Background: an optimization exercise with open tools, aiming at small area and a short achievable clock period. Do not read the settings as production practice. At most, simulation tests tie the RTL to the original design; equivalence was not proved. Not every run is shown, and edits may drop behaviour that the tests do not exercise. Function not checked in runs 1 to 11 and 14 to 17: the RTL went through the layout flow alone.

## flow/design.v in outline (module list and top-level ports)
// module iir_fa: 4 lines
// module iir_ha: 4 lines
// module iir_hb: 4 lines
// module pipelined_iir: 6683 lines
module pipelined_iir(clk, reset, x, y);
  // ...
==> flow/run.sh <==
#!/bin/bash
# synth_recipe.tcl (not shown) runs the flow's synth.tcl, then flattens the netlist and writes it again
# the make line also repeats each setting of config.mk as NAME=value (left out here)
make -C /OpenROAD-flow-scripts/flow DESIGN_CONFIG=/design/flow/config.mk WORK_HOME=/design/flow/orfs CLKGATE_MAP_FILE= SYNTH_SCRIPT=/design/flow/synth_recipe.tcl finish
==> flow/config.mk <==
export PLATFORM = sky130hd
export DESIGN_NAME = pipelined_iir
export DESIGN_NICKNAME = pipelined_iir
export VERILOG_FILES = /design/flow/design.v
export SDC_FILE = /design/flow/constraint.sdc
export NUM_CORES = 8
export LEC_CHECK = 0
export CAP_MARGIN = 40
export CORE_MARGIN = 2
export CORE_UTILIZATION = 60
export SLEW_MARGIN = 40
export SYNTH_HIERARCHICAL = 1
export SYNTH_MINIMUM_KEEP_SIZE = 0
==> flow/constraint.sdc <==
create_clock -name core_clock -period 32.0 [get_ports {clk}]
set_input_delay 6.4000 -clock core_clock [delete_from_list [all_inputs] [get_ports {clk}]]
set_output_delay 6.4000 -clock core_clock [all_outputs]
set_load 0.01 [all_outputs]
Run 1, M1 wires:
The bar under the picture is 200 um long. Cells faint in the background.
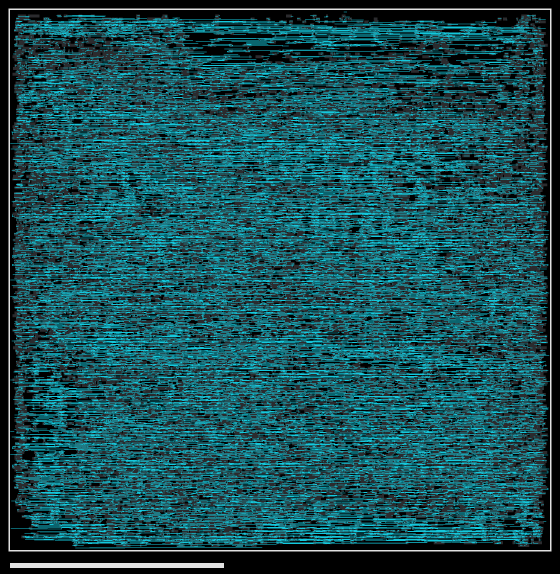
share of all routed wire: 30%
nets with wire on the layer: 16939
main direction: horizontal

Run 1, pin map:
The bar under the picture is 200 um long. Pins as bars across the die edge, other pins in gray.
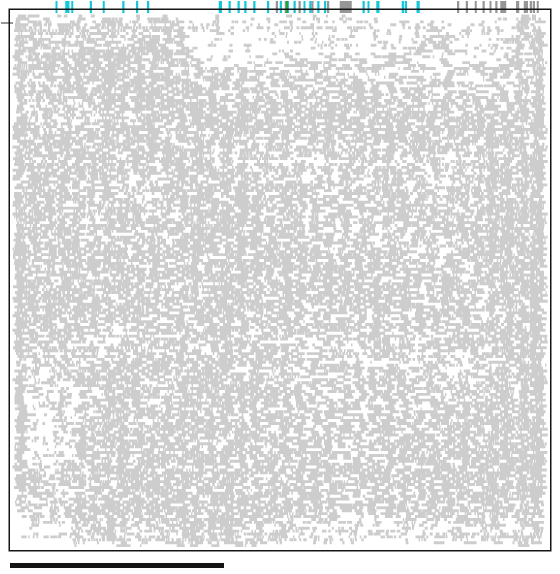
| color | port | pins | direction | edge |
|---|---|---|---|---|
| green | reset | 1 | input | top |
| cyan | y | 32 | output | top |
Die Y: 505 um
Buffers on Ports: 65

Run 1, placed standard cells:
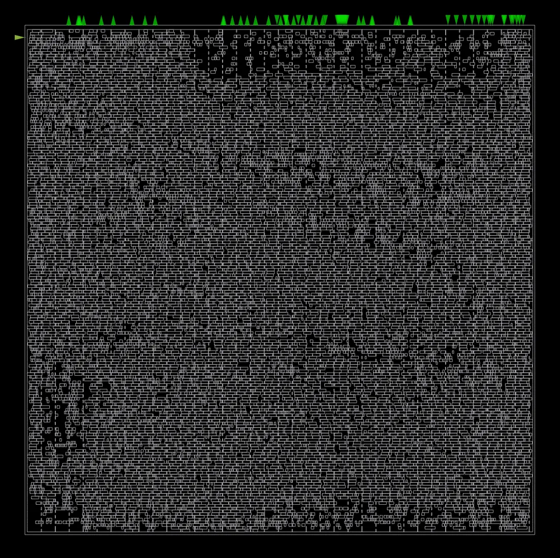
count of non-filler cells in the finished layout: 16000
fill count: 18800

Run 1, placed cells, one color a class:
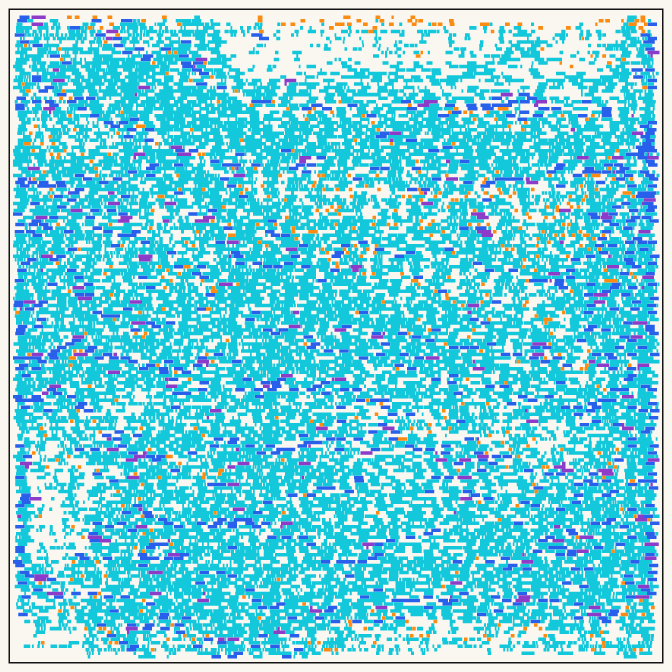
| color | class | cells | share of their area |
|---|---|---|---|
| blue | flops | 813 | 10% |
| purple | clock drivers and dummy loads | 216 | 2.6% |
| cyan | combinational and other logic | 11046 | 84% |
| orange | other buffers and delay cells | 576 | 2.8% |
Final Cell Area: 0.165 mm2
Seq area share: 9.94%
post-layout util: 66.3%
core area: 0.249 mm2

==> impl_results.md, run 1 <==
* Root Driver: clkbuf_16
* Hold_buf cts at 0
* Slew Viols, Final at 0
* Slowest cell on crit path: clkdlybuf4s50_1
* Status: no timing/DRC/antenna violations
* Crit path launch type: input pin
* Top delay family on crit path: adder cells
* Fin nets at approximately 18000
* Vias at roughly 100k
* WL per Instance at 39.3 um
* Share of cells above drive strength 1 at 11.8%
* N_taps at roughly 3300
* Critical Path End Type: output pin
* CTS max path bufs at 3
* Vias/cell at around 6.4
* Register-to-Register Path Depth at 49
* Resize count post-CTS at 0
* Endpoints failing setup at 0
* Most used routing layer in global routing: met2
* Worst hold stages at 1
* Top layer in use: met5
* Commonest non-fill, non-tap cell in the layout: fa_1
* Multi-input gate share of total cell area at between 70 and 80%
* Placed insts at approximately 16000
* RSZ-0062 raised after global routing: no
* Fmax at about 50 MHz
* YS warnings at 7
* Part of the cycle the worst path needs at between 60% and 70%
* Min-delay worst type: flip-flop to flip-flop
* Drt pass-1 iters at 8
* Worst setup margin at about 12 ns
* Sink Count at roughly 800
Run 1, clock wires, drivers and flops:
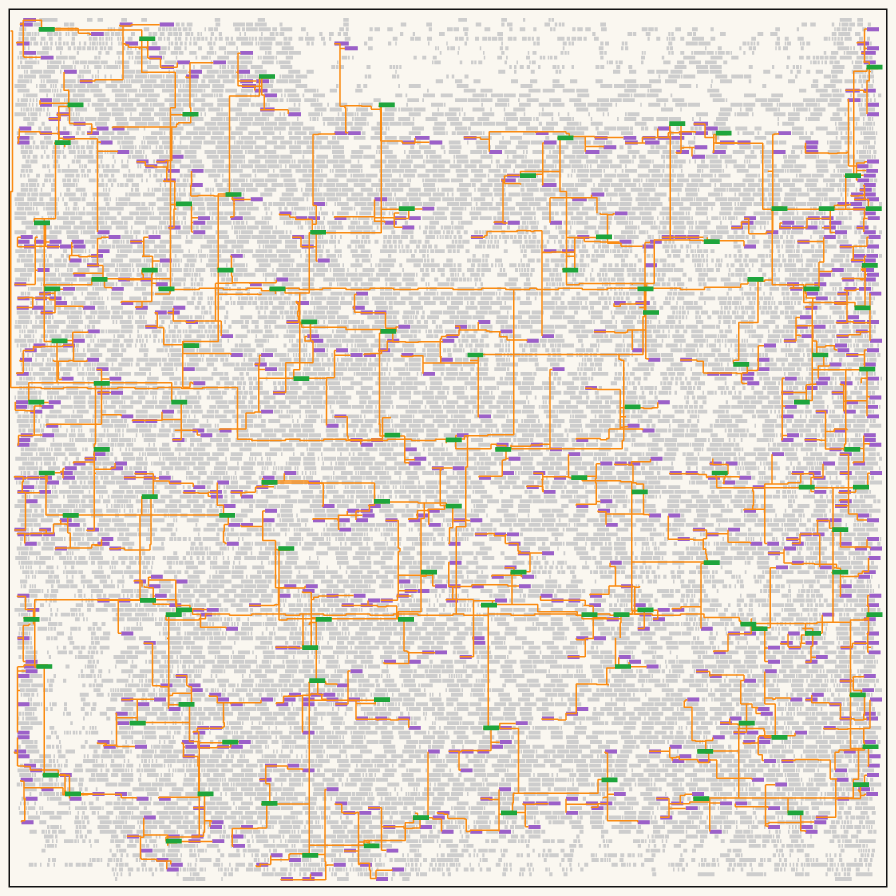

==> run 1 -> run 2 <==
--- a/flow/config.mk
+++ b/flow/config.mk
@@ -9,3 +9,3 @@
 export CORE_MARGIN = 2
-export CORE_UTILIZATION = 60
+export CORE_UTILIZATION = 35
 export SLEW_MARGIN = 40
Run 2, clock wires, drivers and flops:
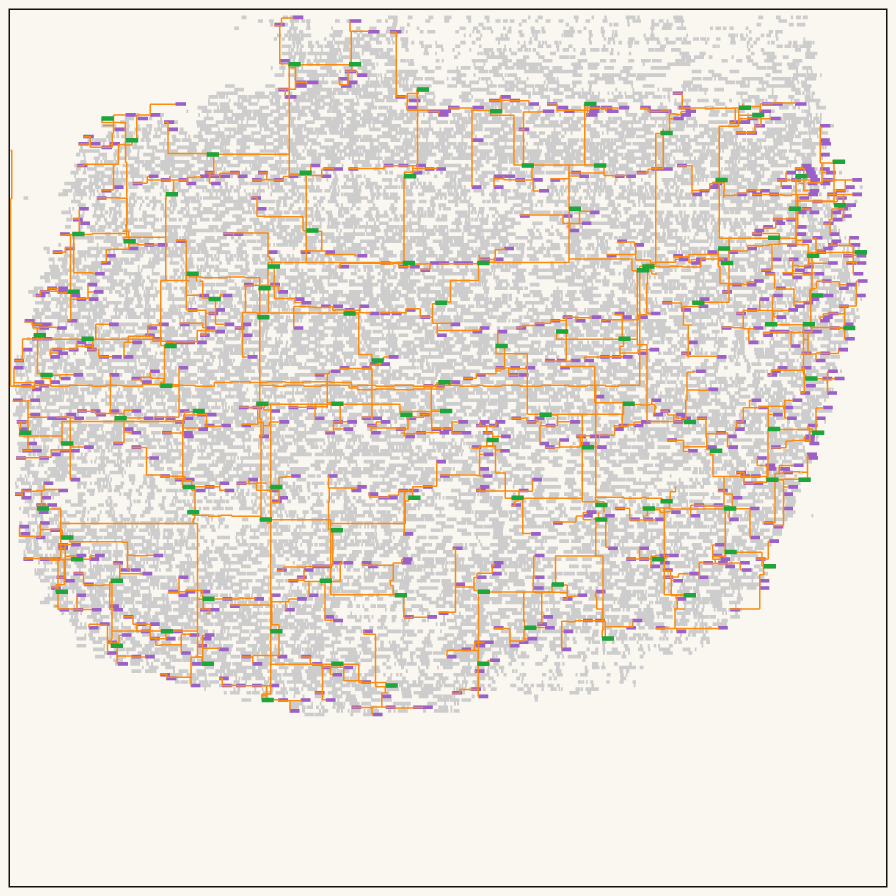
[green] clock drivers | count: 112
[purple] flip-flops | count: 813
[orange] clock wires | length: 17700 um
routed clock nets: 113
clk_skew: 0.0959 ns
clock latency (worst-skew pair): 0.88 ns

Run 2, placed cells, one color a class:
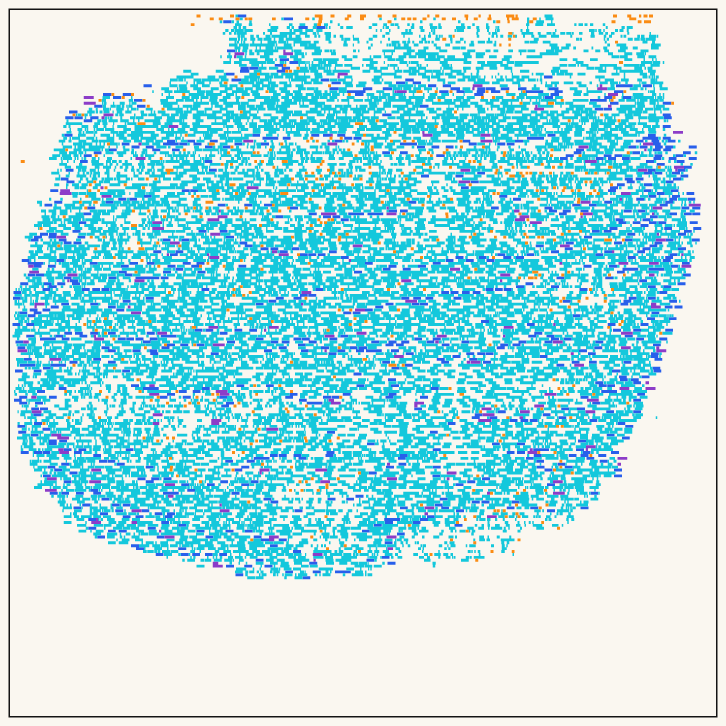
| color | class | cells | share of their area |
|---|---|---|---|
| orange | other buffers and delay cells | 571 | 2.8% |
| blue | flops | 813 | 10% |
| purple | clock drivers and dummy loads | 211 | 2.5% |
| cyan | combinational and other logic | 11046 | 84% |
post-layout util: 39.2%
Seq area share: 9.80%

==> run 2 against run 1 <==
Net effect:
- still clean on timing, DRC and antenna
- non-clock buffer count fell by 5
- synthesized cell count is the same
==> impl_results.md, run 2 <==
* Status: no timing/DRC/antenna violations (unchanged)
* Resize count post-CTS at 0 (unchanged)
* Vias/cell at 5.23 (was 6.36)
* WL per Instance at 33.5 um (was 39.3 um)
* Placed insts at 18100 (was 15800)
* Final Cell Area at 0.168 mm2 (was 0.165 mm2)
* Slowest cell on crit path: clkdlybuf4s50_1 (unchanged)
* Vias at 95900 (was 102000)
* Top delay family on crit path: adder cells (unchanged)
* Drt pass-1 iters at 7 (was 8)
* Reg-to-reg slack, setup at 13.52 ns (was 13.44 ns)
* Non-clock inverters at 2664 (unchanged)
* Most used routing layer in global routing: met2 (unchanged)
* Die Y at 660 um (was 505 um)
* Met2 Track Usage GR at 44.5% (was 72.2%)
* Worst hold stages at 1 (unchanged)
* Slew Viols, Final at 0 (unchanged)
* Commonest non-fill, non-tap cell in the layout: fa_1 (unchanged)
* Worst setup margin at 11.59 ns (was 12.13 ns)
* Antenna Nets Post-Route at 0 (unchanged)
* Buffers on Ports at 65 (unchanged)
* DRC Markers at 0 (unchanged)
* Min-delay worst type: flip-flop to flip-flop (unchanged)
* Crit-path max cell delay at 0.85 ns (was 0.59 ns)
* Part of the cycle the worst path needs at 63.8% (was 62.1%)
* Share of cells above drive strength 1 at 11.7% (was 11.8%)
* Fin nets at 18200 (about the same)
* CTS max path bufs at 3 (unchanged)
* Top layer in use: met5 (unchanged)
* Sink Count at 813 (unchanged)
* Register-to-Register Path Depth at 51 (was 49)
* N_taps at 5687 (was 3330)
* RSZ-0062 raised after global routing: no (unchanged)
* Crit-path max FO at 9 (unchanged)
* Endpoints failing setup at 0 (unchanged)
* Core area at 0.428 mm2 (was 0.249 mm2)
* Post-place setup slack at 11.65 ns (was 11.64 ns)
* Seq_cells at 813 (unchanged)
* Fmax at 49.0 MHz (was 50.3 MHz)
* Root Driver: clkbuf_16 (unchanged)
* Multi-input gate share of total cell area at 74.9% (was 76.2%)
* Critical Path End Type: output pin (unchanged)
* Crit path launch type: input pin (unchanged)
* CP cell instances: clkdlybuf4s50_1 -> buf_4 -> fa_1 -> fa_1 -> fa_1 -> inv_1 -> fa_1 -> fa_1 -> ha_1 -> a21o_1 -> a211oi_1 -> o221ai_1 -> nor3b_1 -> o31ai_2 -> a22oi_1 -> nand2_1 -> a21oi_1 -> xnor2_1 -> clkdlybuf4s50_1 (was clkdlybuf4s50_1 -> buf_4 -> fa_1 -> fa_1 -> fa_1 -> inv_1 -> fa_1 -> fa_1 -> ha_1 -> a21o_1 -> a211oi_1 -> o221ai_1 -> nor3b_2 -> o31ai_2 -> a22oi_1 -> nand2_1 -> a311oi_1 -> xnor2_1 -> clkdlybuf4s50_1)
* Hold_buf cts at 0 (unchanged)
* YS warnings at 7 (unchanged)
* Sequential standard cell area at 0.0164 mm2 (about the same)
* Count of non-filler cells in the finished layout at 18300 (was 16000)
Run 2, pin map:
The bar under the picture is 200 um long. Pins as bars across the die edge, other pins in gray.
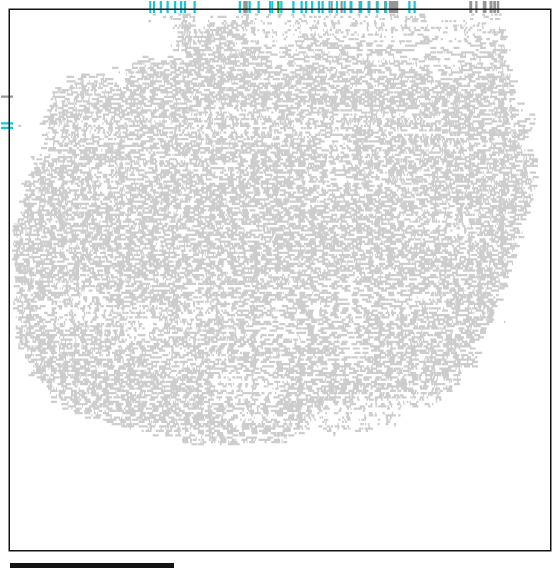

==> run 3: too many edits to list; what changed since run 2 <==
flow/design.v: 6695 -> 6691 lines; modules unchanged: 3
  pipelined_iir: edited, 6683 -> 6679 lines
==> flow/flow/run.sh (new file) <==
#!/bin/bash
set -euo pipefail
export SETUP_SLACK_MARGIN=14
bash standard.sh > standard.log 2>&1
==> flow/standard.sh (new file) <==
#!/bin/bash
# synth_recipe.tcl (not shown) runs the flow's synth.tcl, then flattens the netlist and writes it again
# the make line also repeats each setting of config.mk as NAME=value (left out here)
make -C /OpenROAD-flow-scripts/flow DESIGN_CONFIG=/design/flow/config.mk WORK_HOME=/design/flow/orfs CLKGATE_MAP_FILE= SYNTH_SCRIPT=/design/flow/synth_recipe.tcl "${@:-finish}"
removed: flow/run.sh
Run 3, pin map:
The bar under the picture is 200 um long. Pins as bars across the die edge, other pins in gray.
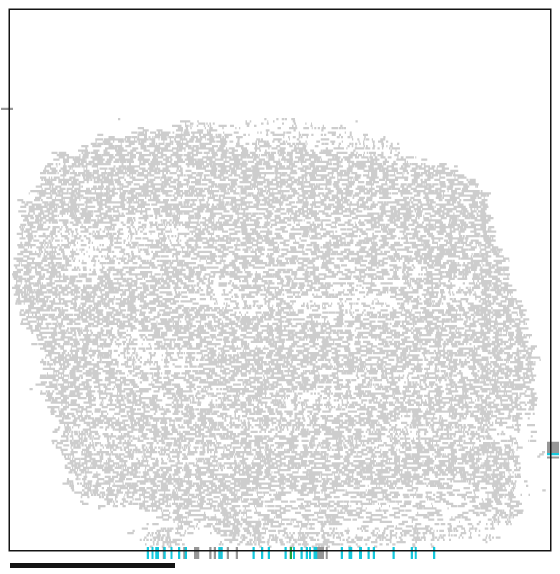
| color | port | pins | direction | edge |
|---|---|---|---|---|
| green | reset | 1 | input | bottom |
| cyan | y | 32 | output | 31 bottom, 1 right |
all pins by edge: 53 bottom, 12 right, 1 left

Run 3, clock wires, drivers and flops:
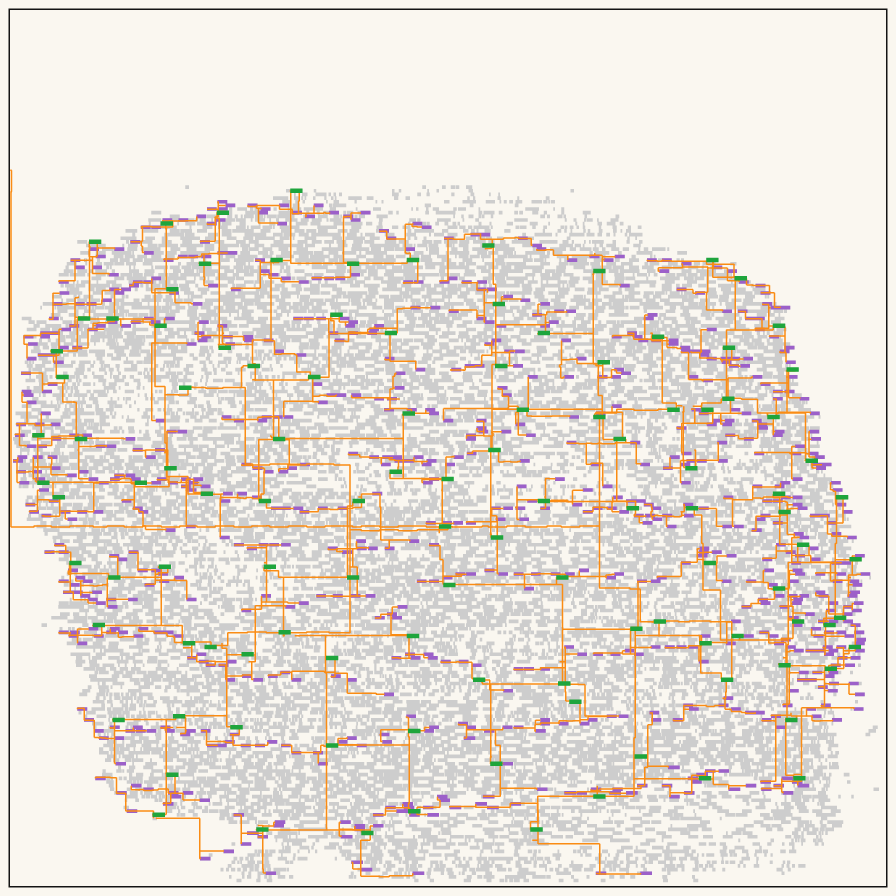
[green] clock drivers | count: 112
[purple] flip-flops | count: 813
[orange] clock wires | length: 18000 um
routed clock nets: 113
clk_skew: 0.0976 ns
clock latency (worst-skew pair): 0.93 ns

==> run 3 against run 2 <==
Net effect:
- core utilization rose by 0.18 points
- hold slack gained 0.0071 ns
- synthesized area fell by 2.1%
- largest cell class unchanged
- via count down 0.81%
- still clean on timing, DRC and antenna
- setup slack better by 2.5 ns
- non-clock buffer count is 42 higher
- design area down 1.4%
- critical path type unchanged
==> impl_results.md, run 3 <==
* Status: no timing/DRC/antenna violations (unchanged)
* CTS max path bufs at 3 (unchanged)
* Final Cell Area at 0.165 mm2 (was 0.168 mm2)
* Crit-path max FO at 8 (was 9)
* Worst setup margin at 14.14 ns (was 11.59 ns)
* Min-delay worst type: flip-flop to flip-flop (unchanged)
* Multi-input gate share of total cell area at 77.1% (was 74.9%)
* Register-to-Register Path Depth at 50 (was 51)
* Crit-path max cell delay at 0.57 ns (was 0.85 ns)
* N_taps at 5520 (was 5687)
* Worst hold stages at 1 (unchanged)
* Buffers on Ports at 65 (unchanged)
* WL per Instance at 36.5 um (was 33.5 um)
* Die Y at 653 um (was 660 um)
* Share of cells above drive strength 1 at 13.7% (was 11.7%)
* Vias at 95100 (was 95900)
* Root Driver: clkbuf_16 (unchanged)
* Antenna Nets Post-Route at 0 (unchanged)
* Resize count post-CTS at 186 (was 0)
* CP cell instances: buf_4 -> fa_1 -> fa_1 -> fa_1 -> fa_1 -> ha_2 -> and4_1 -> nand3_1 -> or2_2 -> o2111ai_2 -> a41oi_2 -> buf_4 -> o31ai_1 -> xor2_1 -> clkdlybuf4s50_1 (was clkdlybuf4s50_1 -> buf_4 -> fa_1 -> fa_1 -> fa_1 -> inv_1 -> fa_1 -> fa_1 -> ha_1 -> a21o_1 -> a211oi_1 -> o221ai_1 -> nor3b_1 -> o31ai_2 -> a22oi_1 -> nand2_1 -> a21oi_1 -> xnor2_1 -> clkdlybuf4s50_1)
* Post-place setup slack at 12.41 ns (was 11.65 ns)
* Drt pass-1 iters at 6 (was 7)
* Fin nets at 17200 (was 18200)
* Top delay family on crit path: adder cells (unchanged)
* YS warnings at 7 (unchanged)
* Core area at 0.420 mm2 (was 0.428 mm2)
* Placed insts at 17000 (was 18100)
* Sink Count at 813 (unchanged)
* DRC Markers at 0 (unchanged)
* Top layer in use: met5 (unchanged)
* Slowest cell on crit path: clkdlybuf4s50_1 (unchanged)
* Part of the cycle the worst path needs at 55.8% (was 63.8%)
* Crit path launch type: input pin (unchanged)
* Commonest non-fill, non-tap cell in the layout: fa_1 (unchanged)
* Reg-to-reg slack, setup at 14.34 ns (was 13.52 ns)
* Vias/cell at 5.51 (was 5.23)
* Hold_buf cts at 0 (unchanged)
Run 3, placed cells, one color a class:
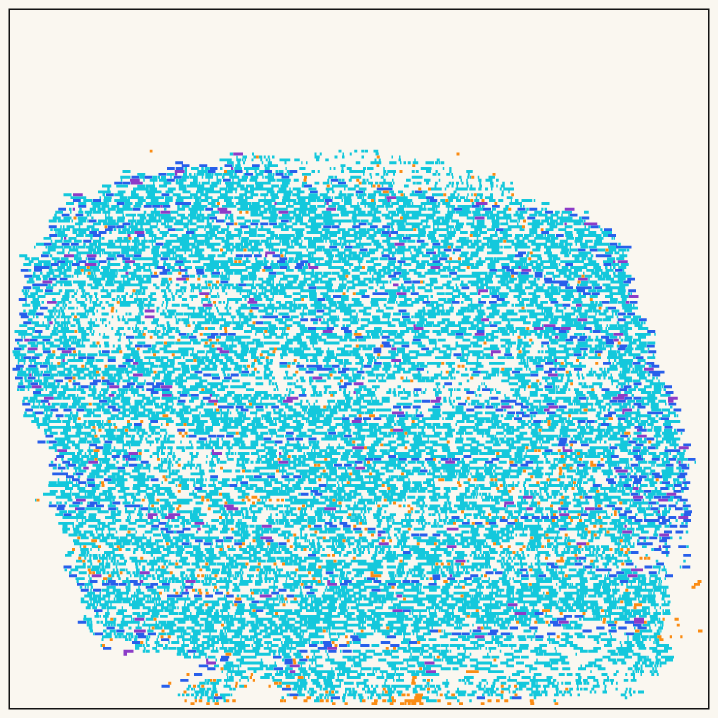

==> run 3 -> run 4 <==
==> flow/flow/run.sh (replaced) <==
#!/bin/bash
set -euo pipefail
export SETUP_SLACK_MARGIN=15
bash standard.sh MATCH_CELL_FOOTPRINT=0 finish > standard.log 2>&1
Run 4, placed cells, one color a class:
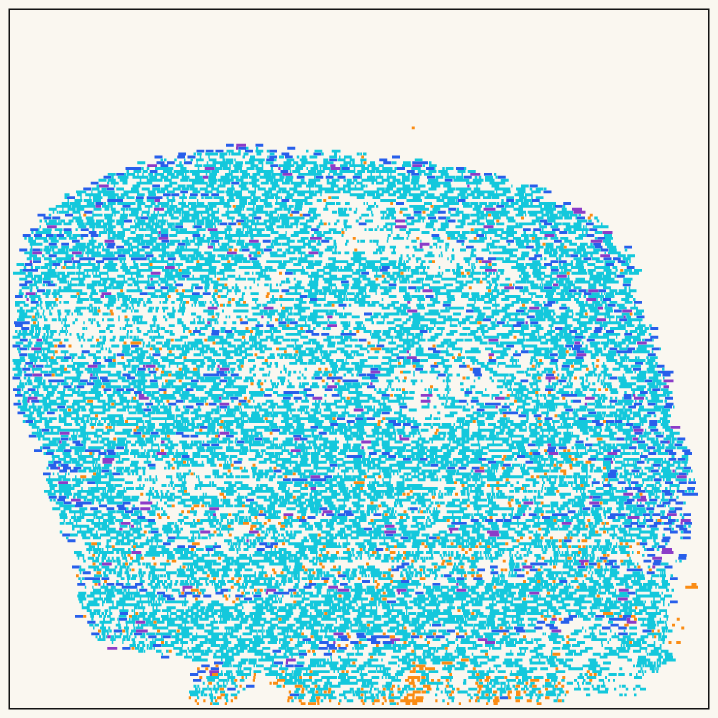
| color | class | cells | share of their area |
|---|---|---|---|
| orange | other buffers and delay cells | 738 | 3.7% |
| purple | clock drivers and dummy loads | 216 | 2.5% |
| blue | flops | 813 | 10% |
| cyan | combinational and other logic | 10101 | 83% |

==> run 4 against run 3 <==
Net effect:
- still clean
- via count is 0.57% higher
- die area did not move
==> impl_results.md, run 4 <==
* Status: no timing/DRC/antenna violations (unchanged)
* Met2 Track Usage GR at 45.6% (was 44.6%)
* CTS max path bufs at 4 (was 3)
* Top delay family on crit path: adder cells (unchanged)
* Slew Viols, Final at 0 (unchanged)
* Post-place setup slack at 12.62 ns (was 12.41 ns)
* Hold_buf cts at 0 (unchanged)
* Min-delay worst type: flip-flop to flip-flop (unchanged)
* M1 WL at 227000 um (was 224000 um)
* Reg-to-reg slack, setup at 15.37 ns (was 14.34 ns)
* GR Layer Usage met3 at 8.95% (was 9.49%)
* Count of non-filler cells in the finished layout at 17400 (was 17300)
* Antenna Nets Post-Route at 0 (unchanged)
* Share of cells above drive strength 1 at 15.5% (was 13.7%)
* Sink Count at 813 (unchanged)
* Placed insts at 17000 (about the same)
* Fin nets at 17400 (was 17200)
* Root Driver: clkbuf_16 (unchanged)
* Vias at 95700 (was 95100)
* WL per Instance at 36.9 um (was 36.5 um)
* Crit-path max cell delay at 0.56 ns (was 0.57 ns)
* Die Area at 0.426 mm2 (unchanged)
* Commonest non-fill, non-tap cell in the layout: fa_1 (unchanged)
* Resize count post-CTS at 371 (was 186)
* DRC Markers at 0 (unchanged)
* Critical Path End Type: output pin (unchanged)
* Area Overhead vs Synth at 13.5% (was 12.2%)
* Seq area share at 9.83% (was 9.93%)
* Worst hold stages at 1 (unchanged)
* Rel. slew slack at 36.4% (was 32.1%)
* Register-to-Register Path Depth at 50 (unchanged)
* Part of the cycle the worst path needs at 55.3% (was 55.8%)
* Vias/cell at 5.49 (was 5.51)
* RSZ-0062 raised after global routing: yes (unchanged)
* CP cell instances: buf_8 -> buf_12 -> buf_4 -> fa_1 -> fa_2 -> fa_1 -> inv_1 -> fa_2 -> fa_2 -> ha_4 -> a21o_1 -> a21o_1 -> a2111oi_4 -> o21ai_2 -> a221oi_2 -> buf_4 -> o221ai_4 -> xnor2_2 -> buf_2 (was buf_4 -> fa_1 -> fa_1 -> fa_1 -> fa_1 -> ha_2 -> and4_1 -> nand3_1 -> or2_2 -> o2111ai_2 -> a41oi_2 -> buf_4 -> o31ai_1 -> xor2_1 -> clkdlybuf4s50_1)
* Endpoints failing setup at 0 (unchanged)
* Crit path launch type: input pin (unchanged)
* Fmax at 56.5 MHz (was 56.0 MHz)
* Post-layout util at 39.8% (was 39.4%)
* Clock latency (worst-skew pair) at 1.02 ns (was 0.93 ns)
* Crit-path max FO at 4 (was 8)
* Worst setup margin at 14.31 ns (was 14.14 ns)
* Crit. path cell count at 19 (was 15)
* N_taps at 5520 (unchanged)
* Final Cell Area at 0.167 mm2 (was 0.165 mm2)
* Multi-input gate share of total cell area at 76.6% (was 77.1%)
* Area-dominant class: multi-input combinational cells (unchanged)
* Top layer in use: met5 (unchanged)
* Non-clock inverters at 1514 (unchanged)
Run 4, placed standard cells:
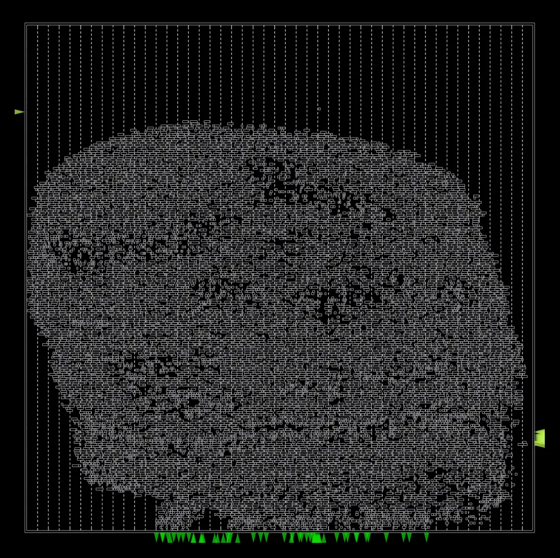
seq_cells: 813
core area: 0.420 mm2
fill count: 39700

Run 4, clock wires, drivers and flops:
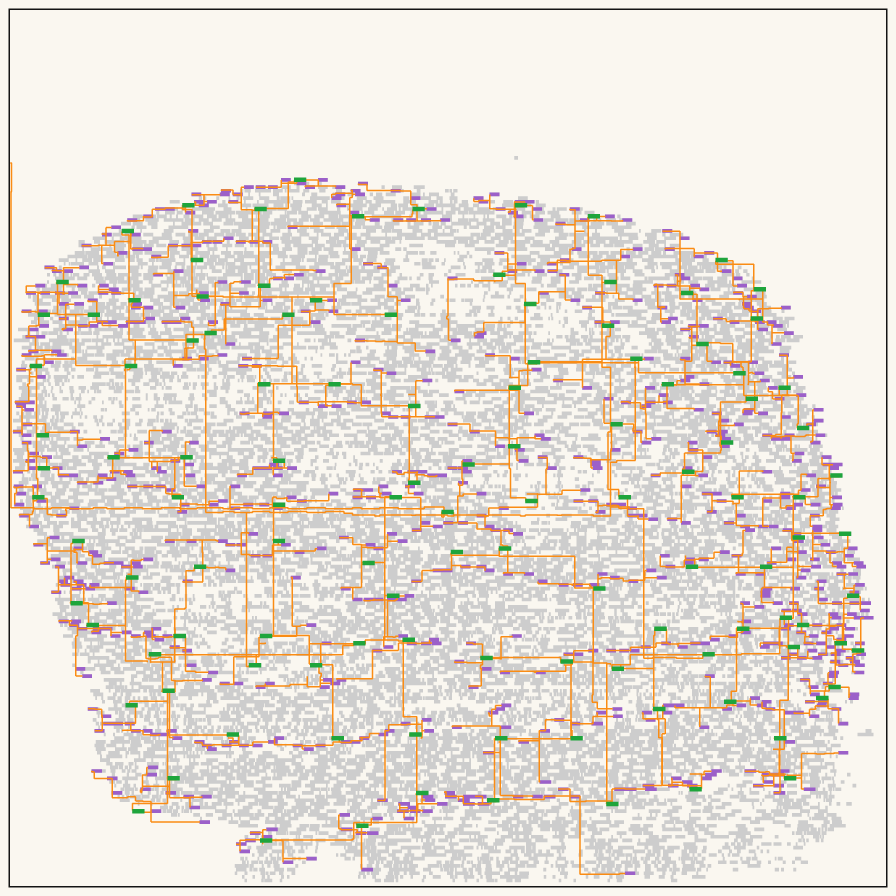

==> run 4 -> run 5 <==
--- a/flow/config.mk
+++ b/flow/config.mk
@@ -9,3 +9,3 @@
 export CORE_MARGIN = 2
-export CORE_UTILIZATION = 35
+export CORE_UTILIZATION = 60
 export SLEW_MARGIN = 40
Run 5, clock wires, drivers and flops:
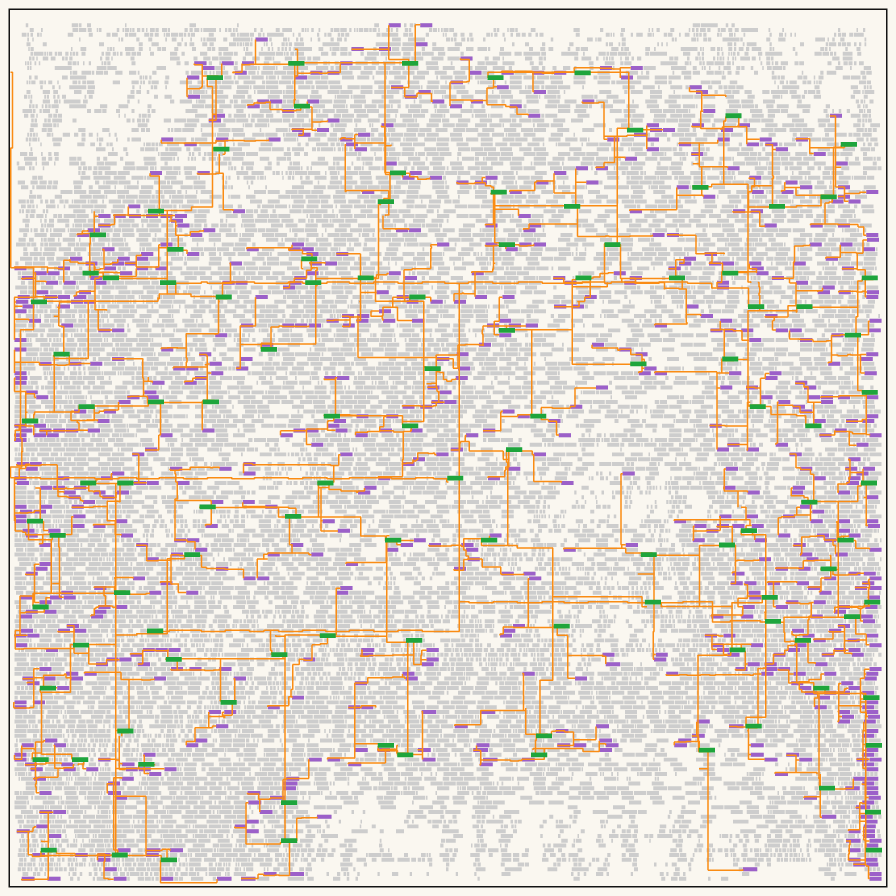
[orange] clock wires | length: 16700 um
[purple] flip-flops | count: 813
[green] clock drivers | count: 112
flops lie: spread over the die
routed clock nets: 113
clock latency (worst-skew pair): 0.87 ns
clk_skew: 0.0430 ns

==> run 5 against run 4 <==
Net effect:
- hold slack improved by 0.0040 ns
- count of clock-buffer cells in the layout decreased by 18
- still clean on timing, DRC and antenna
- synthesized cell count unchanged
- die area decreased by 41%
- global-route usage increased by 23 points
- core utilization increased by 28 points
- first-iteration DRC count increased by 24%
- via count increased by 6.3%
==> impl_results.md, run 5 <==
* Critical Path End Type: output pin (unchanged)
* Die Y at 500 um (was 653 um)
* Sink Count at 813 (unchanged)
* Worst hold stages at 1 (unchanged)
* M1 WL at 196000 um (was 227000 um)
* Status: no timing/DRC/antenna violations (unchanged)
* Part of the cycle the worst path needs at 55.1% (was 55.3%)
* RSZ-0062 raised after global routing: yes (unchanged)
* Most used routing layer in global routing: met2 (unchanged)
* Drt pass-1 iters at 7 (was 10)
* CP cell instances: buf_6 -> buf_12 -> fa_1 -> fa_1 -> inv_1 -> fa_2 -> fa_1 -> fa_1 -> ha_4 -> a21oi_4 -> o21ai_4 -> a21oi_4 -> nor3_4 -> a2111oi_4 -> o21ai_4 -> a221oi_4 -> buf_4 -> o221ai_4 -> xnor2_2 -> buf_2 (was buf_8 -> buf_12 -> buf_4 -> fa_1 -> fa_2 -> fa_1 -> inv_1 -> fa_2 -> fa_2 -> ha_4 -> a21o_1 -> a21o_1 -> a2111oi_4 -> o21ai_2 -> a221oi_2 -> buf_4 -> o221ai_4 -> xnor2_2 -> buf_2)
* Endpoints failing setup at 0 (unchanged)
* DRC Markers at 0 (unchanged)
* Seq area share at 10.0% (was 9.83%)
* Crit. path cell count at 20 (was 19)
* Buffers on Ports at 65 (unchanged)
* Area Overhead vs Synth at 11.4% (was 13.5%)
* Multi-input gate share of total cell area at 78.1% (was 76.6%)
* Reg-to-reg slack, setup at 15.21 ns (was 15.37 ns)
* Non-clock inverters at 1514 (unchanged)
* Commonest non-fill, non-tap cell in the layout: fa_1 (unchanged)
* Rel. slew slack at 31.3% (was 36.4%)
* Met2 Track Usage GR at 73.8% (was 45.6%)
Run 5, placed standard cells:
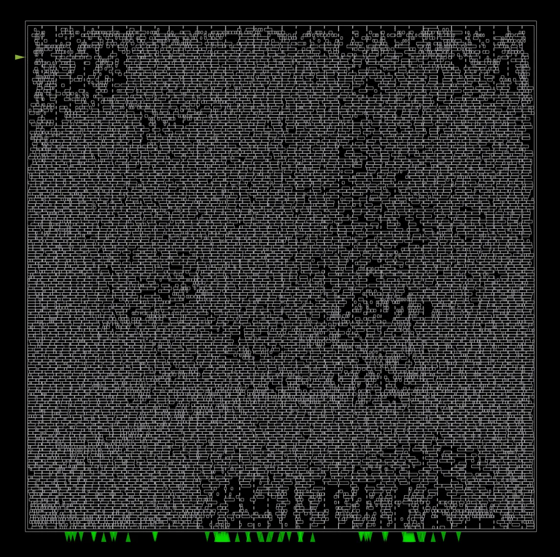
n_taps: 3202
count of non-filler cells in the finished layout: 15100
core area: 0.244 mm2
post-layout util: 67.4%

Run 5, placed cells, one color a class:
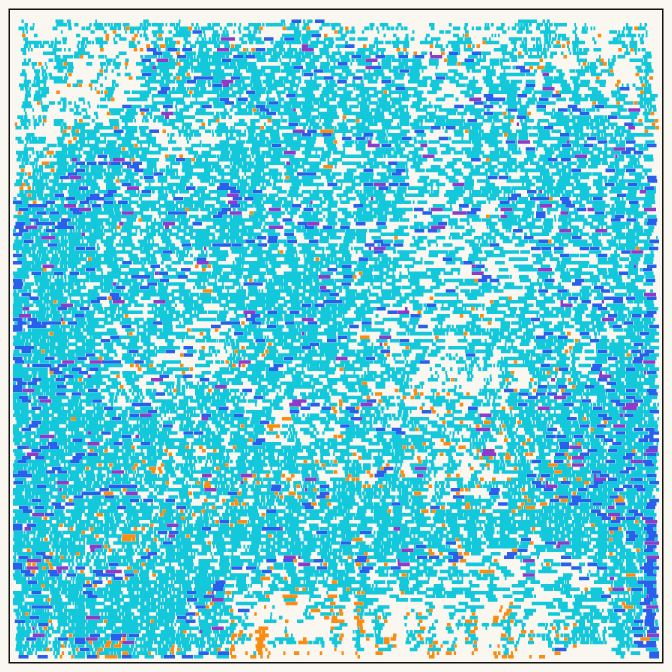

==> run 6: too many edits to list; what changed since run 5 <==
flow/design.v: 6691 -> 11315 lines; modules unchanged: 2
  iir_gp: new, 4 lines
  iir_g: new, 3 lines
  iir_xn: new, 3 lines
  iir_or: new, 3 lines
  pipelined_iir: edited, 6679 -> 11294 lines
  removed: iir_hb
==> module iir_g as of run 6 <==
module iir_g(input wire gh, input wire ph, input wire gl, output wire g);
  assign g = gh | (ph & gl);
endmodule
==> module iir_or as of run 6 <==
module iir_or(input wire a, input wire b, output wire y);
  assign y = a | b;
endmodule
==> module iir_gp as of run 6 <==
module iir_gp(input wire gh, input wire ph, input wire gl, input wire pl, output wire g, output wire p);
  assign g = gh | (ph & gl);
  assign p = ph & pl;
endmodule
==> module iir_xn as of run 6 <==
module iir_xn(input wire a, input wire b, output wire y);
  assign y = ~(a ^ b);
endmodule
==> flow/flow/run.sh (replaced) <==
#!/bin/bash
set -euo pipefail
export SETUP_SLACK_MARGIN=16
bash standard.sh MATCH_CELL_FOOTPRINT=0 finish > standard.log 2>&1
--- a/flow/config.mk
+++ b/flow/config.mk
@@ -8,5 +8,5 @@
 export CAP_MARGIN = 40
 export CORE_MARGIN = 2
-export CORE_UTILIZATION = 60
+export CORE_UTILIZATION = 45
 export SLEW_MARGIN = 40
 export SYNTH_HIERARCHICAL = 1
Run 6, placed cells, one color a class:
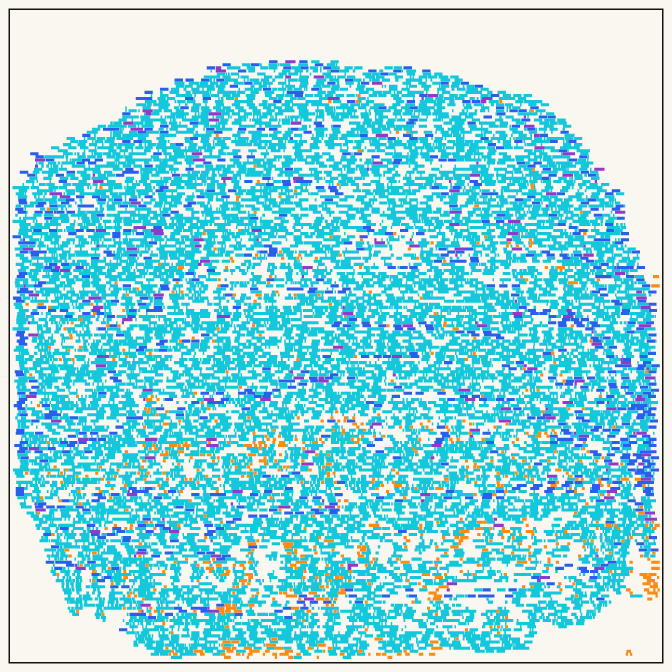
| color | class | cells | share of their area |
|---|---|---|---|
| orange | other buffers and delay cells | 756 | 4.3% |
| blue | flops | 829 | 10% |
| purple | clock drivers and dummy loads | 212 | 2.4% |
| cyan | combinational and other logic | 10357 | 83% |
Seq area share: 10.0%
core area: 0.327 mm2
post-layout util: 50.9%
Final Cell Area: 0.167 mm2
Row Count: 210

Run 6, M1 wires:
The bar under the picture is 200 um long. Cells faint in the background.
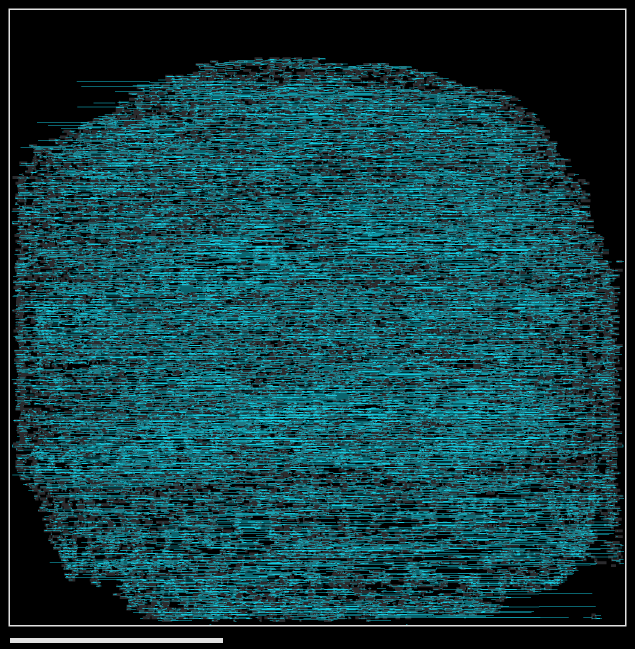
longest straight run: 155 um
wire length on this layer: 204 mm
main direction: horizontal
nets with wire on the layer: 16574
share of all routed wire: 34%

==> run 6 against run 5 <==
Net effect:
- via count decreased by 6.8%
- final cell count increased by 9.6%
- highest routed layer unchanged
- design area increased by 1.5%
- flip-flop and latch count increased by 16
==> impl_results.md, run 6 <==
* Buffers on Ports at 65 (unchanged)
* Reg-to-reg slack, setup at 16.06 ns (was 15.21 ns)
* Root Driver: clkbuf_16 (unchanged)
* Slew Viols, Final at 0 (unchanged)
* Met2 Track Usage GR at 57.0% (was 73.8%)
* Critical Path End Type: output pin (unchanged)
* Antenna Nets Post-Route at 0 (unchanged)
* Crit-path max cell delay at 0.58 ns (was 0.55 ns)
* Area-dominant class: multi-input combinational cells (unchanged)
* Endpoints failing setup at 0 (unchanged)
* Status: no timing/DRC/antenna violations (unchanged)
* Top layer in use: met5 (unchanged)
* Rel. slew slack at 33.1% (was 31.3%)
* Hold_buf cts at 0 (unchanged)
* Crit path launch type: input pin (unchanged)
* Fin nets at 17800 (was 17300)
* WL per Instance at 36.8 um (was 42.9 um)
* Drt pass-1 iters at 6 (was 7)
* Worst setup margin at 14.62 ns (was 14.36 ns)
* N_taps at 4346 (was 3202)
* Most used routing layer in global routing: met2 (unchanged)
* Multi-input gate share of total cell area at 74.7% (was 78.1%)
* Fill count at 28700 (was 17400)
* Vias/cell at 5.74 (was 6.75)
* Sink Count at 829 (was 813)
* Commonest non-fill, non-tap cell in the layout: fa_1 (unchanged)
* Seq_cells at 829 (was 813)
* M1 WL at 204000 um (was 196000 um)
* Count of non-filler cells in the finished layout at 16500 (was 15100)
* Post-place setup slack at 12.81 ns (was 12.52 ns)
* Placed insts at 16000 (was 14700)
* GR Layer Usage met3 at 12.4% (was 27.5%)
Run 6, clock wires, drivers and flops:
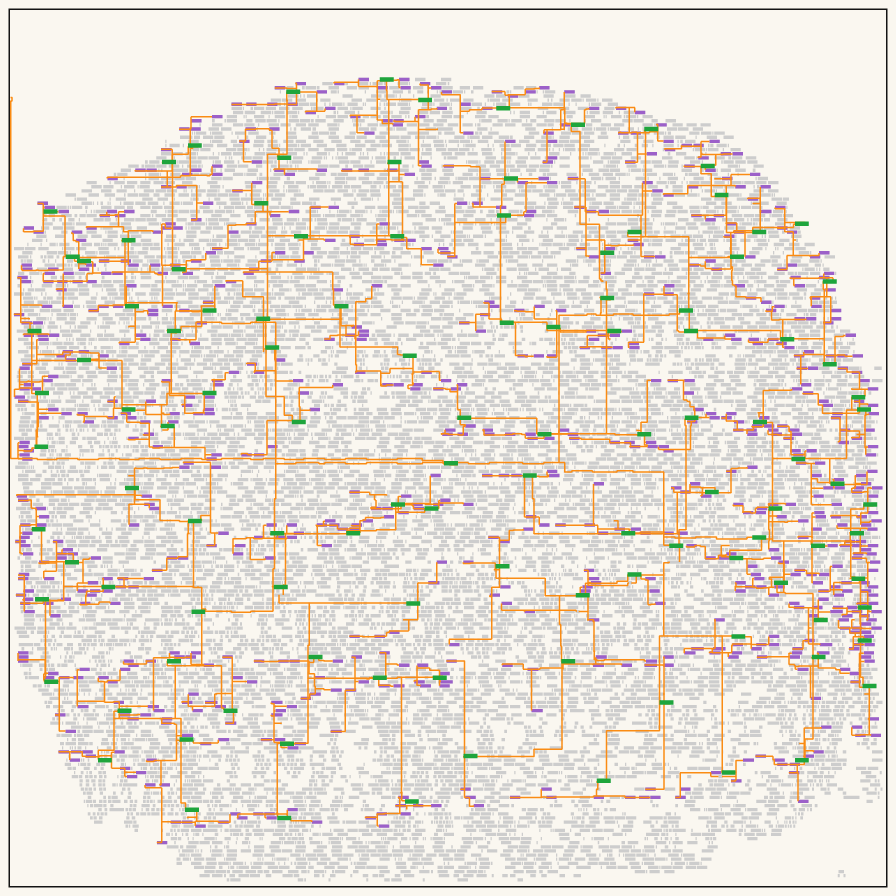

==> run 6 -> run 7 <==
==> flow/flow/run.sh (replaced) <==
#!/bin/bash
set -euo pipefail
export SETUP_SLACK_MARGIN=15
bash standard.sh MATCH_CELL_FOOTPRINT=0 finish > standard.log 2>&1
Run 7, clock wires, drivers and flops:
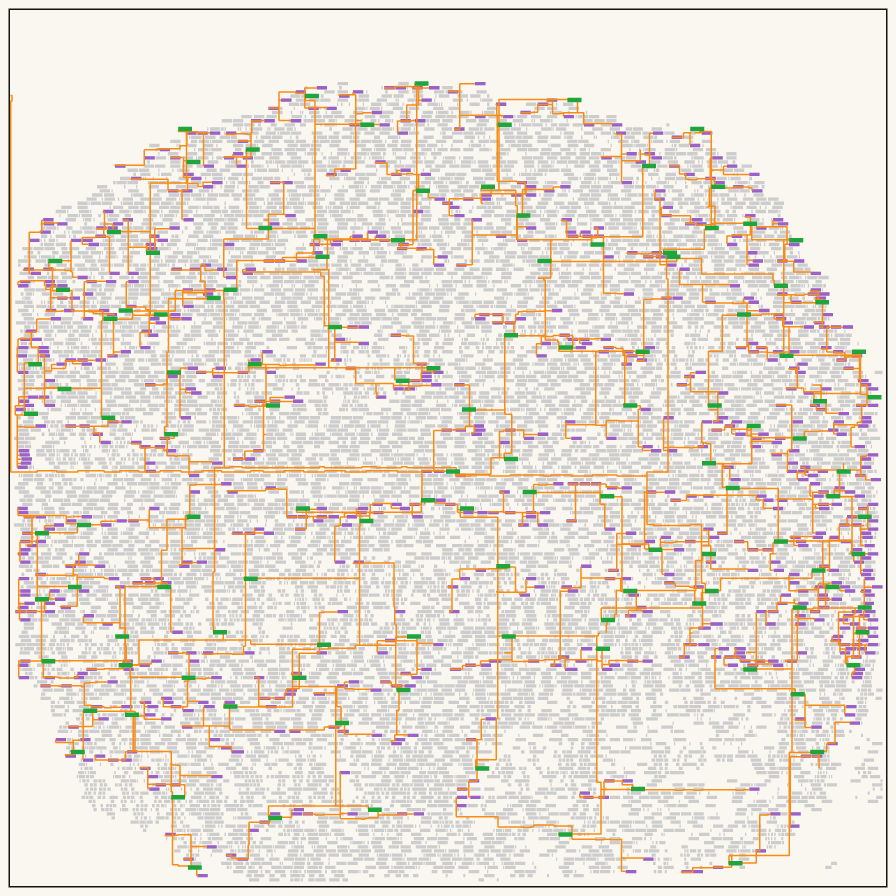
[green] clock drivers | count: 122
[orange] clock wires | length: 18300 um
[purple] flip-flops | count: 829
routed clock nets: 123

Run 7, placed cells, one color a class:
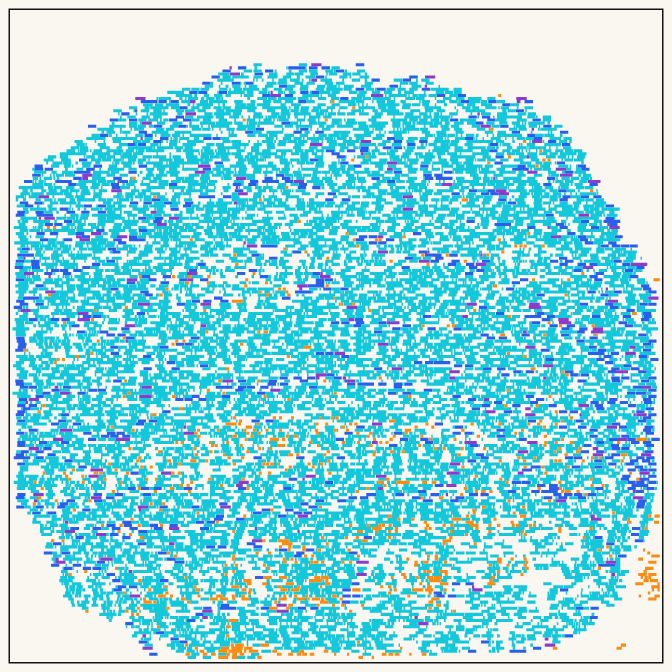
| color | class | cells | share of their area |
|---|---|---|---|
| purple | clock drivers and dummy loads | 221 | 2.6% |
| cyan | combinational and other logic | 10360 | 83% |
| orange | other buffers and delay cells | 710 | 4.0% |
| blue | flops | 829 | 10% |
Final Cell Area: 0.166 mm2
Seq area share: 10.1%
post-layout util: 50.6%

==> run 7 against run 6 <==
Net effect:
- still clean
- register-to-register slack lost 0.87 ns
- critical path depth shrank 1
- synthesized area is the same
- routed wire length shrank 1.1%
- via count shrank 0.58%
- critical path type unchanged
==> impl_results.md, run 7 <==
* Post-place setup slack at 12.80 ns (was 12.81 ns)
* N_taps at 4346 (unchanged)
* Area Overhead vs Synth at 12.0% (was 12.5%)
* Met2 Track Usage GR at 56.4% (was 57.0%)
* Area-dominant class: multi-input combinational cells (unchanged)
* Resize count post-CTS at 341 (was 431)
* Crit path launch type: input pin (unchanged)
* Non-clock inverters at 2391 (unchanged)
* RSZ-0062 raised after global routing: yes (unchanged)
* Vias/cell at 5.72 (was 5.74)
* Antenna Nets Post-Route at 0 (unchanged)
* Buffers on Ports at 65 (unchanged)
* Multi-input gate share of total cell area at 74.9% (was 74.7%)
* Slew Viols, Final at 0 (unchanged)
* Root Driver: clkbuf_16 (unchanged)
* Clk_skew at 0.103 ns (was 0.105 ns)
* Crit-path max cell delay at 0.61 ns (was 0.58 ns)
* M1 WL at 201000 um (was 204000 um)
* Worst hold stages at 1 (unchanged)
* Commonest non-fill, non-tap cell in the layout: fa_1 (unchanged)
* Crit. path cell count at 18 (was 19)
* Register-to-Register Path Depth at 55 (was 57)
* Top delay family on crit path: adder cells (unchanged)
* Share of cells above drive strength 1 at 10.3% (was 11.0%)
* Top layer in use: met5 (unchanged)
* Placed insts at 16000 (about the same)
* Core area at 0.327 mm2 (unchanged)
* Sequential standard cell area at 0.0167 mm2 (about the same)
* Fin nets at 17800 (about the same)
* Fmax at 57.6 MHz (was 57.5 MHz)
* Part of the cycle the worst path needs at 54.2% (was 54.3%)
* Die Y at 578 um (unchanged)
* Critical Path End Type: output pin (unchanged)
* Min-delay worst type: flip-flop to flip-flop (unchanged)
* Status: no timing/DRC/antenna violations (unchanged)
* Clock latency (worst-skew pair) at 0.98 ns (was 0.91 ns)
* Worst setup margin at 14.65 ns (was 14.62 ns)
* Reg-to-reg slack, setup at 15.19 ns (was 16.06 ns)
* Row Count at 210 (unchanged)
* Die Area at 0.334 mm2 (unchanged)
* Slowest cell on crit path: fa_1 (was fa_2)
* Count of non-filler cells in the finished layout at 16500 (about the same)
* CP cell instances: buf_16 -> buf_16 -> fa_1 -> fa_1 -> fa_1 -> fa_1 -> ha_4 -> a21o_1 -> a21o_1 -> a21o_1 -> a21o_4 -> a21o_4 -> buf_6 -> buf_6 -> a21o_1 -> xor2_4 -> buf_12 -> buf_6 (was buf_8 -> buf_12 -> fa_2 -> fa_2 -> fa_1 -> inv_2 -> fa_2 -> inv_2 -> ha_4 -> and2_4 -> and2_4 -> a21o_4 -> a21o_4 -> buf_4 -> buf_8 -> a21o_4 -> a21o_4 -> xor2_4 -> buf_6)
* Endpoints failing setup at 0 (unchanged)
* Drt pass-1 iters at 6 (unchanged)
* CTS max path bufs at 4 (was 3)
Run 7, placed standard cells:
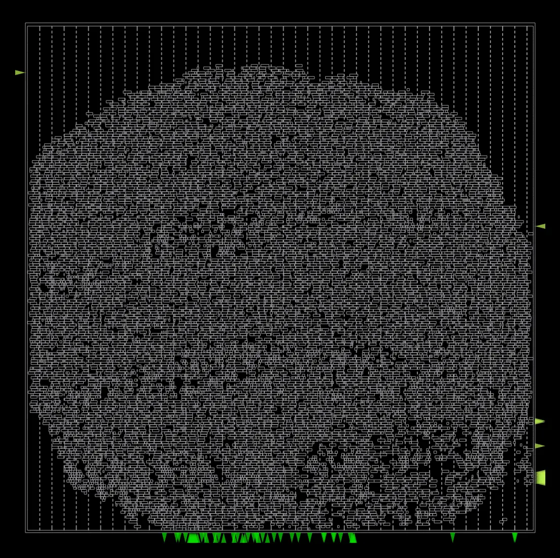

## Run 8: large edit since run 7, in outline
flow/design.v: 11315 -> 10987 lines; modules unchanged: 6
  iir_gpn: new, 4 lines
  iir_gn: new, 3 lines
  iir_gpi: new, 4 lines
  iir_gi: new, 3 lines
  iir_xo: new, 3 lines
  pipelined_iir: edited, 11294 -> 10949 lines
==> module iir_gn as of run 8 <==
module iir_gn(input wire gh, input wire ph, input wire gl, output wire g);
  assign g = ~(gh | (ph & gl));
endmodule
==> module iir_gi as of run 8 <==
module iir_gi(input wire gh, input wire ph, input wire gl, output wire g);
  assign g = ~(gh & (ph | gl));
endmodule
==> module iir_gpi as of run 8 <==
module iir_gpi(input wire gh, input wire ph, input wire gl, input wire pl, output wire g, output wire p);
  assign g = ~(gh & (ph | gl));
  assign p = ~(ph | pl);
endmodule
==> module iir_gpn as of run 8 <==
module iir_gpn(input wire gh, input wire ph, input wire gl, input wire pl, output wire g, output wire p);
  assign g = ~(gh | (ph & gl));
  assign p = ~(ph & pl);
endmodule
==> module iir_xo as of run 8 <==
module iir_xo(input wire a, input wire b, output wire y);
  assign y = a ^ b;
endmodule
==> flow/flow/run.sh (replaced) <==
#!/bin/bash
set -euo pipefail
export SETUP_SLACK_MARGIN=16
bash standard.sh MATCH_CELL_FOOTPRINT=0 finish > standard.log 2>&1
Run 8, placed standard cells:
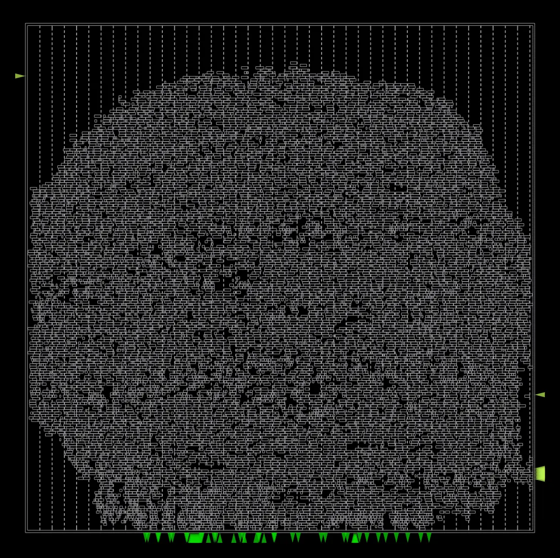
seq_cells: 810
count of non-filler cells in the finished layout: 16100
Row Count: 209

Run 8, placed cells, one color a class:
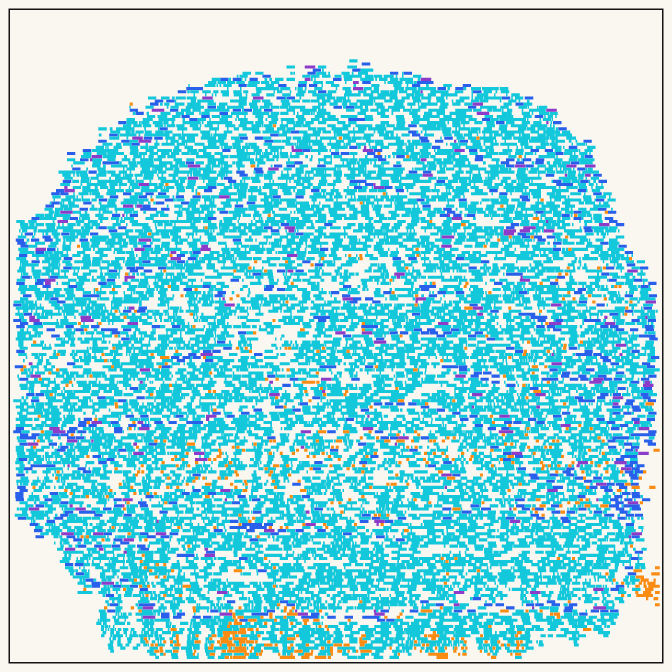
| color | class | cells | share of their area |
|---|---|---|---|
| cyan | combinational and other logic | 9986 | 83% |
| purple | clock drivers and dummy loads | 206 | 2.5% |
| blue | flops | 810 | 10% |
| orange | other buffers and delay cells | 711 | 3.9% |
Seq area share: 9.94%
core area: 0.324 mm2
post-layout util: 50.6%

==> run 8 against run 7 <==
Net effect:
- routed wire length decreased by 3.0%
- hold slack better by 0.0030 ns
- register-to-register slack gained 1.1 ns
- die area is 1.3% lower
- core utilization barely moved
- critical endpoint is now y[29]
==> impl_results.md, run 8 <==
* DRC Markers at 0 (unchanged)
* Area Overhead vs Synth at 12.2% (was 12.0%)
* Crit. path cell count at 20 (was 18)
* Clk_skew at 0.0571 ns (was 0.103 ns)
* Endpoints failing setup at 0 (unchanged)
* Reg-to-reg slack, setup at 16.26 ns (was 15.19 ns)
* GR Layer Usage met3 at 12.1% (was 12.9%)
* Die Y at 574 um (was 578 um)
* M1 WL at 197000 um (was 201000 um)
* Critical Path End Type: output pin (unchanged)
* Final Cell Area at 0.164 mm2 (was 0.166 mm2)
* Status: no timing/DRC/antenna violations (unchanged)
* Register-to-Register Path Depth at 47 (was 55)
* YS warnings at 7 (unchanged)
* Crit-path max cell delay at 0.55 ns (was 0.61 ns)
* Root Driver: clkbuf_16 (unchanged)
* Part of the cycle the worst path needs at 52.9% (was 54.2%)
* Buffers on Ports at 65 (unchanged)
* Worst setup margin at 15.07 ns (was 14.65 ns)
* Clock latency (worst-skew pair) at 0.88 ns (was 0.98 ns)
* WL per Instance at 36.3 um (was 36.5 um)
* Slowest cell on crit path: fa_2 (was fa_1)
* Sequential standard cell area at 0.0163 mm2 (was 0.0167 mm2)
* Fill count at 28200 (was 28600)
* Antenna Nets Post-Route at 0 (unchanged)
* Placed insts at 15700 (was 16000)
* Share of cells above drive strength 1 at 12.3% (was 10.3%)
* Vias/cell at 5.74 (was 5.72)
* Slew Viols, Final at 0 (unchanged)
* Top layer in use: met5 (unchanged)
* Hold_buf cts at 0 (unchanged)
* Rel. slew slack at 34.9% (was 21.9%)
* Worst hold stages at 1 (unchanged)
* Vias at 92200 (was 94200)
* Area-dominant class: multi-input combinational cells (unchanged)
* Crit-path max FO at 6 (was 7)
* Crit path launch type: input pin (unchanged)
* Commonest non-fill, non-tap cell in the layout: fa_1 (unchanged)
* CP cell instances: buf_2 -> buf_12 -> fa_1 -> fa_2 -> fa_2 -> fa_1 -> ha_4 -> nand2_2 -> nor2_2 -> buf_4 -> a21oi_2 -> o21ai_4 -> a21oi_4 -> buf_4 -> buf_6 -> clkbuf_16 -> buf_8 -> o21ai_4 -> xor2_1 -> buf_2 (was buf_16 -> buf_16 -> fa_1 -> fa_1 -> fa_1 -> fa_1 -> ha_4 -> a21o_1 -> a21o_1 -> a21o_1 -> a21o_4 -> a21o_4 -> buf_6 -> buf_6 -> a21o_1 -> xor2_4 -> buf_12 -> buf_6)
Run 8, M1 wires:
The bar under the picture is 200 um long. Cells faint in the background.
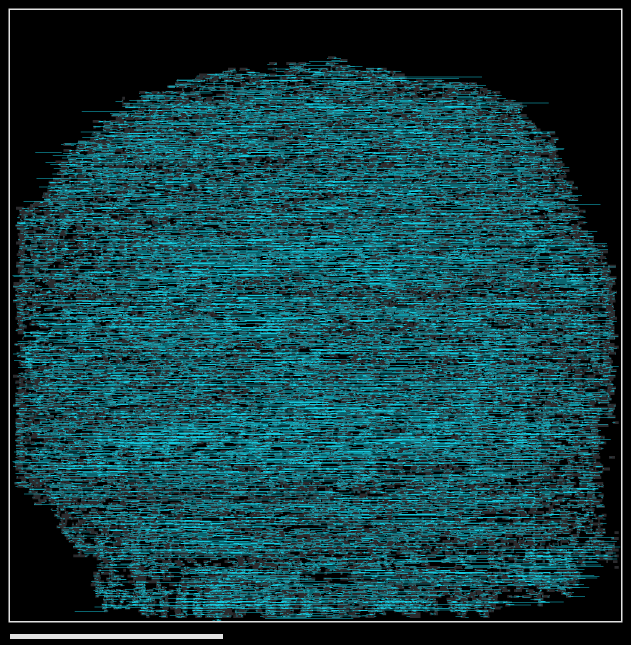

==> run 9: too many edits to list; what changed since run 8 <==
flow/design.v: 10987 -> 11075 lines; modules unchanged: 11
  pipelined_iir: edited, 10949 -> 11037 lines
Run 9, M1 wires:
The bar under the picture is 200 um long. Cells faint in the background.
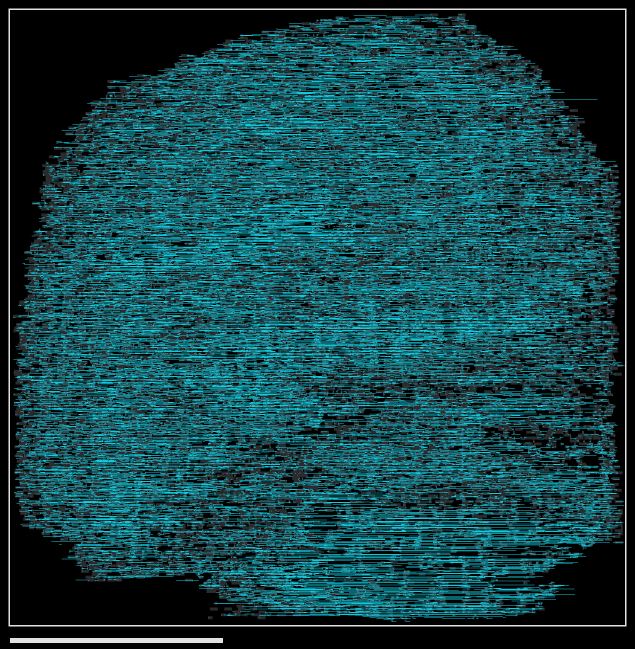
share of all routed wire: 35%
longest straight run: 180 um

Run 9, placed cells, one color a class:
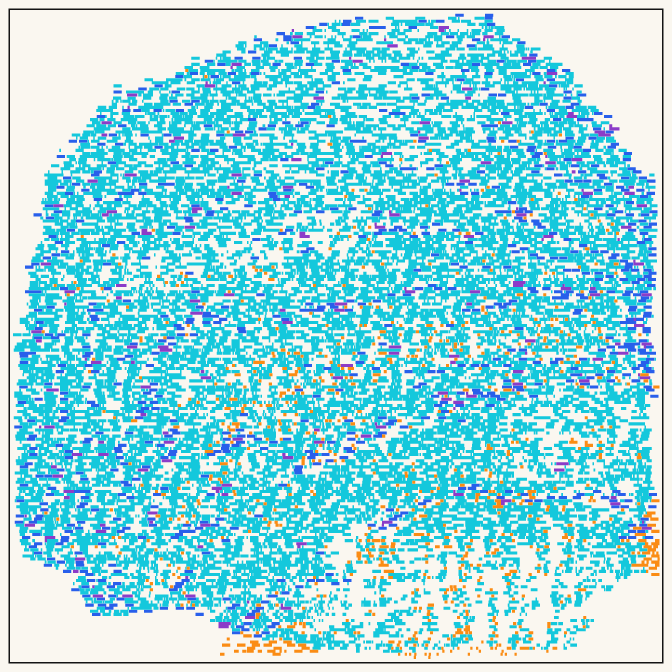
| color | class | cells | share of their area |
|---|---|---|---|
| purple | clock drivers and dummy loads | 214 | 2.4% |
| blue | flops | 810 | 10% |
| cyan | combinational and other logic | 10256 | 83% |
| orange | other buffers and delay cells | 808 | 4.3% |

==> run 9 against run 8 <==
Net effect:
- setup slack better by 0.16 ns
- register-to-register slack worse by 0.04 ns
- synthesized cell count up 2.5%
- core utilization up 0.83 points
- design area up 2.7%
- count of clock-buffer cells in the layout up 22
- maximum frequency up 0.96%
- synthesized area up 1.2%
- largest cell class unchanged
==> impl_results.md, run 9 <==
* Crit-path max FO at 15 (was 6)
* YS warnings at 7 (unchanged)
* Fmax at 59.6 MHz (was 59.1 MHz)
* Worst setup margin at 15.23 ns (was 15.07 ns)
* Die Area at 0.333 mm2 (was 0.329 mm2)
* WL per Instance at 37.8 um (was 36.3 um)
* Worst hold stages at 1 (unchanged)
* DRC Markers at 0 (unchanged)
* Top delay family on crit path: adder cells (unchanged)
* Register-to-Register Path Depth at 49 (was 47)
* Buffers on Ports at 65 (unchanged)
* Crit. path cell count at 16 (was 20)
* Reg-to-reg slack, setup at 16.22 ns (was 16.26 ns)
* Rel. slew slack at 30.7% (was 34.9%)
* CP cell instances: buf_2 -> buf_12 -> fa_2 -> fa_2 -> fa_1 -> fa_1 -> ha_4 -> nand2_8 -> nor2_4 -> nand2_4 -> nor2_4 -> buf_4 -> a21oi_2 -> o21ai_4 -> xor2_2 -> buf_2 (was buf_2 -> buf_12 -> fa_1 -> fa_2 -> fa_2 -> fa_1 -> ha_4 -> nand2_2 -> nor2_2 -> buf_4 -> a21oi_2 -> o21ai_4 -> a21oi_4 -> buf_4 -> buf_6 -> clkbuf_16 -> buf_8 -> o21ai_4 -> xor2_1 -> buf_2)
* Core area at 0.327 mm2 (was 0.324 mm2)
* Area-dominant class: multi-input combinational cells (unchanged)
* Fin nets at 17800 (was 17400)
* Vias/cell at 5.82 (was 5.74)
* Status: no timing/DRC/antenna violations (unchanged)
* Share of cells above drive strength 1 at 15.4% (was 12.3%)
* Area Overhead vs Synth at 13.8% (was 12.2%)
* Antenna Nets Post-Route at 0 (unchanged)
* Critical Path End Type: output pin (unchanged)
* Non-clock inverters at 2005 (was 2033)
* Sequential standard cell area at 0.0163 mm2 (about the same)
* Count of non-filler cells in the finished layout at 16500 (was 16100)
Run 9, placed standard cells:
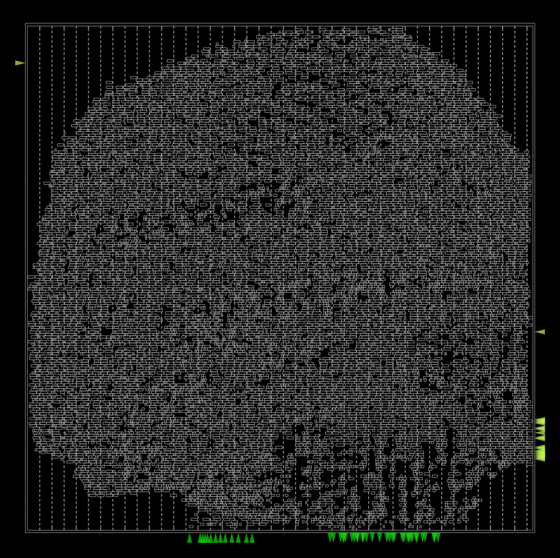

## Run 10: large edit since run 9, in outline
flow/design.v: 11075 -> 10938 lines; modules unchanged: 4
  pipelined_iir: edited, 11037 -> 10924 lines
  removed: iir_gp, iir_g, iir_gpn, iir_gn, iir_gpi, iir_gi, iir_xo
Run 10, placed standard cells:
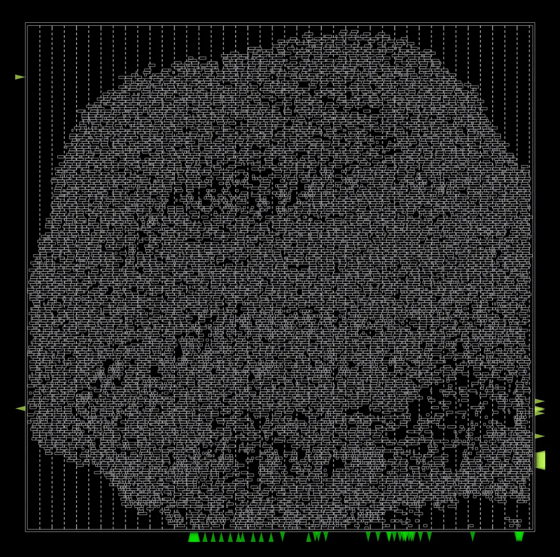
post-layout util: 51.3%
seq_cells: 809
Seq area share: 9.79%

Run 10, pin map:
The bar under the picture is 200 um long. Pins as bars across the die edge, other pins in gray.
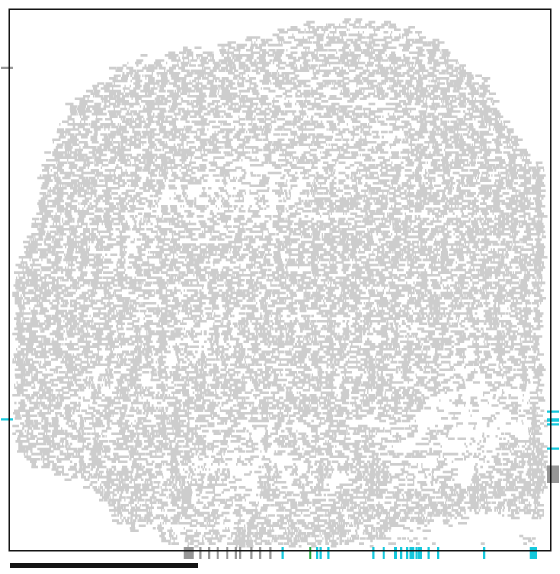
| color | port | pins | direction | edge |
|---|---|---|---|---|
| cyan | y | 32 | output | 26 bottom, 5 right, 1 left |
| green | reset | 1 | input | bottom |
all pins by edge: 46 bottom, 18 right, 2 left

==> run 10 against run 9 <==
Net effect:
- critical path type unchanged
- still clean on timing, DRC and antenna
- critical endpoint is now y[25]
- count of clock-buffer cells in the layout unchanged
- synthesized area decreased by 0.90%
- non-clock buffer count fell by 37
==> impl_results.md, run 10 <==
* Part of the cycle the worst path needs at 56.1% (was 52.4%)
* Placed insts at 15900 (about the same)
* Die Area at 0.330 mm2 (was 0.333 mm2)
* Worst hold stages at 1 (unchanged)
* Critical Path End Type: output pin (unchanged)
* Vias at 94100 (was 95800)
* Top layer in use: met5 (unchanged)
* YS warnings at 7 (unchanged)
* Status: no timing/DRC/antenna violations (unchanged)
* Worst setup margin at 14.04 ns (was 15.23 ns)
* Drt pass-1 iters at 6 (unchanged)
* Slowest cell on crit path: fa_1 (was fa_2)
* Crit-path max FO at 6 (was 15)
* Row Count at 209 (was 210)
* Count of non-filler cells in the finished layout at 16400 (was 16500)
* Top delay family on crit path: adder cells (unchanged)
* Clk_skew at 0.0724 ns (was 0.114 ns)
* Endpoints failing setup at 0 (unchanged)
* Resize count post-CTS at 569 (was 621)
* Antenna Nets Post-Route at 0 (unchanged)
* GR Layer Usage met3 at 12.5% (was 13.0%)
* Core area at 0.324 mm2 (was 0.327 mm2)
* Fin nets at 17600 (was 17800)
* Buffers on Ports at 65 (unchanged)
* DRC Markers at 0 (unchanged)
* CTS max path bufs at 4 (unchanged)
* Crit. path cell count at 27 (was 16)
* Root Driver: clkbuf_16 (unchanged)
* Register-to-Register Path Depth at 47 (was 49)
* Most used routing layer in global routing: met2 (unchanged)
* WL per Instance at 37.5 um (was 37.8 um)
* Multi-input gate share of total cell area at 74.7% (was 76.1%)
* Met2 Track Usage GR at 58.3% (was 57.1%)
* Reg-to-reg slack, setup at 16.02 ns (was 16.22 ns)
* Sequential standard cell area at 0.0163 mm2 (about the same)
* Die Y at 575 um (was 577 um)
Run 10, clock wires, drivers and flops:
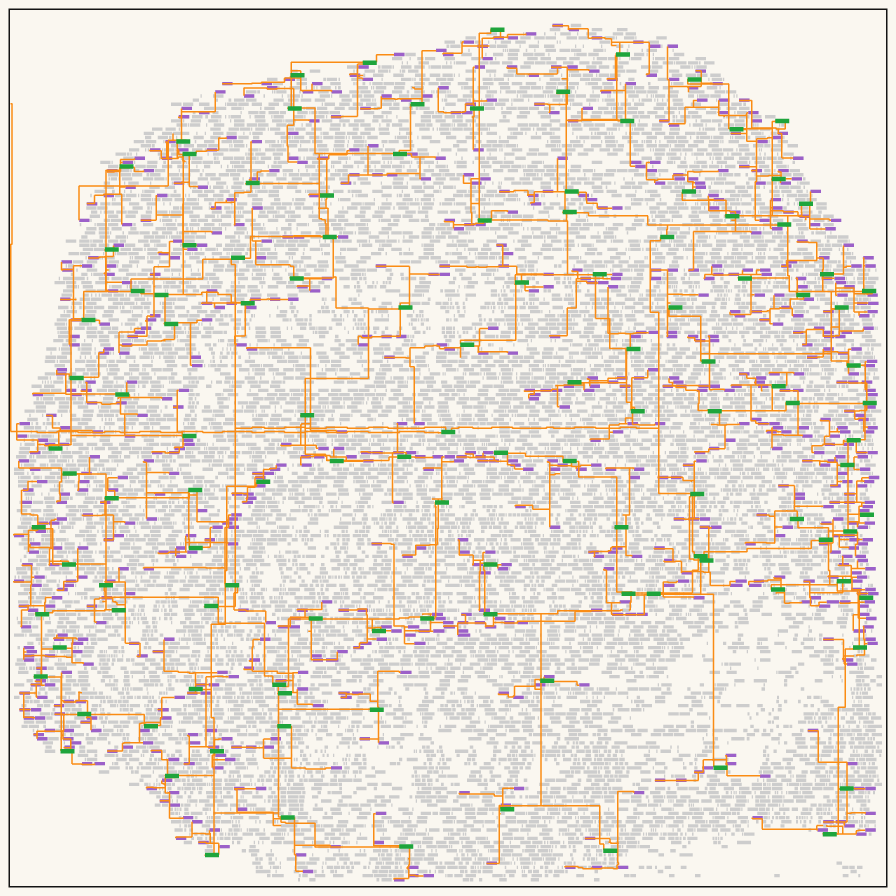

==> run 10 -> run 11 <==
==> flow/flow/run.sh (replaced) <==
#!/bin/bash
set -euo pipefail
export SETUP_SLACK_MARGIN=15
bash standard.sh MATCH_CELL_FOOTPRINT=0 finish > standard.log 2>&1
Run 11, clock wires, drivers and flops:
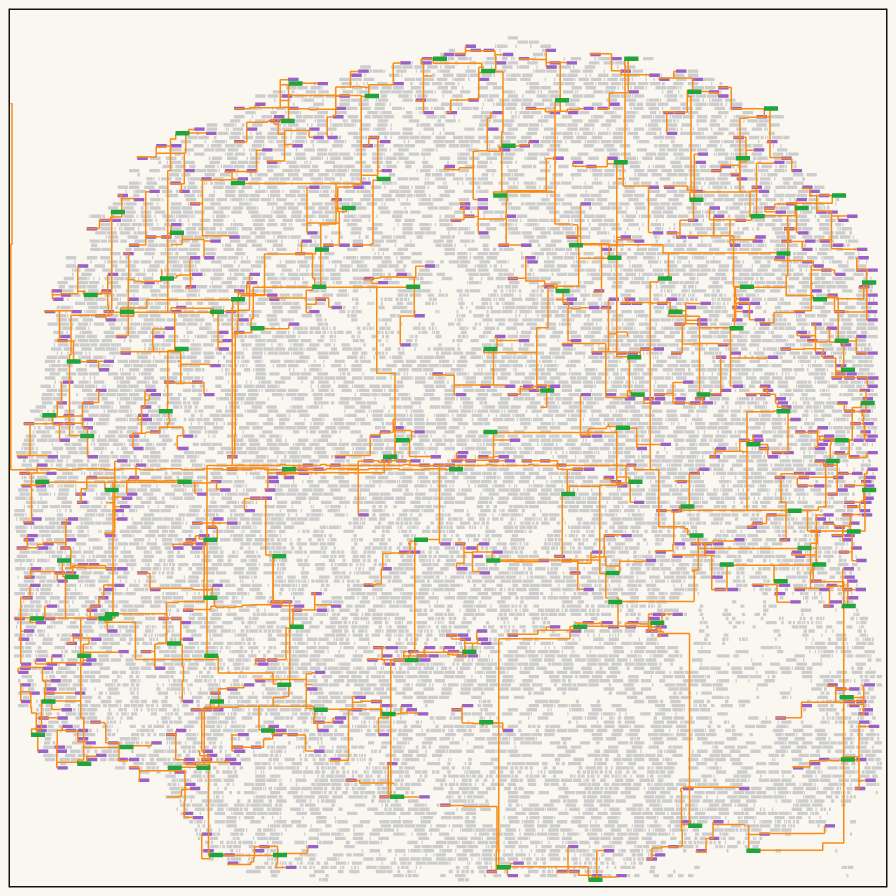
[green] clock drivers | count: 121
[orange] clock wires | length: 18600 um
[purple] flip-flops | count: 809
routed clock nets: 122
clk_skew: 0.0974 ns

Run 11, M1 wires:
The bar under the picture is 200 um long. Cells faint in the background.
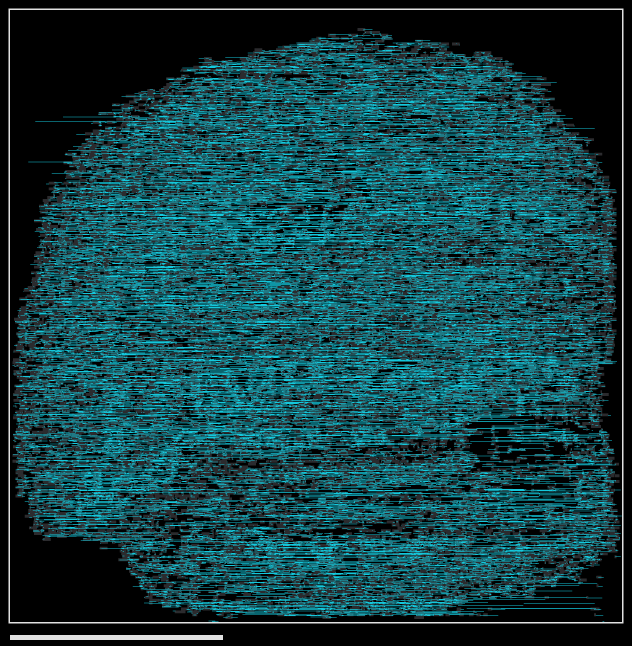
main direction: horizontal
share of all routed wire: 33%
wire length on this layer: 202 mm
longest straight run: 184 um
nets with wire on the layer: 16348

==> run 11 against run 10 <==
Net effect:
- setup slack improved by 0.010 ns
- global-route usage decreased by 0.21 points
- non-clock buffer count decreased by 29
- sequential share of layout area increased by 0.082 points
- die area unchanged
- critical path depth decreased by 8
==> impl_results.md, run 11 <==
* Status: no timing/DRC/antenna violations (unchanged)
* Count of non-filler cells in the finished layout at 16300 (was 16400)
* CP cell instances: buf_2 -> buf_12 -> fa_1 -> fa_1 -> fa_1 -> fa_1 -> ha_4 -> nand3_4 -> nor2_4 -> nand4_1 -> a21oi_4 -> buf_12 -> o2111ai_4 -> a21boi_4 -> a31oi_4 -> o2111a_2 -> o41a_1 -> xnor2_4 -> buf_2
* Vias/cell at 5.79 (was 5.75)
* Fin nets at 17600 (about the same)
* Core area at 0.324 mm2 (unchanged)
* Met2 Track Usage GR at 58.6% (was 58.3%)
* Critical Path End Type: output pin (unchanged)
* CTS max path bufs at 4 (unchanged)
* Non-clock inverters at 2365 (unchanged)
* RSZ-0062 raised after global routing: yes (unchanged)
* Reg-to-reg slack, setup at 15.13 ns (was 16.02 ns)
* Antenna Nets Post-Route at 0 (unchanged)
* Clock latency (worst-skew pair) at 0.96 ns (was 0.97 ns)
* Sink Count at 809 (unchanged)
* WL per Instance at 37.4 um (was 37.5 um)
* GR Layer Usage met3 at 12.1% (was 12.5%)
* Drt pass-1 iters at 7 (was 6)
* Multi-input gate share of total cell area at 74.8% (was 74.7%)
* Die Area at 0.330 mm2 (unchanged)
* Root Driver: clkbuf_16 (unchanged)
* Resize count post-CTS at 393 (was 569)
* Vias at 94600 (was 94100)
* YS warnings at 7 (unchanged)
* Final Cell Area at 0.165 mm2 (was 0.166 mm2)
* DRC Markers at 0 (unchanged)
* Post-place setup slack at 12.04 ns (was 12.08 ns)
* Register-to-Register Path Depth at 48 (was 47)
* Row Count at 209 (unchanged)
* Most used routing layer in global routing: met2 (unchanged)
* Part of the cycle the worst path needs at 56.1% (about the same)
* Slowest cell on crit path: fa_1 (unchanged)
* Crit-path max cell delay at 0.52 ns (was 0.53 ns)
* Crit-path max FO at 19 (was 6)
* N_taps at 4325 (unchanged)
* Share of cells above drive strength 1 at 11.2% (was 12.3%)
Run 11, placed standard cells:
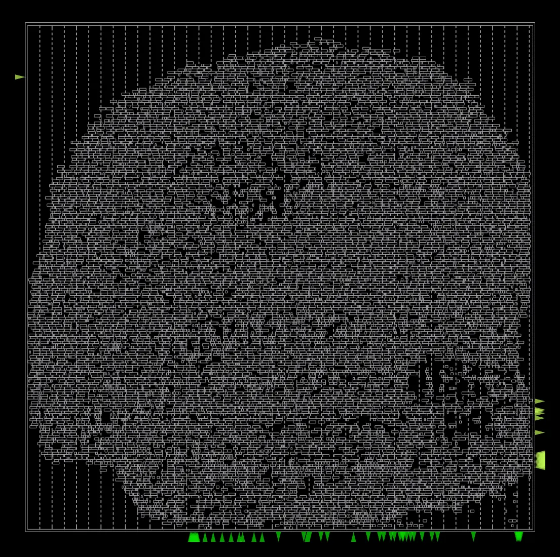

==> run 12: too many edits to list; what changed since run 11 <==
flow/design.v: 10938 -> 11264 lines; modules unchanged: 4
  iir_gp: new, 4 lines
  iir_g: new, 3 lines
  pipelined_iir: edited, 10924 -> 11243 lines
==> module iir_g as of run 12 <==
module iir_g(input wire gh, input wire ph, input wire gl, output wire g);
  assign g = gh | (ph & gl);
endmodule
==> module iir_gp as of run 12 <==
module iir_gp(input wire gh, input wire ph, input wire gl, input wire pl, output wire g, output wire p);
  assign g = gh | (ph & gl);
  assign p = ph & pl;
endmodule
Run 12, placed standard cells:
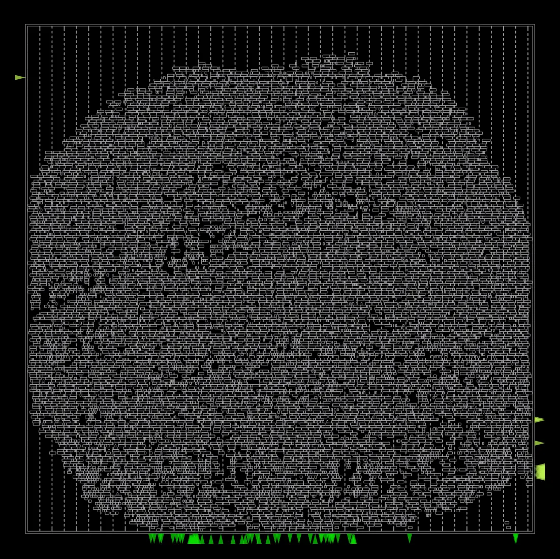
fill count: 28600
Seq area share: 9.86%
count of non-filler cells in the finished layout: 16400

Run 12, pin map:
The bar under the picture is 200 um long. Pins as bars across the die edge, other pins in gray.
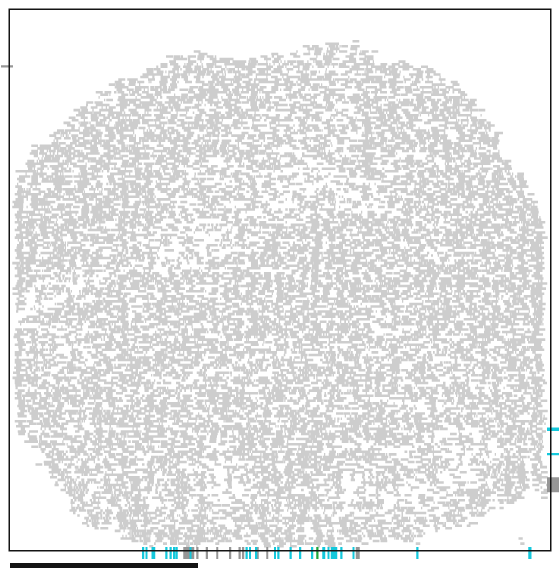
| color | port | pins | direction | edge |
|---|---|---|---|---|
| cyan | y | 32 | output | 29 bottom, 3 right |
| green | reset | 1 | input | bottom |
all pins by edge: 51 bottom, 14 right, 1 left
Die W: 576 um
Die Y: 576 um

==> run 12 against run 11 <==
Net effect:
- still clean on timing, DRC and antenna
- hold slack lost 0.0019 ns
- design area increased by 0.15%
- global-route usage is 0.20 points lower
- synthesized cell count is 0.33% higher
- die area is 0.49% higher
- maximum frequency grew 3.3%
- routed wire length down 0.43%
- clock skew down 0.041 ns
- count of clock-buffer cells in the layout grew 12
- critical path type unchanged
- highest routed layer unchanged
==> impl_results.md, run 12 <==
* Commonest non-fill, non-tap cell in the layout: fa_1 (unchanged)
* Seq_cells at 810 (was 809)
* Worst setup path category: input pin to output pin (unchanged)
* WL per Instance at 37.1 um (was 37.4 um)
* Share of cells above drive strength 1 at 10.5% (was 11.2%)
* Root Driver: clkbuf_16 (unchanged)
* Non-clock inverters at 2363 (was 2365)
* Hold_buf cts at 0 (unchanged)
* Slowest cell on crit path: fa_1 (unchanged)
* YS warnings at 7 (unchanged)
* Final Cell Area at 0.165 mm2 (about the same)
* CTS max path bufs at 4 (unchanged)
* Die Area at 0.332 mm2 (was 0.330 mm2)
* Worst setup margin at 14.63 ns (was 14.05 ns)
* Clock latency (worst-skew pair) at 0.94 ns (was 0.96 ns)
* Row Count at 210 (was 209)
* Worst hold stages at 1 (unchanged)
* Crit. path cell count at 20 (was 19)
* Register-to-Register Path Depth at 43 (was 48)
* RSZ-0062 raised after global routing: yes (unchanged)
* Area Overhead vs Synth at 12.1% (was 12.5%)
* Crit path launch type: input pin (unchanged)
* Placed insts at 16000 (was 15900)
* Post-place setup slack at 12.53 ns (was 12.04 ns)
* Status: no timing/DRC/antenna violations (unchanged)
* Most used routing layer in global routing: met2 (unchanged)
* Post-layout util at 50.6% (was 50.9%)
* Sequential standard cell area at 0.0163 mm2 (about the same)
* Clk_skew at 0.0567 ns (was 0.0974 ns)
* Fmax at 57.6 MHz (was 55.7 MHz)
* Resize count post-CTS at 369 (was 393)
* GR Layer Usage met3 at 12.2% (was 12.1%)
* Vias at 94500 (was 94600)
* Endpoints failing setup at 0 (unchanged)
* Reg-to-reg slack, setup at 15.10 ns (was 15.13 ns)
* Antenna Nets Post-Route at 0 (unchanged)
* Top layer in use: met5 (unchanged)
* Vias/cell at 5.76 (was 5.79)
* Fin nets at 17700 (was 17600)
* EDFF count, synth at 0 (unchanged)
* Area-dominant class: multi-input combinational cells (unchanged)
* Min-delay worst type: flip-flop to flip-flop (unchanged)
* Crit-path max cell delay at 0.57 ns (was 0.52 ns)
* Met2 Track Usage GR at 57.7% (was 58.6%)
* Drt pass-1 iters at 6 (was 7)
* Crit-path max FO at 7 (was 19)
* Buffers on Ports at 65 (unchanged)
* Critical Path End Type: output pin (unchanged)
* CP cell instances: buf_6 -> buf_12 -> fa_1 -> fa_2 -> fa_2 -> inv_2 -> fa_1 -> inv_2 -> ha_4 -> and2_4 -> and2_4 -> a21o_4 -> a21o_4 -> a21o_4 -> buf_6 -> buf_6 -> a21o_1 -> xnor2_2 -> bufinv_8 -> buf_6 (was buf_2 -> buf_12 -> fa_1 -> fa_1 -> fa_1 -> fa_1 -> ha_4 -> nand3_4 -> nor2_4 -> nand4_1 -> a21oi_4 -> buf_12 -> o2111ai_4 -> a21boi_4 -> a31oi_4 -> o2111a_2 -> o41a_1 -> xnor2_4 -> buf_2)
* Mapped cell area at 0.147 mm2 (was 0.146 mm2)
* Core area at 0.326 mm2 (was 0.324 mm2)
Run 12, M1 wires:
The bar under the picture is 200 um long. Cells faint in the background.
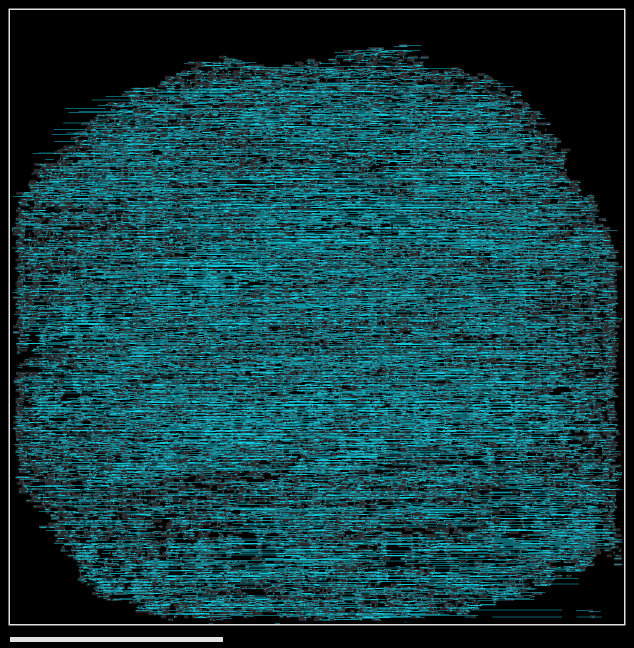

==> run 12 -> run 13 <==
--- a/flow/config.mk
+++ b/flow/config.mk
@@ -10,2 +10,3 @@
 export CORE_UTILIZATION = 45
+export CTS_BUF_LIST = sky130_fd_sc_hd__clkbuf_4 sky130_fd_sc_hd__clkbuf_8
 export SLEW_MARGIN = 40
Run 13, M1 wires:
The bar under the picture is 200 um long. Cells faint in the background.
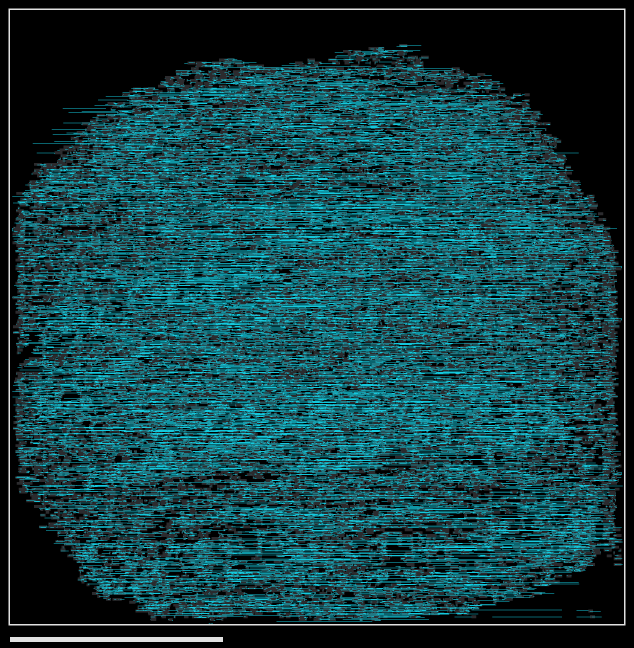
share of all routed wire: 33%
main direction: horizontal
wire length on this layer: 203 mm
longest straight run: 162 um
nets with wire on the layer: 16551
grt met1 use: 45.0%
Vias: 94500
Routed WL: 611000 um

Run 13, pin map:
The bar under the picture is 200 um long. Pins as bars across the die edge, other pins in gray.
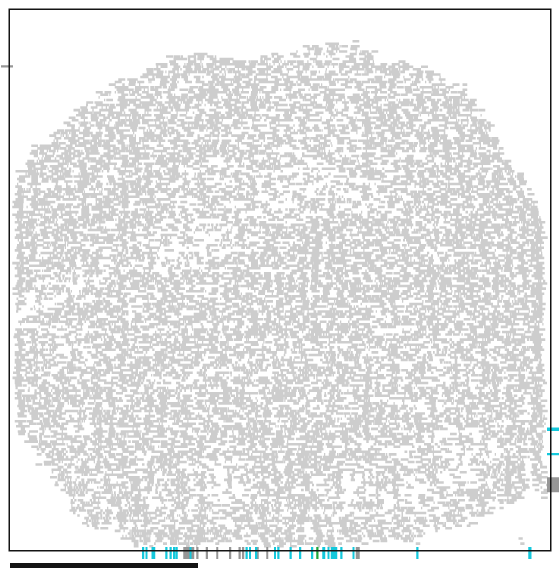
| color | port | pins | direction | edge |
|---|---|---|---|---|
| green | reset | 1 | input | bottom |
| cyan | y | 32 | output | 29 bottom, 3 right |
all pins by edge: 51 bottom, 14 right, 1 left

==> run 13 against run 12 <==
Net effect:
- still clean
- synthesized cell count unchanged
- final cell count increased by 0.68%
- register-to-register slack improved by 0.12 ns
- setup slack improved by 0.011 ns
- first-iteration DRC count increased by 3.0%
- routed wire length increased by 0.30%
- via count about the same
- critical path depth unchanged
- count of clock-buffer cells in the layout increased by 121
- critical path type unchanged
- critical endpoint unchanged
==> impl_results.md, run 13 <==
* Vias/cell at 5.72 (was 5.76)
* Critical Path End Type: output pin (unchanged)
* Crit-path max FO at 7 (unchanged)
* Resize count post-CTS at 369 (unchanged)
* Root Driver: clkbuf_8 (was clkbuf_16)
* Worst hold stages at 1 (unchanged)
* CTS max path bufs at 4 (unchanged)
* Fmax at 57.6 MHz (about the same)
* Buffers on Ports at 65 (unchanged)
* Slowest cell on crit path: fa_1 (unchanged)
* Status: no timing/DRC/antenna violations (unchanged)
* WL per Instance at 37.0 um (was 37.1 um)
* Seq area share at 9.86% (about the same)
* YS warnings at 7 (unchanged)
* Top delay family on crit path: adder cells (unchanged)
* GR Layer Usage met3 at 12.8% (was 12.2%)
* Seq_cells at 810 (unchanged)
* Commonest non-fill, non-tap cell in the layout: fa_1 (unchanged)
* Rel. slew slack at 30.8% (was 33.2%)
* CP cell instances: buf_6 -> buf_12 -> fa_1 -> fa_2 -> fa_2 -> inv_2 -> fa_1 -> inv_2 -> ha_4 -> and2_4 -> and2_4 -> a21o_4 -> a21o_4 -> a21o_4 -> buf_6 -> buf_6 -> a21o_1 -> xnor2_2 -> bufinv_8 -> buf_6 (unchanged)
* N_taps at 4346 (unchanged)
* Clk_skew at 0.0858 ns (was 0.0567 ns)
* Placed insts at 16000 (unchanged)
Run 13, clock wires, drivers and flops:
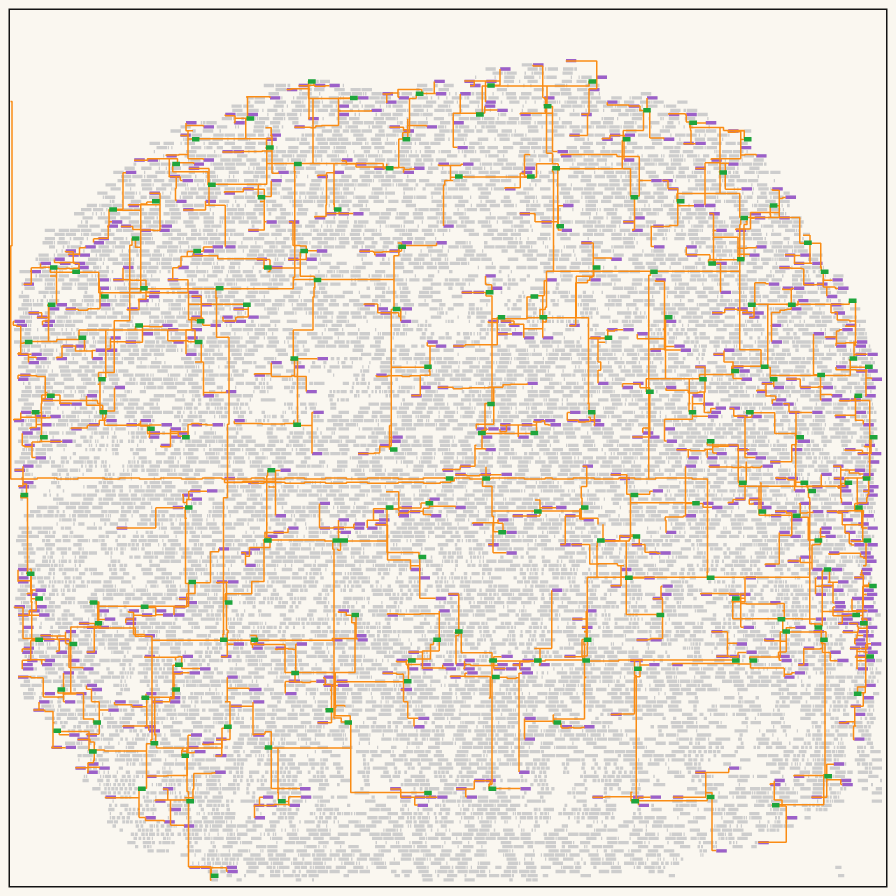

==> run 14: too many edits to list; what changed since run 13 <==
flow/design.v: 11264 -> 10947 lines; modules unchanged: 6
  iir_gpn: new, 4 lines
  iir_gn: new, 3 lines
  iir_gpi: new, 4 lines
  iir_gi: new, 3 lines
  iir_xo: new, 3 lines
  pipelined_iir: edited, 11243 -> 10909 lines
==> module iir_xo as of run 14 <==
module iir_xo(input wire a, input wire b, output wire y);
  assign y = a ^ b;
endmodule
==> module iir_gpi as of run 14 <==
module iir_gpi(input wire gh, input wire ph, input wire gl, input wire pl, output wire g, output wire p);
  assign g = ~(gh & (ph | gl));
  assign p = ~(ph | pl);
endmodule
==> module iir_gpn as of run 14 <==
module iir_gpn(input wire gh, input wire ph, input wire gl, input wire pl, output wire g, output wire p);
  assign g = ~(gh | (ph & gl));
  assign p = ~(ph & pl);
endmodule
==> module iir_gi as of run 14 <==
module iir_gi(input wire gh, input wire ph, input wire gl, output wire g);
  assign g = ~(gh & (ph | gl));
endmodule
==> module iir_gn as of run 14 <==
module iir_gn(input wire gh, input wire ph, input wire gl, output wire g);
  assign g = ~(gh | (ph & gl));
endmodule
==> flow/flow/run.sh (replaced) <==
#!/bin/bash
set -euo pipefail
export SETUP_SLACK_MARGIN=16
bash standard.sh MATCH_CELL_FOOTPRINT=0 finish > standard.log 2>&1
--- a/flow/config.mk
+++ b/flow/config.mk
@@ -9,5 +9,4 @@
 export CORE_MARGIN = 2
 export CORE_UTILIZATION = 45
-export CTS_BUF_LIST = sky130_fd_sc_hd__clkbuf_4 sky130_fd_sc_hd__clkbuf_8
 export SLEW_MARGIN = 40
 export SYNTH_HIERARCHICAL = 1
Run 14, clock wires, drivers and flops:
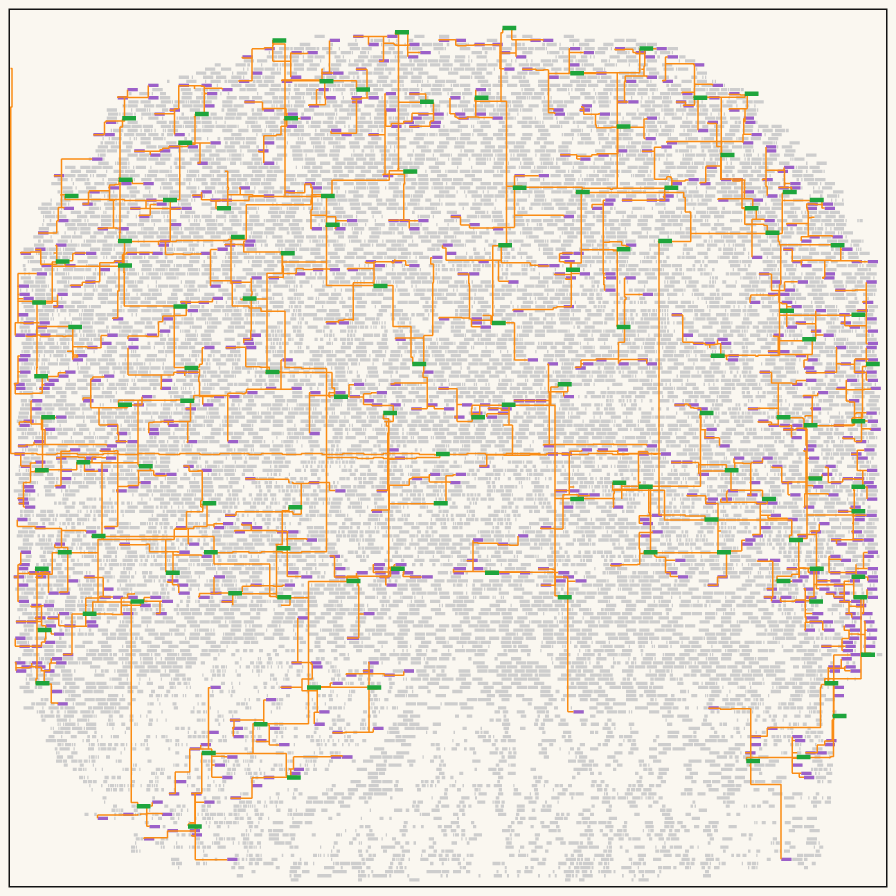
[orange] clock wires | length: 18300 um
[purple] flip-flops | count: 829
[green] clock drivers | count: 121
routed clock nets: 122

==> run 14 against run 13 <==
Net effect:
- die area is 2.1% higher
- maximum frequency up 3.2%
==> impl_results.md, run 14 <==
* Status: no timing/DRC/antenna violations (unchanged)
* Rel. slew slack at 35.6% (was 30.8%)
* Fmax at 59.5 MHz (was 57.6 MHz)
* Register-to-Register Path Depth at 49 (was 43)
* Fill count at 28900 (was 28700)
* Die Y at 582 um (was 576 um)
* Seq area share at 9.82% (was 9.86%)
* Post-place setup slack at 13.44 ns (was 12.53 ns)
* Resize count post-CTS at 524 (was 369)
* Slew Viols, Final at 0 (unchanged)
* Endpoints failing setup at 0 (unchanged)
* Vias at 99700 (was 94500)
* Commonest non-fill, non-tap cell in the layout: fa_1 (unchanged)
* Area Overhead vs Synth at 13.0% (was 12.1%)
* YS warnings at 7 (unchanged)
* Root Driver: clkbuf_16 (was clkbuf_8)
* EDFF count, synth at 0 (unchanged)
* Clock latency (worst-skew pair) at 0.97 ns (was 1.10 ns)
* WL per Instance at 39.4 um (was 37.0 um)
* Crit. path cell count at 18 (was 20)
* M1 WL at 240000 um (was 203000 um)
* Met2 Track Usage GR at 56.8% (was 57.6%)
* Share of cells above drive strength 1 at 16.1% (was 11.5%)
* CTS max path bufs at 4 (unchanged)
* Routed WL at 662000 um (was 611000 um)
* DRC Markers at 0 (unchanged)
* Reg-to-reg slack, setup at 16.37 ns (was 15.22 ns)
* Min-delay worst type: flip-flop to flip-flop (unchanged)
* Vias/cell at 5.92 (was 5.72)
Run 14, placed cells, one color a class:
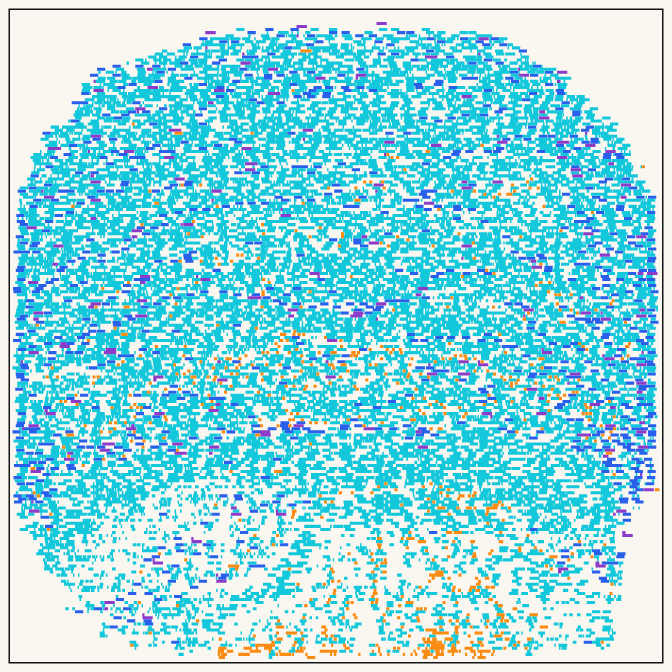
| color | class | cells | share of their area |
|---|---|---|---|
| purple | clock drivers and dummy loads | 219 | 2.5% |
| orange | other buffers and delay cells | 720 | 3.8% |
| cyan | combinational and other logic | 10638 | 84% |
| blue | flops | 829 | 10% |

Run 14, M1 wires:
The bar under the picture is 200 um long. Cells faint in the background.
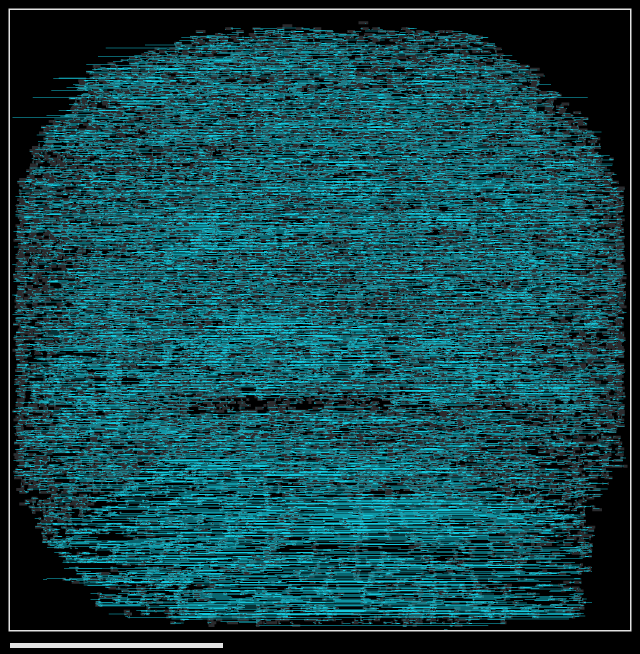

==> run 14 -> run 15 <==
==> flow/flow/run.sh (replaced) <==
#!/bin/bash
set -euo pipefail
export SETUP_SLACK_MARGIN=15
bash standard.sh MATCH_CELL_FOOTPRINT=0 finish > standard.log 2>&1
Run 15, M1 wires:
The bar under the picture is 200 um long. Cells faint in the background.
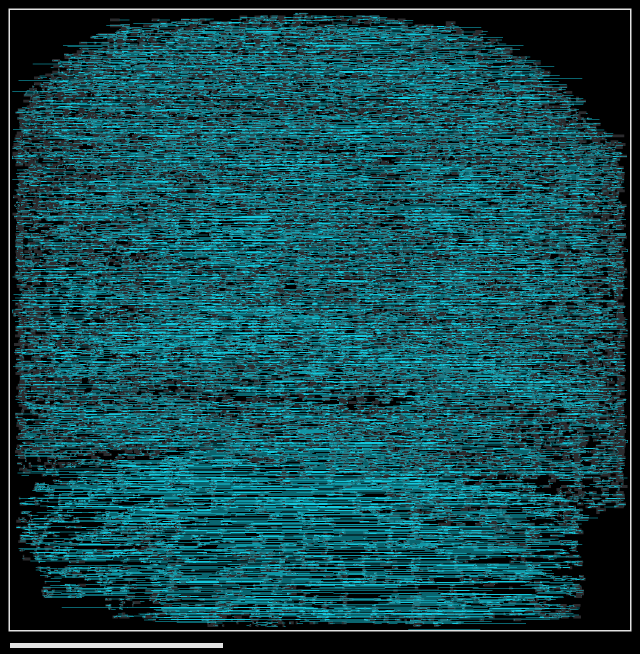
wire length on this layer: 254 mm
nets with wire on the layer: 16866

Run 15, placed standard cells:
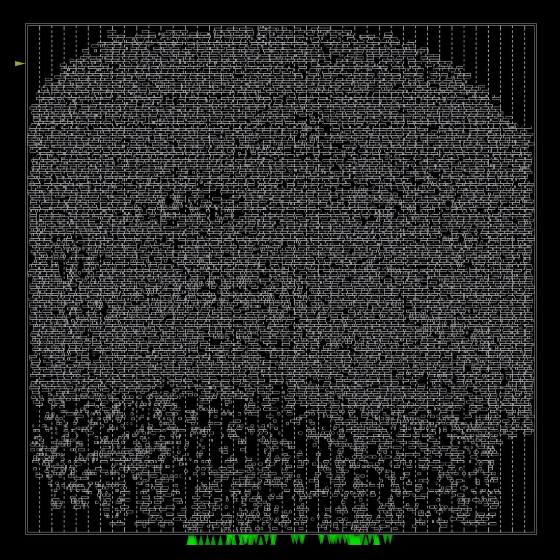
Row Count: 212
seq_cells: 829
post-layout util: 51.0%
fill count: 28900

==> run 15 against run 14 <==
Net effect:
- final cell count about the same
- via count down 0.31%
- still clean on timing, DRC and antenna
- register-to-register slack worse by 1.2 ns
- hold slack better by 0.0015 ns
==> impl_results.md, run 15 <==
* CTS max path bufs at 4 (unchanged)
* Critical Path End Type: output pin (unchanged)
* Count of non-filler cells in the finished layout at 16800 (about the same)
* Post-place setup slack at 12.62 ns (was 13.44 ns)
* Routed WL at 679000 um (was 662000 um)
* Multi-input gate share of total cell area at 76.4% (was 76.5%)
* WL per Instance at 40.4 um (was 39.4 um)
* RSZ-0062 raised after global routing: yes (unchanged)
* Grt met1 use at 54.4% (was 51.6%)
* Most used routing layer in global routing: met2 (unchanged)
* Clock latency (worst-skew pair) at 0.97 ns (about the same)
* Area-dominant class: multi-input combinational cells (unchanged)
* Top delay family on crit path: adder cells (unchanged)
* Die Area at 0.339 mm2 (unchanged)
* Fin nets at 18000 (about the same)
* Area Overhead vs Synth at 12.9% (was 13.0%)
* Vias/cell at 5.91 (was 5.92)
* DRC Markers at 0 (unchanged)
* Part of the cycle the worst path needs at 53.2% (was 52.5%)
* Sink Count at 829 (unchanged)
* Status: no timing/DRC/antenna violations (unchanged)
* Root Driver: clkbuf_16 (unchanged)
* CP cell instances: buf_2 -> buf_12 -> buf_12 -> fa_1 -> fa_1 -> fa_1 -> fa_1 -> ha_4 -> nand2_4 -> o21ai_4 -> a21oi_4 -> o21ai_4 -> buf_4 -> a21oi_2 -> o21ai_4 -> xor2_4 -> clkbuf_2 (was buf_2 -> buf_12 -> clkinvlp_4 -> buf_6 -> fa_2 -> fa_2 -> fa_1 -> fa_1 -> ha_4 -> nand2_4 -> buf_4 -> nor2_4 -> nand2_2 -> nor2_4 -> nand2_1 -> o21ai_4 -> xor2_1 -> buf_2)
* Clk_skew at 0.0653 ns (was 0.102 ns)
* Die W at 582 um (unchanged)
* Worst setup margin at 14.98 ns (was 15.19 ns)
* Worst hold stages at 1 (unchanged)
* Met2 Track Usage GR at 57.7% (was 56.8%)
* Share of cells above drive strength 1 at 15.5% (was 16.1%)
* Fmax at 58.8 MHz (was 59.5 MHz)
* Die Y at 582 um (unchanged)
* Buffers on Ports at 65 (unchanged)
* Register-to-Register Path Depth at 50 (was 49)
* Slew Viols, Final at 0 (unchanged)
* Antenna Nets Post-Route at 0 (unchanged)
* Placed insts at 16400 (about the same)
* Endpoints failing setup at 0 (unchanged)
* Resize count post-CTS at 578 (was 524)
* Crit. path cell count at 17 (was 18)
* YS warnings at 7 (unchanged)
* Seq area share at 9.82% (about the same)
* Rel. slew slack at 36.8% (was 35.6%)
* Crit path launch type: input pin (unchanged)
* Reg-to-reg slack, setup at 15.19 ns (was 16.37 ns)
* Drt pass-1 iters at 8 (was 9)
* Mapped cell area at 0.150 mm2 (unchanged)
* FFs w/ async S/R, synth at 0% (unchanged)
* Hold_buf cts at 0 (unchanged)
* Final Cell Area at 0.170 mm2 (about the same)
* Crit-path max FO at 7 (was 4)
* M1 WL at 254000 um (was 240000 um)
* Non-clock inverters at 1972 (unchanged)
* GR Layer Usage met3 at 15.4% (was 16.2%)
* Top layer in use: met5 (unchanged)
Run 15, clock wires, drivers and flops:
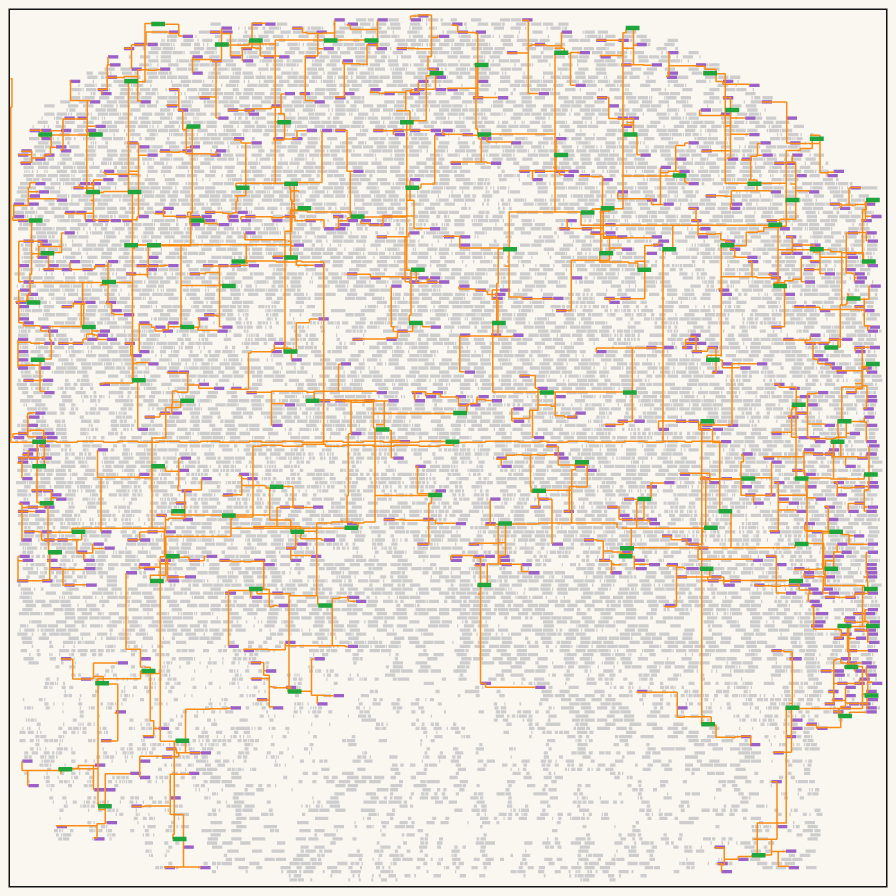

--- run 16: outline of the changes from run 15 ---
flow/design.v: 10947 -> 10771 lines; modules unchanged: 11
  pipelined_iir: edited, 10909 -> 10733 lines
==> flow/flow/run.sh (replaced) <==
#!/bin/bash
set -euo pipefail
export SETUP_SLACK_MARGIN=16
bash standard.sh MATCH_CELL_FOOTPRINT=0 finish > standard.log 2>&1
Run 16, clock wires, drivers and flops:
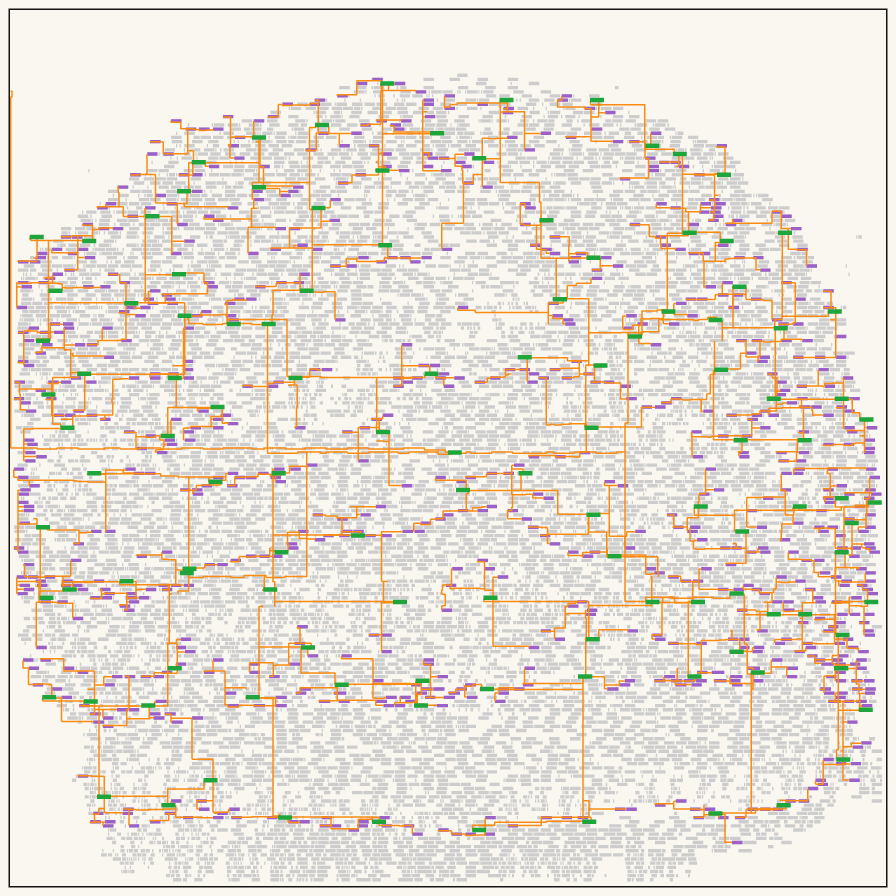
[orange] clock wires | length: 17200 um
[green] clock drivers | count: 117
[purple] flip-flops | count: 829
routed clock nets: 118

==> run 16 against run 15 <==
Net effect:
- still clean on timing, DRC and antenna
- global-route usage is 4.4 points lower
- routed wire length is 13% lower
- final cell count shrank 3.5%
- design area is 3.5% lower
- via count shrank 5.8%
- flip-flop and latch count did not move
- first-iteration DRC count fell by 17%
- largest cell class unchanged
==> impl_results.md, run 16 <==
* Status: no timing/DRC/antenna violations (unchanged)
* Part of the cycle the worst path needs at 52.8% (was 53.2%)
* Commonest non-fill, non-tap cell in the layout: fa_1 (unchanged)
* Crit-path max cell delay at 0.58 ns (was 0.52 ns)
* FFs w/ async S/R, synth at 0% (unchanged)
* Sequential standard cell area at 0.0167 mm2 (about the same)
* Clk_skew at 0.0892 ns (was 0.0653 ns)
* M1 WL at 198000 um (was 254000 um)
* Most used routing layer in global routing: met2 (unchanged)
* Crit. path cell count at 18 (was 17)
* Fmax at 59.2 MHz (was 58.8 MHz)
* Endpoints failing setup at 0 (unchanged)
* Mapped cell area at 0.146 mm2 (was 0.150 mm2)
* Fill count at 28100 (was 28900)
* Antenna Nets Post-Route at 0 (unchanged)
* Core area at 0.324 mm2 (was 0.333 mm2)
* Sink Count at 829 (unchanged)
* Seq_cells at 829 (unchanged)
* Slowest cell on crit path: fa_2 (was fa_1)
* Worst hold stages at 1 (unchanged)
* CTS max path bufs at 3 (was 4)
* Critical Path End Type: output pin (unchanged)
* Area-dominant class: multi-input combinational cells (unchanged)
* N_taps at 4325 (was 4387)
* Multi-input gate share of total cell area at 75.7% (was 76.4%)
* GR Layer Usage met3 at 11.9% (was 15.4%)
* Count of non-filler cells in the finished layout at 16200 (was 16800)
* Top delay family on crit path: adder cells (unchanged)
* Non-clock inverters at 2050 (was 1972)
* Vias/cell at 5.77 (was 5.91)
* Post-place setup slack at 13.10 ns (was 12.62 ns)
* Buffers on Ports at 65 (unchanged)
* Final Cell Area at 0.164 mm2 (was 0.170 mm2)
* Area Overhead vs Synth at 11.8% (was 12.9%)
Run 16, M1 wires:
The bar under the picture is 200 um long. Cells faint in the background.
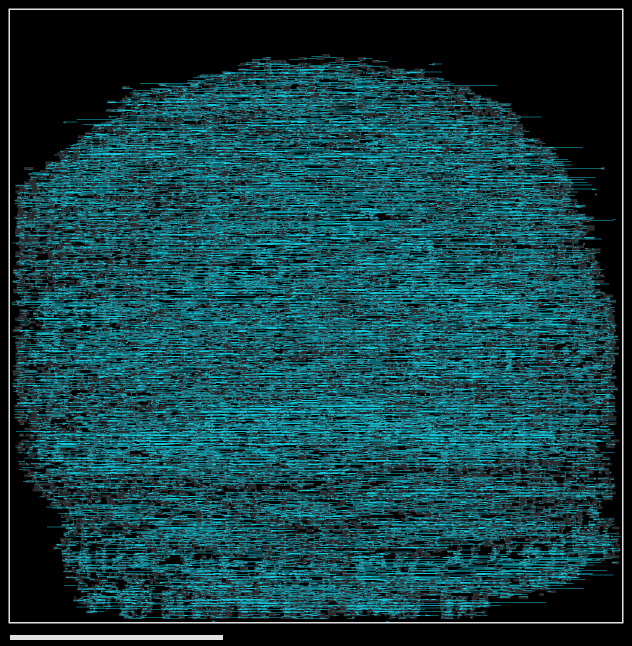
nets with wire on the layer: 16227
wire length on this layer: 198 mm
longest straight run: 211 um
share of all routed wire: 34%
main direction: horizontal
grt met1 use: 44.4%
Routed WL: 588000 um
Vias: 93600

Run 16, placed standard cells:
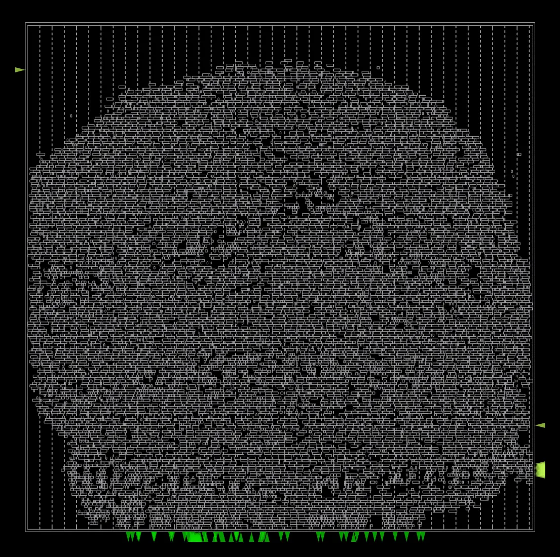

==> run 16 -> run 17 <==
--- a/flow/config.mk
+++ b/flow/config.mk
@@ -10,2 +10,3 @@
 export CORE_UTILIZATION = 45
+export PLACE_DENSITY = 0.75
 export SLEW_MARGIN = 40
Run 17, placed standard cells:
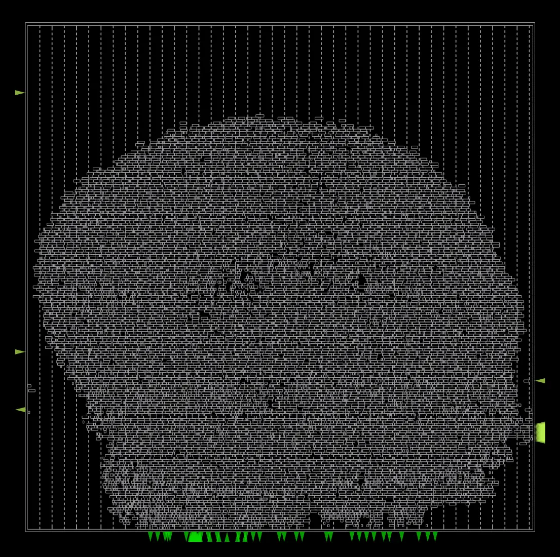
fill count: 27000
Seq area share: 10.2%
core area: 0.324 mm2
post-layout util: 50.3%
n_taps: 4325

Run 17, placed cells, one color a class:
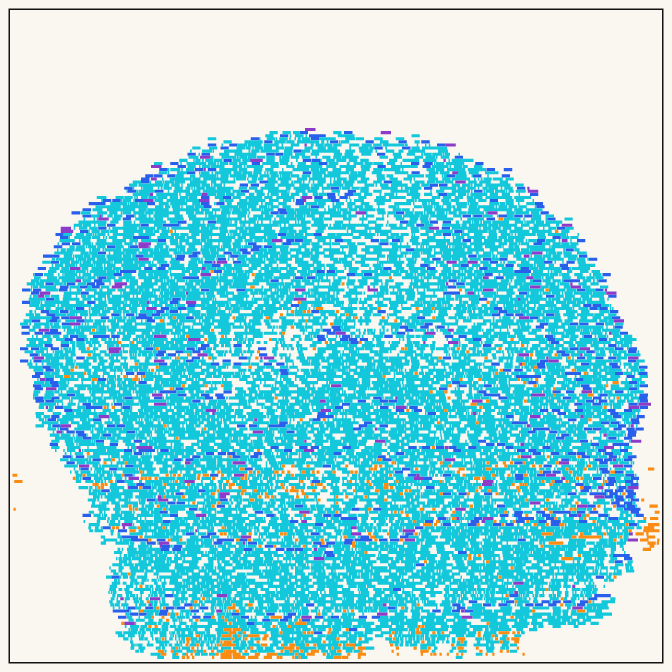
| color | class | cells | share of their area |
|---|---|---|---|
| blue | flops | 829 | 11% |
| purple | clock drivers and dummy loads | 199 | 2.4% |
| cyan | combinational and other logic | 10173 | 84% |
| orange | other buffers and delay cells | 632 | 3.4% |
Final Cell Area: 0.163 mm2
Row Count: 209

==> run 17 against run 16 <==
Net effect:
- still clean on timing, DRC and antenna
- die area unchanged
- sequential share of layout area about the same
- first-iteration DRC count rose by 26%
- register-to-register slack got worse by 0.08 ns
- design area decreased by 0.42%
- routed wire length decreased by 6.5%
- setup slack lost 0.0088 ns
- global-route usage shrank 2.6 points
- non-clock buffer count down 26
- maximum frequency is essentially flat
- flip-flop and latch count unchanged
- largest cell class unchanged
- highest routed layer unchanged
==> impl_results.md, run 17 <==
* Root Driver: clkbuf_16 (unchanged)
* Grt met1 use at 39.1% (was 44.4%)
* Status: no timing/DRC/antenna violations (unchanged)
* Critical Path End Type: output pin (unchanged)
* Die W at 575 um (unchanged)
* Min-delay worst type: flip-flop to flip-flop (unchanged)
* Clk_skew at 0.0732 ns (was 0.0892 ns)
* Crit-path max FO at 7 (was 11)
* M1 WL at 167000 um (was 198000 um)
* Most used routing layer in global routing: met2 (unchanged)
* Routed WL at 550000 um (was 588000 um)
* Area-dominant class: multi-input combinational cells (unchanged)
* Buffers on Ports at 65 (unchanged)
* Clock latency (worst-skew pair) at 0.84 ns (was 0.87 ns)
* Endpoints failing setup at 0 (unchanged)
* Slowest cell on crit path: fa_2 (unchanged)
* CP cell instances: buf_2 -> buf_12 -> fa_2 -> fa_2 -> fa_1 -> fa_1 -> ha_4 -> nand2_2 -> nor2_4 -> nand2_2 -> o21ai_2 -> a21oi_4 -> buf_12 -> buf_12 -> clkbuf_16 -> buf_4 -> o21ai_4 -> xor2_1 -> buf_2 (was buf_8 -> buf_12 -> fa_2 -> fa_2 -> fa_1 -> fa_1 -> ha_4 -> a21oi_4 -> o21ai_2 -> a21oi_4 -> o21ai_2 -> a21oi_4 -> buf_6 -> clkinvlp_4 -> buf_12 -> a21oi_4 -> xnor2_1 -> buf_2)
* Share of cells above drive strength 1 at 12.5% (was 13.0%)
* Count of non-filler cells in the finished layout at 16200 (about the same)
* Met2 Track Usage GR at 48.0% (was 55.7%)
* Top delay family on crit path: adder cells (unchanged)
* Rel. slew slack at 31.6% (was 31.4%)
* Reg-to-reg slack, setup at 16.32 ns (was 16.40 ns)
* DRC Markers at 0 (unchanged)
* Resize count post-CTS at 384 (was 372)
* Register-to-Register Path Depth at 49 (was 43)
* Mapped cell area at 0.146 mm2 (unchanged)
* Non-clock inverters at 2050 (unchanged)
* Worst hold stages at 1 (unchanged)
* Crit. path cell count at 19 (was 18)

[port drivers added, routing unchanged]
The results above use ideal ports. As a check the final layouts listed here were re-extracted and re-timed, cells and wires unchanged. Step 1: set_driving_cell puts a clkbuf_16 on clk and a buf_2 on each other input, an assumption about the parent block. Step 2, shift: input delay + t, output delay - t, t = (earliest + latest rising clock arrival at the registers) / 2. This alone moves slack from input paths to output paths. a / b / c = no drivers / after step 1 / after step 2; a / b = the first two.
run	t (ns)	setup slack, ns	worst hold slack (ns)	latest minus earliest clock arrival (ns)	pins driven straight from the clock port
run 1	0.953	12.132 / 12.099 / 12.099	0.409 / 0.409 / 0.409	0.041 / 0.041	1
run 2	0.939	11.589 / 11.565 / 11.565	0.404 / 0.404 / 0.404	0.097 / 0.097	1
run 3	0.981	14.136 / 14.077 / 14.077	0.411 / 0.411 / 0.411	0.103 / 0.103	1
run 4	1.067	14.313 / 14.260 / 14.260	0.411 / 0.411 / 0.411	0.102 / 0.101	1
run 5	0.967	14.361 / 14.317 / 14.317	0.415 / 0.415 / 0.415	0.046 / 0.046	1
run 6	0.968	14.619 / 14.580 / 14.580	0.375 / 0.375 / 0.375	0.108 / 0.109	1
run 7	1.043	14.645 / 14.584 / 14.523	0.376 / 0.376 / 0.376	0.108 / 0.108	1
run 8	0.944	15.068 / 15.010 / 15.010	0.379 / 0.379 / 0.379	0.061 / 0.060	1
run 9	0.999	15.229 / 15.192 / 15.154	0.373 / 0.373 / 0.373	0.115 / 0.114	1
run 10	1.030	14.039 / 13.994 / 13.994	0.376 / 0.376 / 0.376	0.077 / 0.077	1
run 11	1.015	14.049 / 14.003 / 14.003	0.379 / 0.379 / 0.379	0.100 / 0.100	1
run 12	1.024	14.629 / 14.568 / 14.362	0.377 / 0.377 / 0.377	0.061 / 0.061	1
run 13	1.167	14.640 / 14.580 / 14.394	0.377 / 0.377 / 0.377	0.086 / 0.087	1
run 14	1.036	15.186 / 15.123 / 15.123	0.376 / 0.376 / 0.376	0.110 / 0.109	1
run 15	1.040	14.980 / 14.951 / 14.852	0.378 / 0.378 / 0.378	0.083 / 0.083	1
run 16	0.931	15.112 / 15.070 / 15.070	0.361 / 0.361 / 0.361	0.092 / 0.092	1
run 17	0.914	15.103 / 15.008 / 15.008	0.360 / 0.360 / 0.360	0.077 / 0.077	1
After both steps setup and hold are still met in every run listed. The setup slack of run 12, which loses most, moves by -0.061 ns with the drivers and by -0.267 ns with both steps.
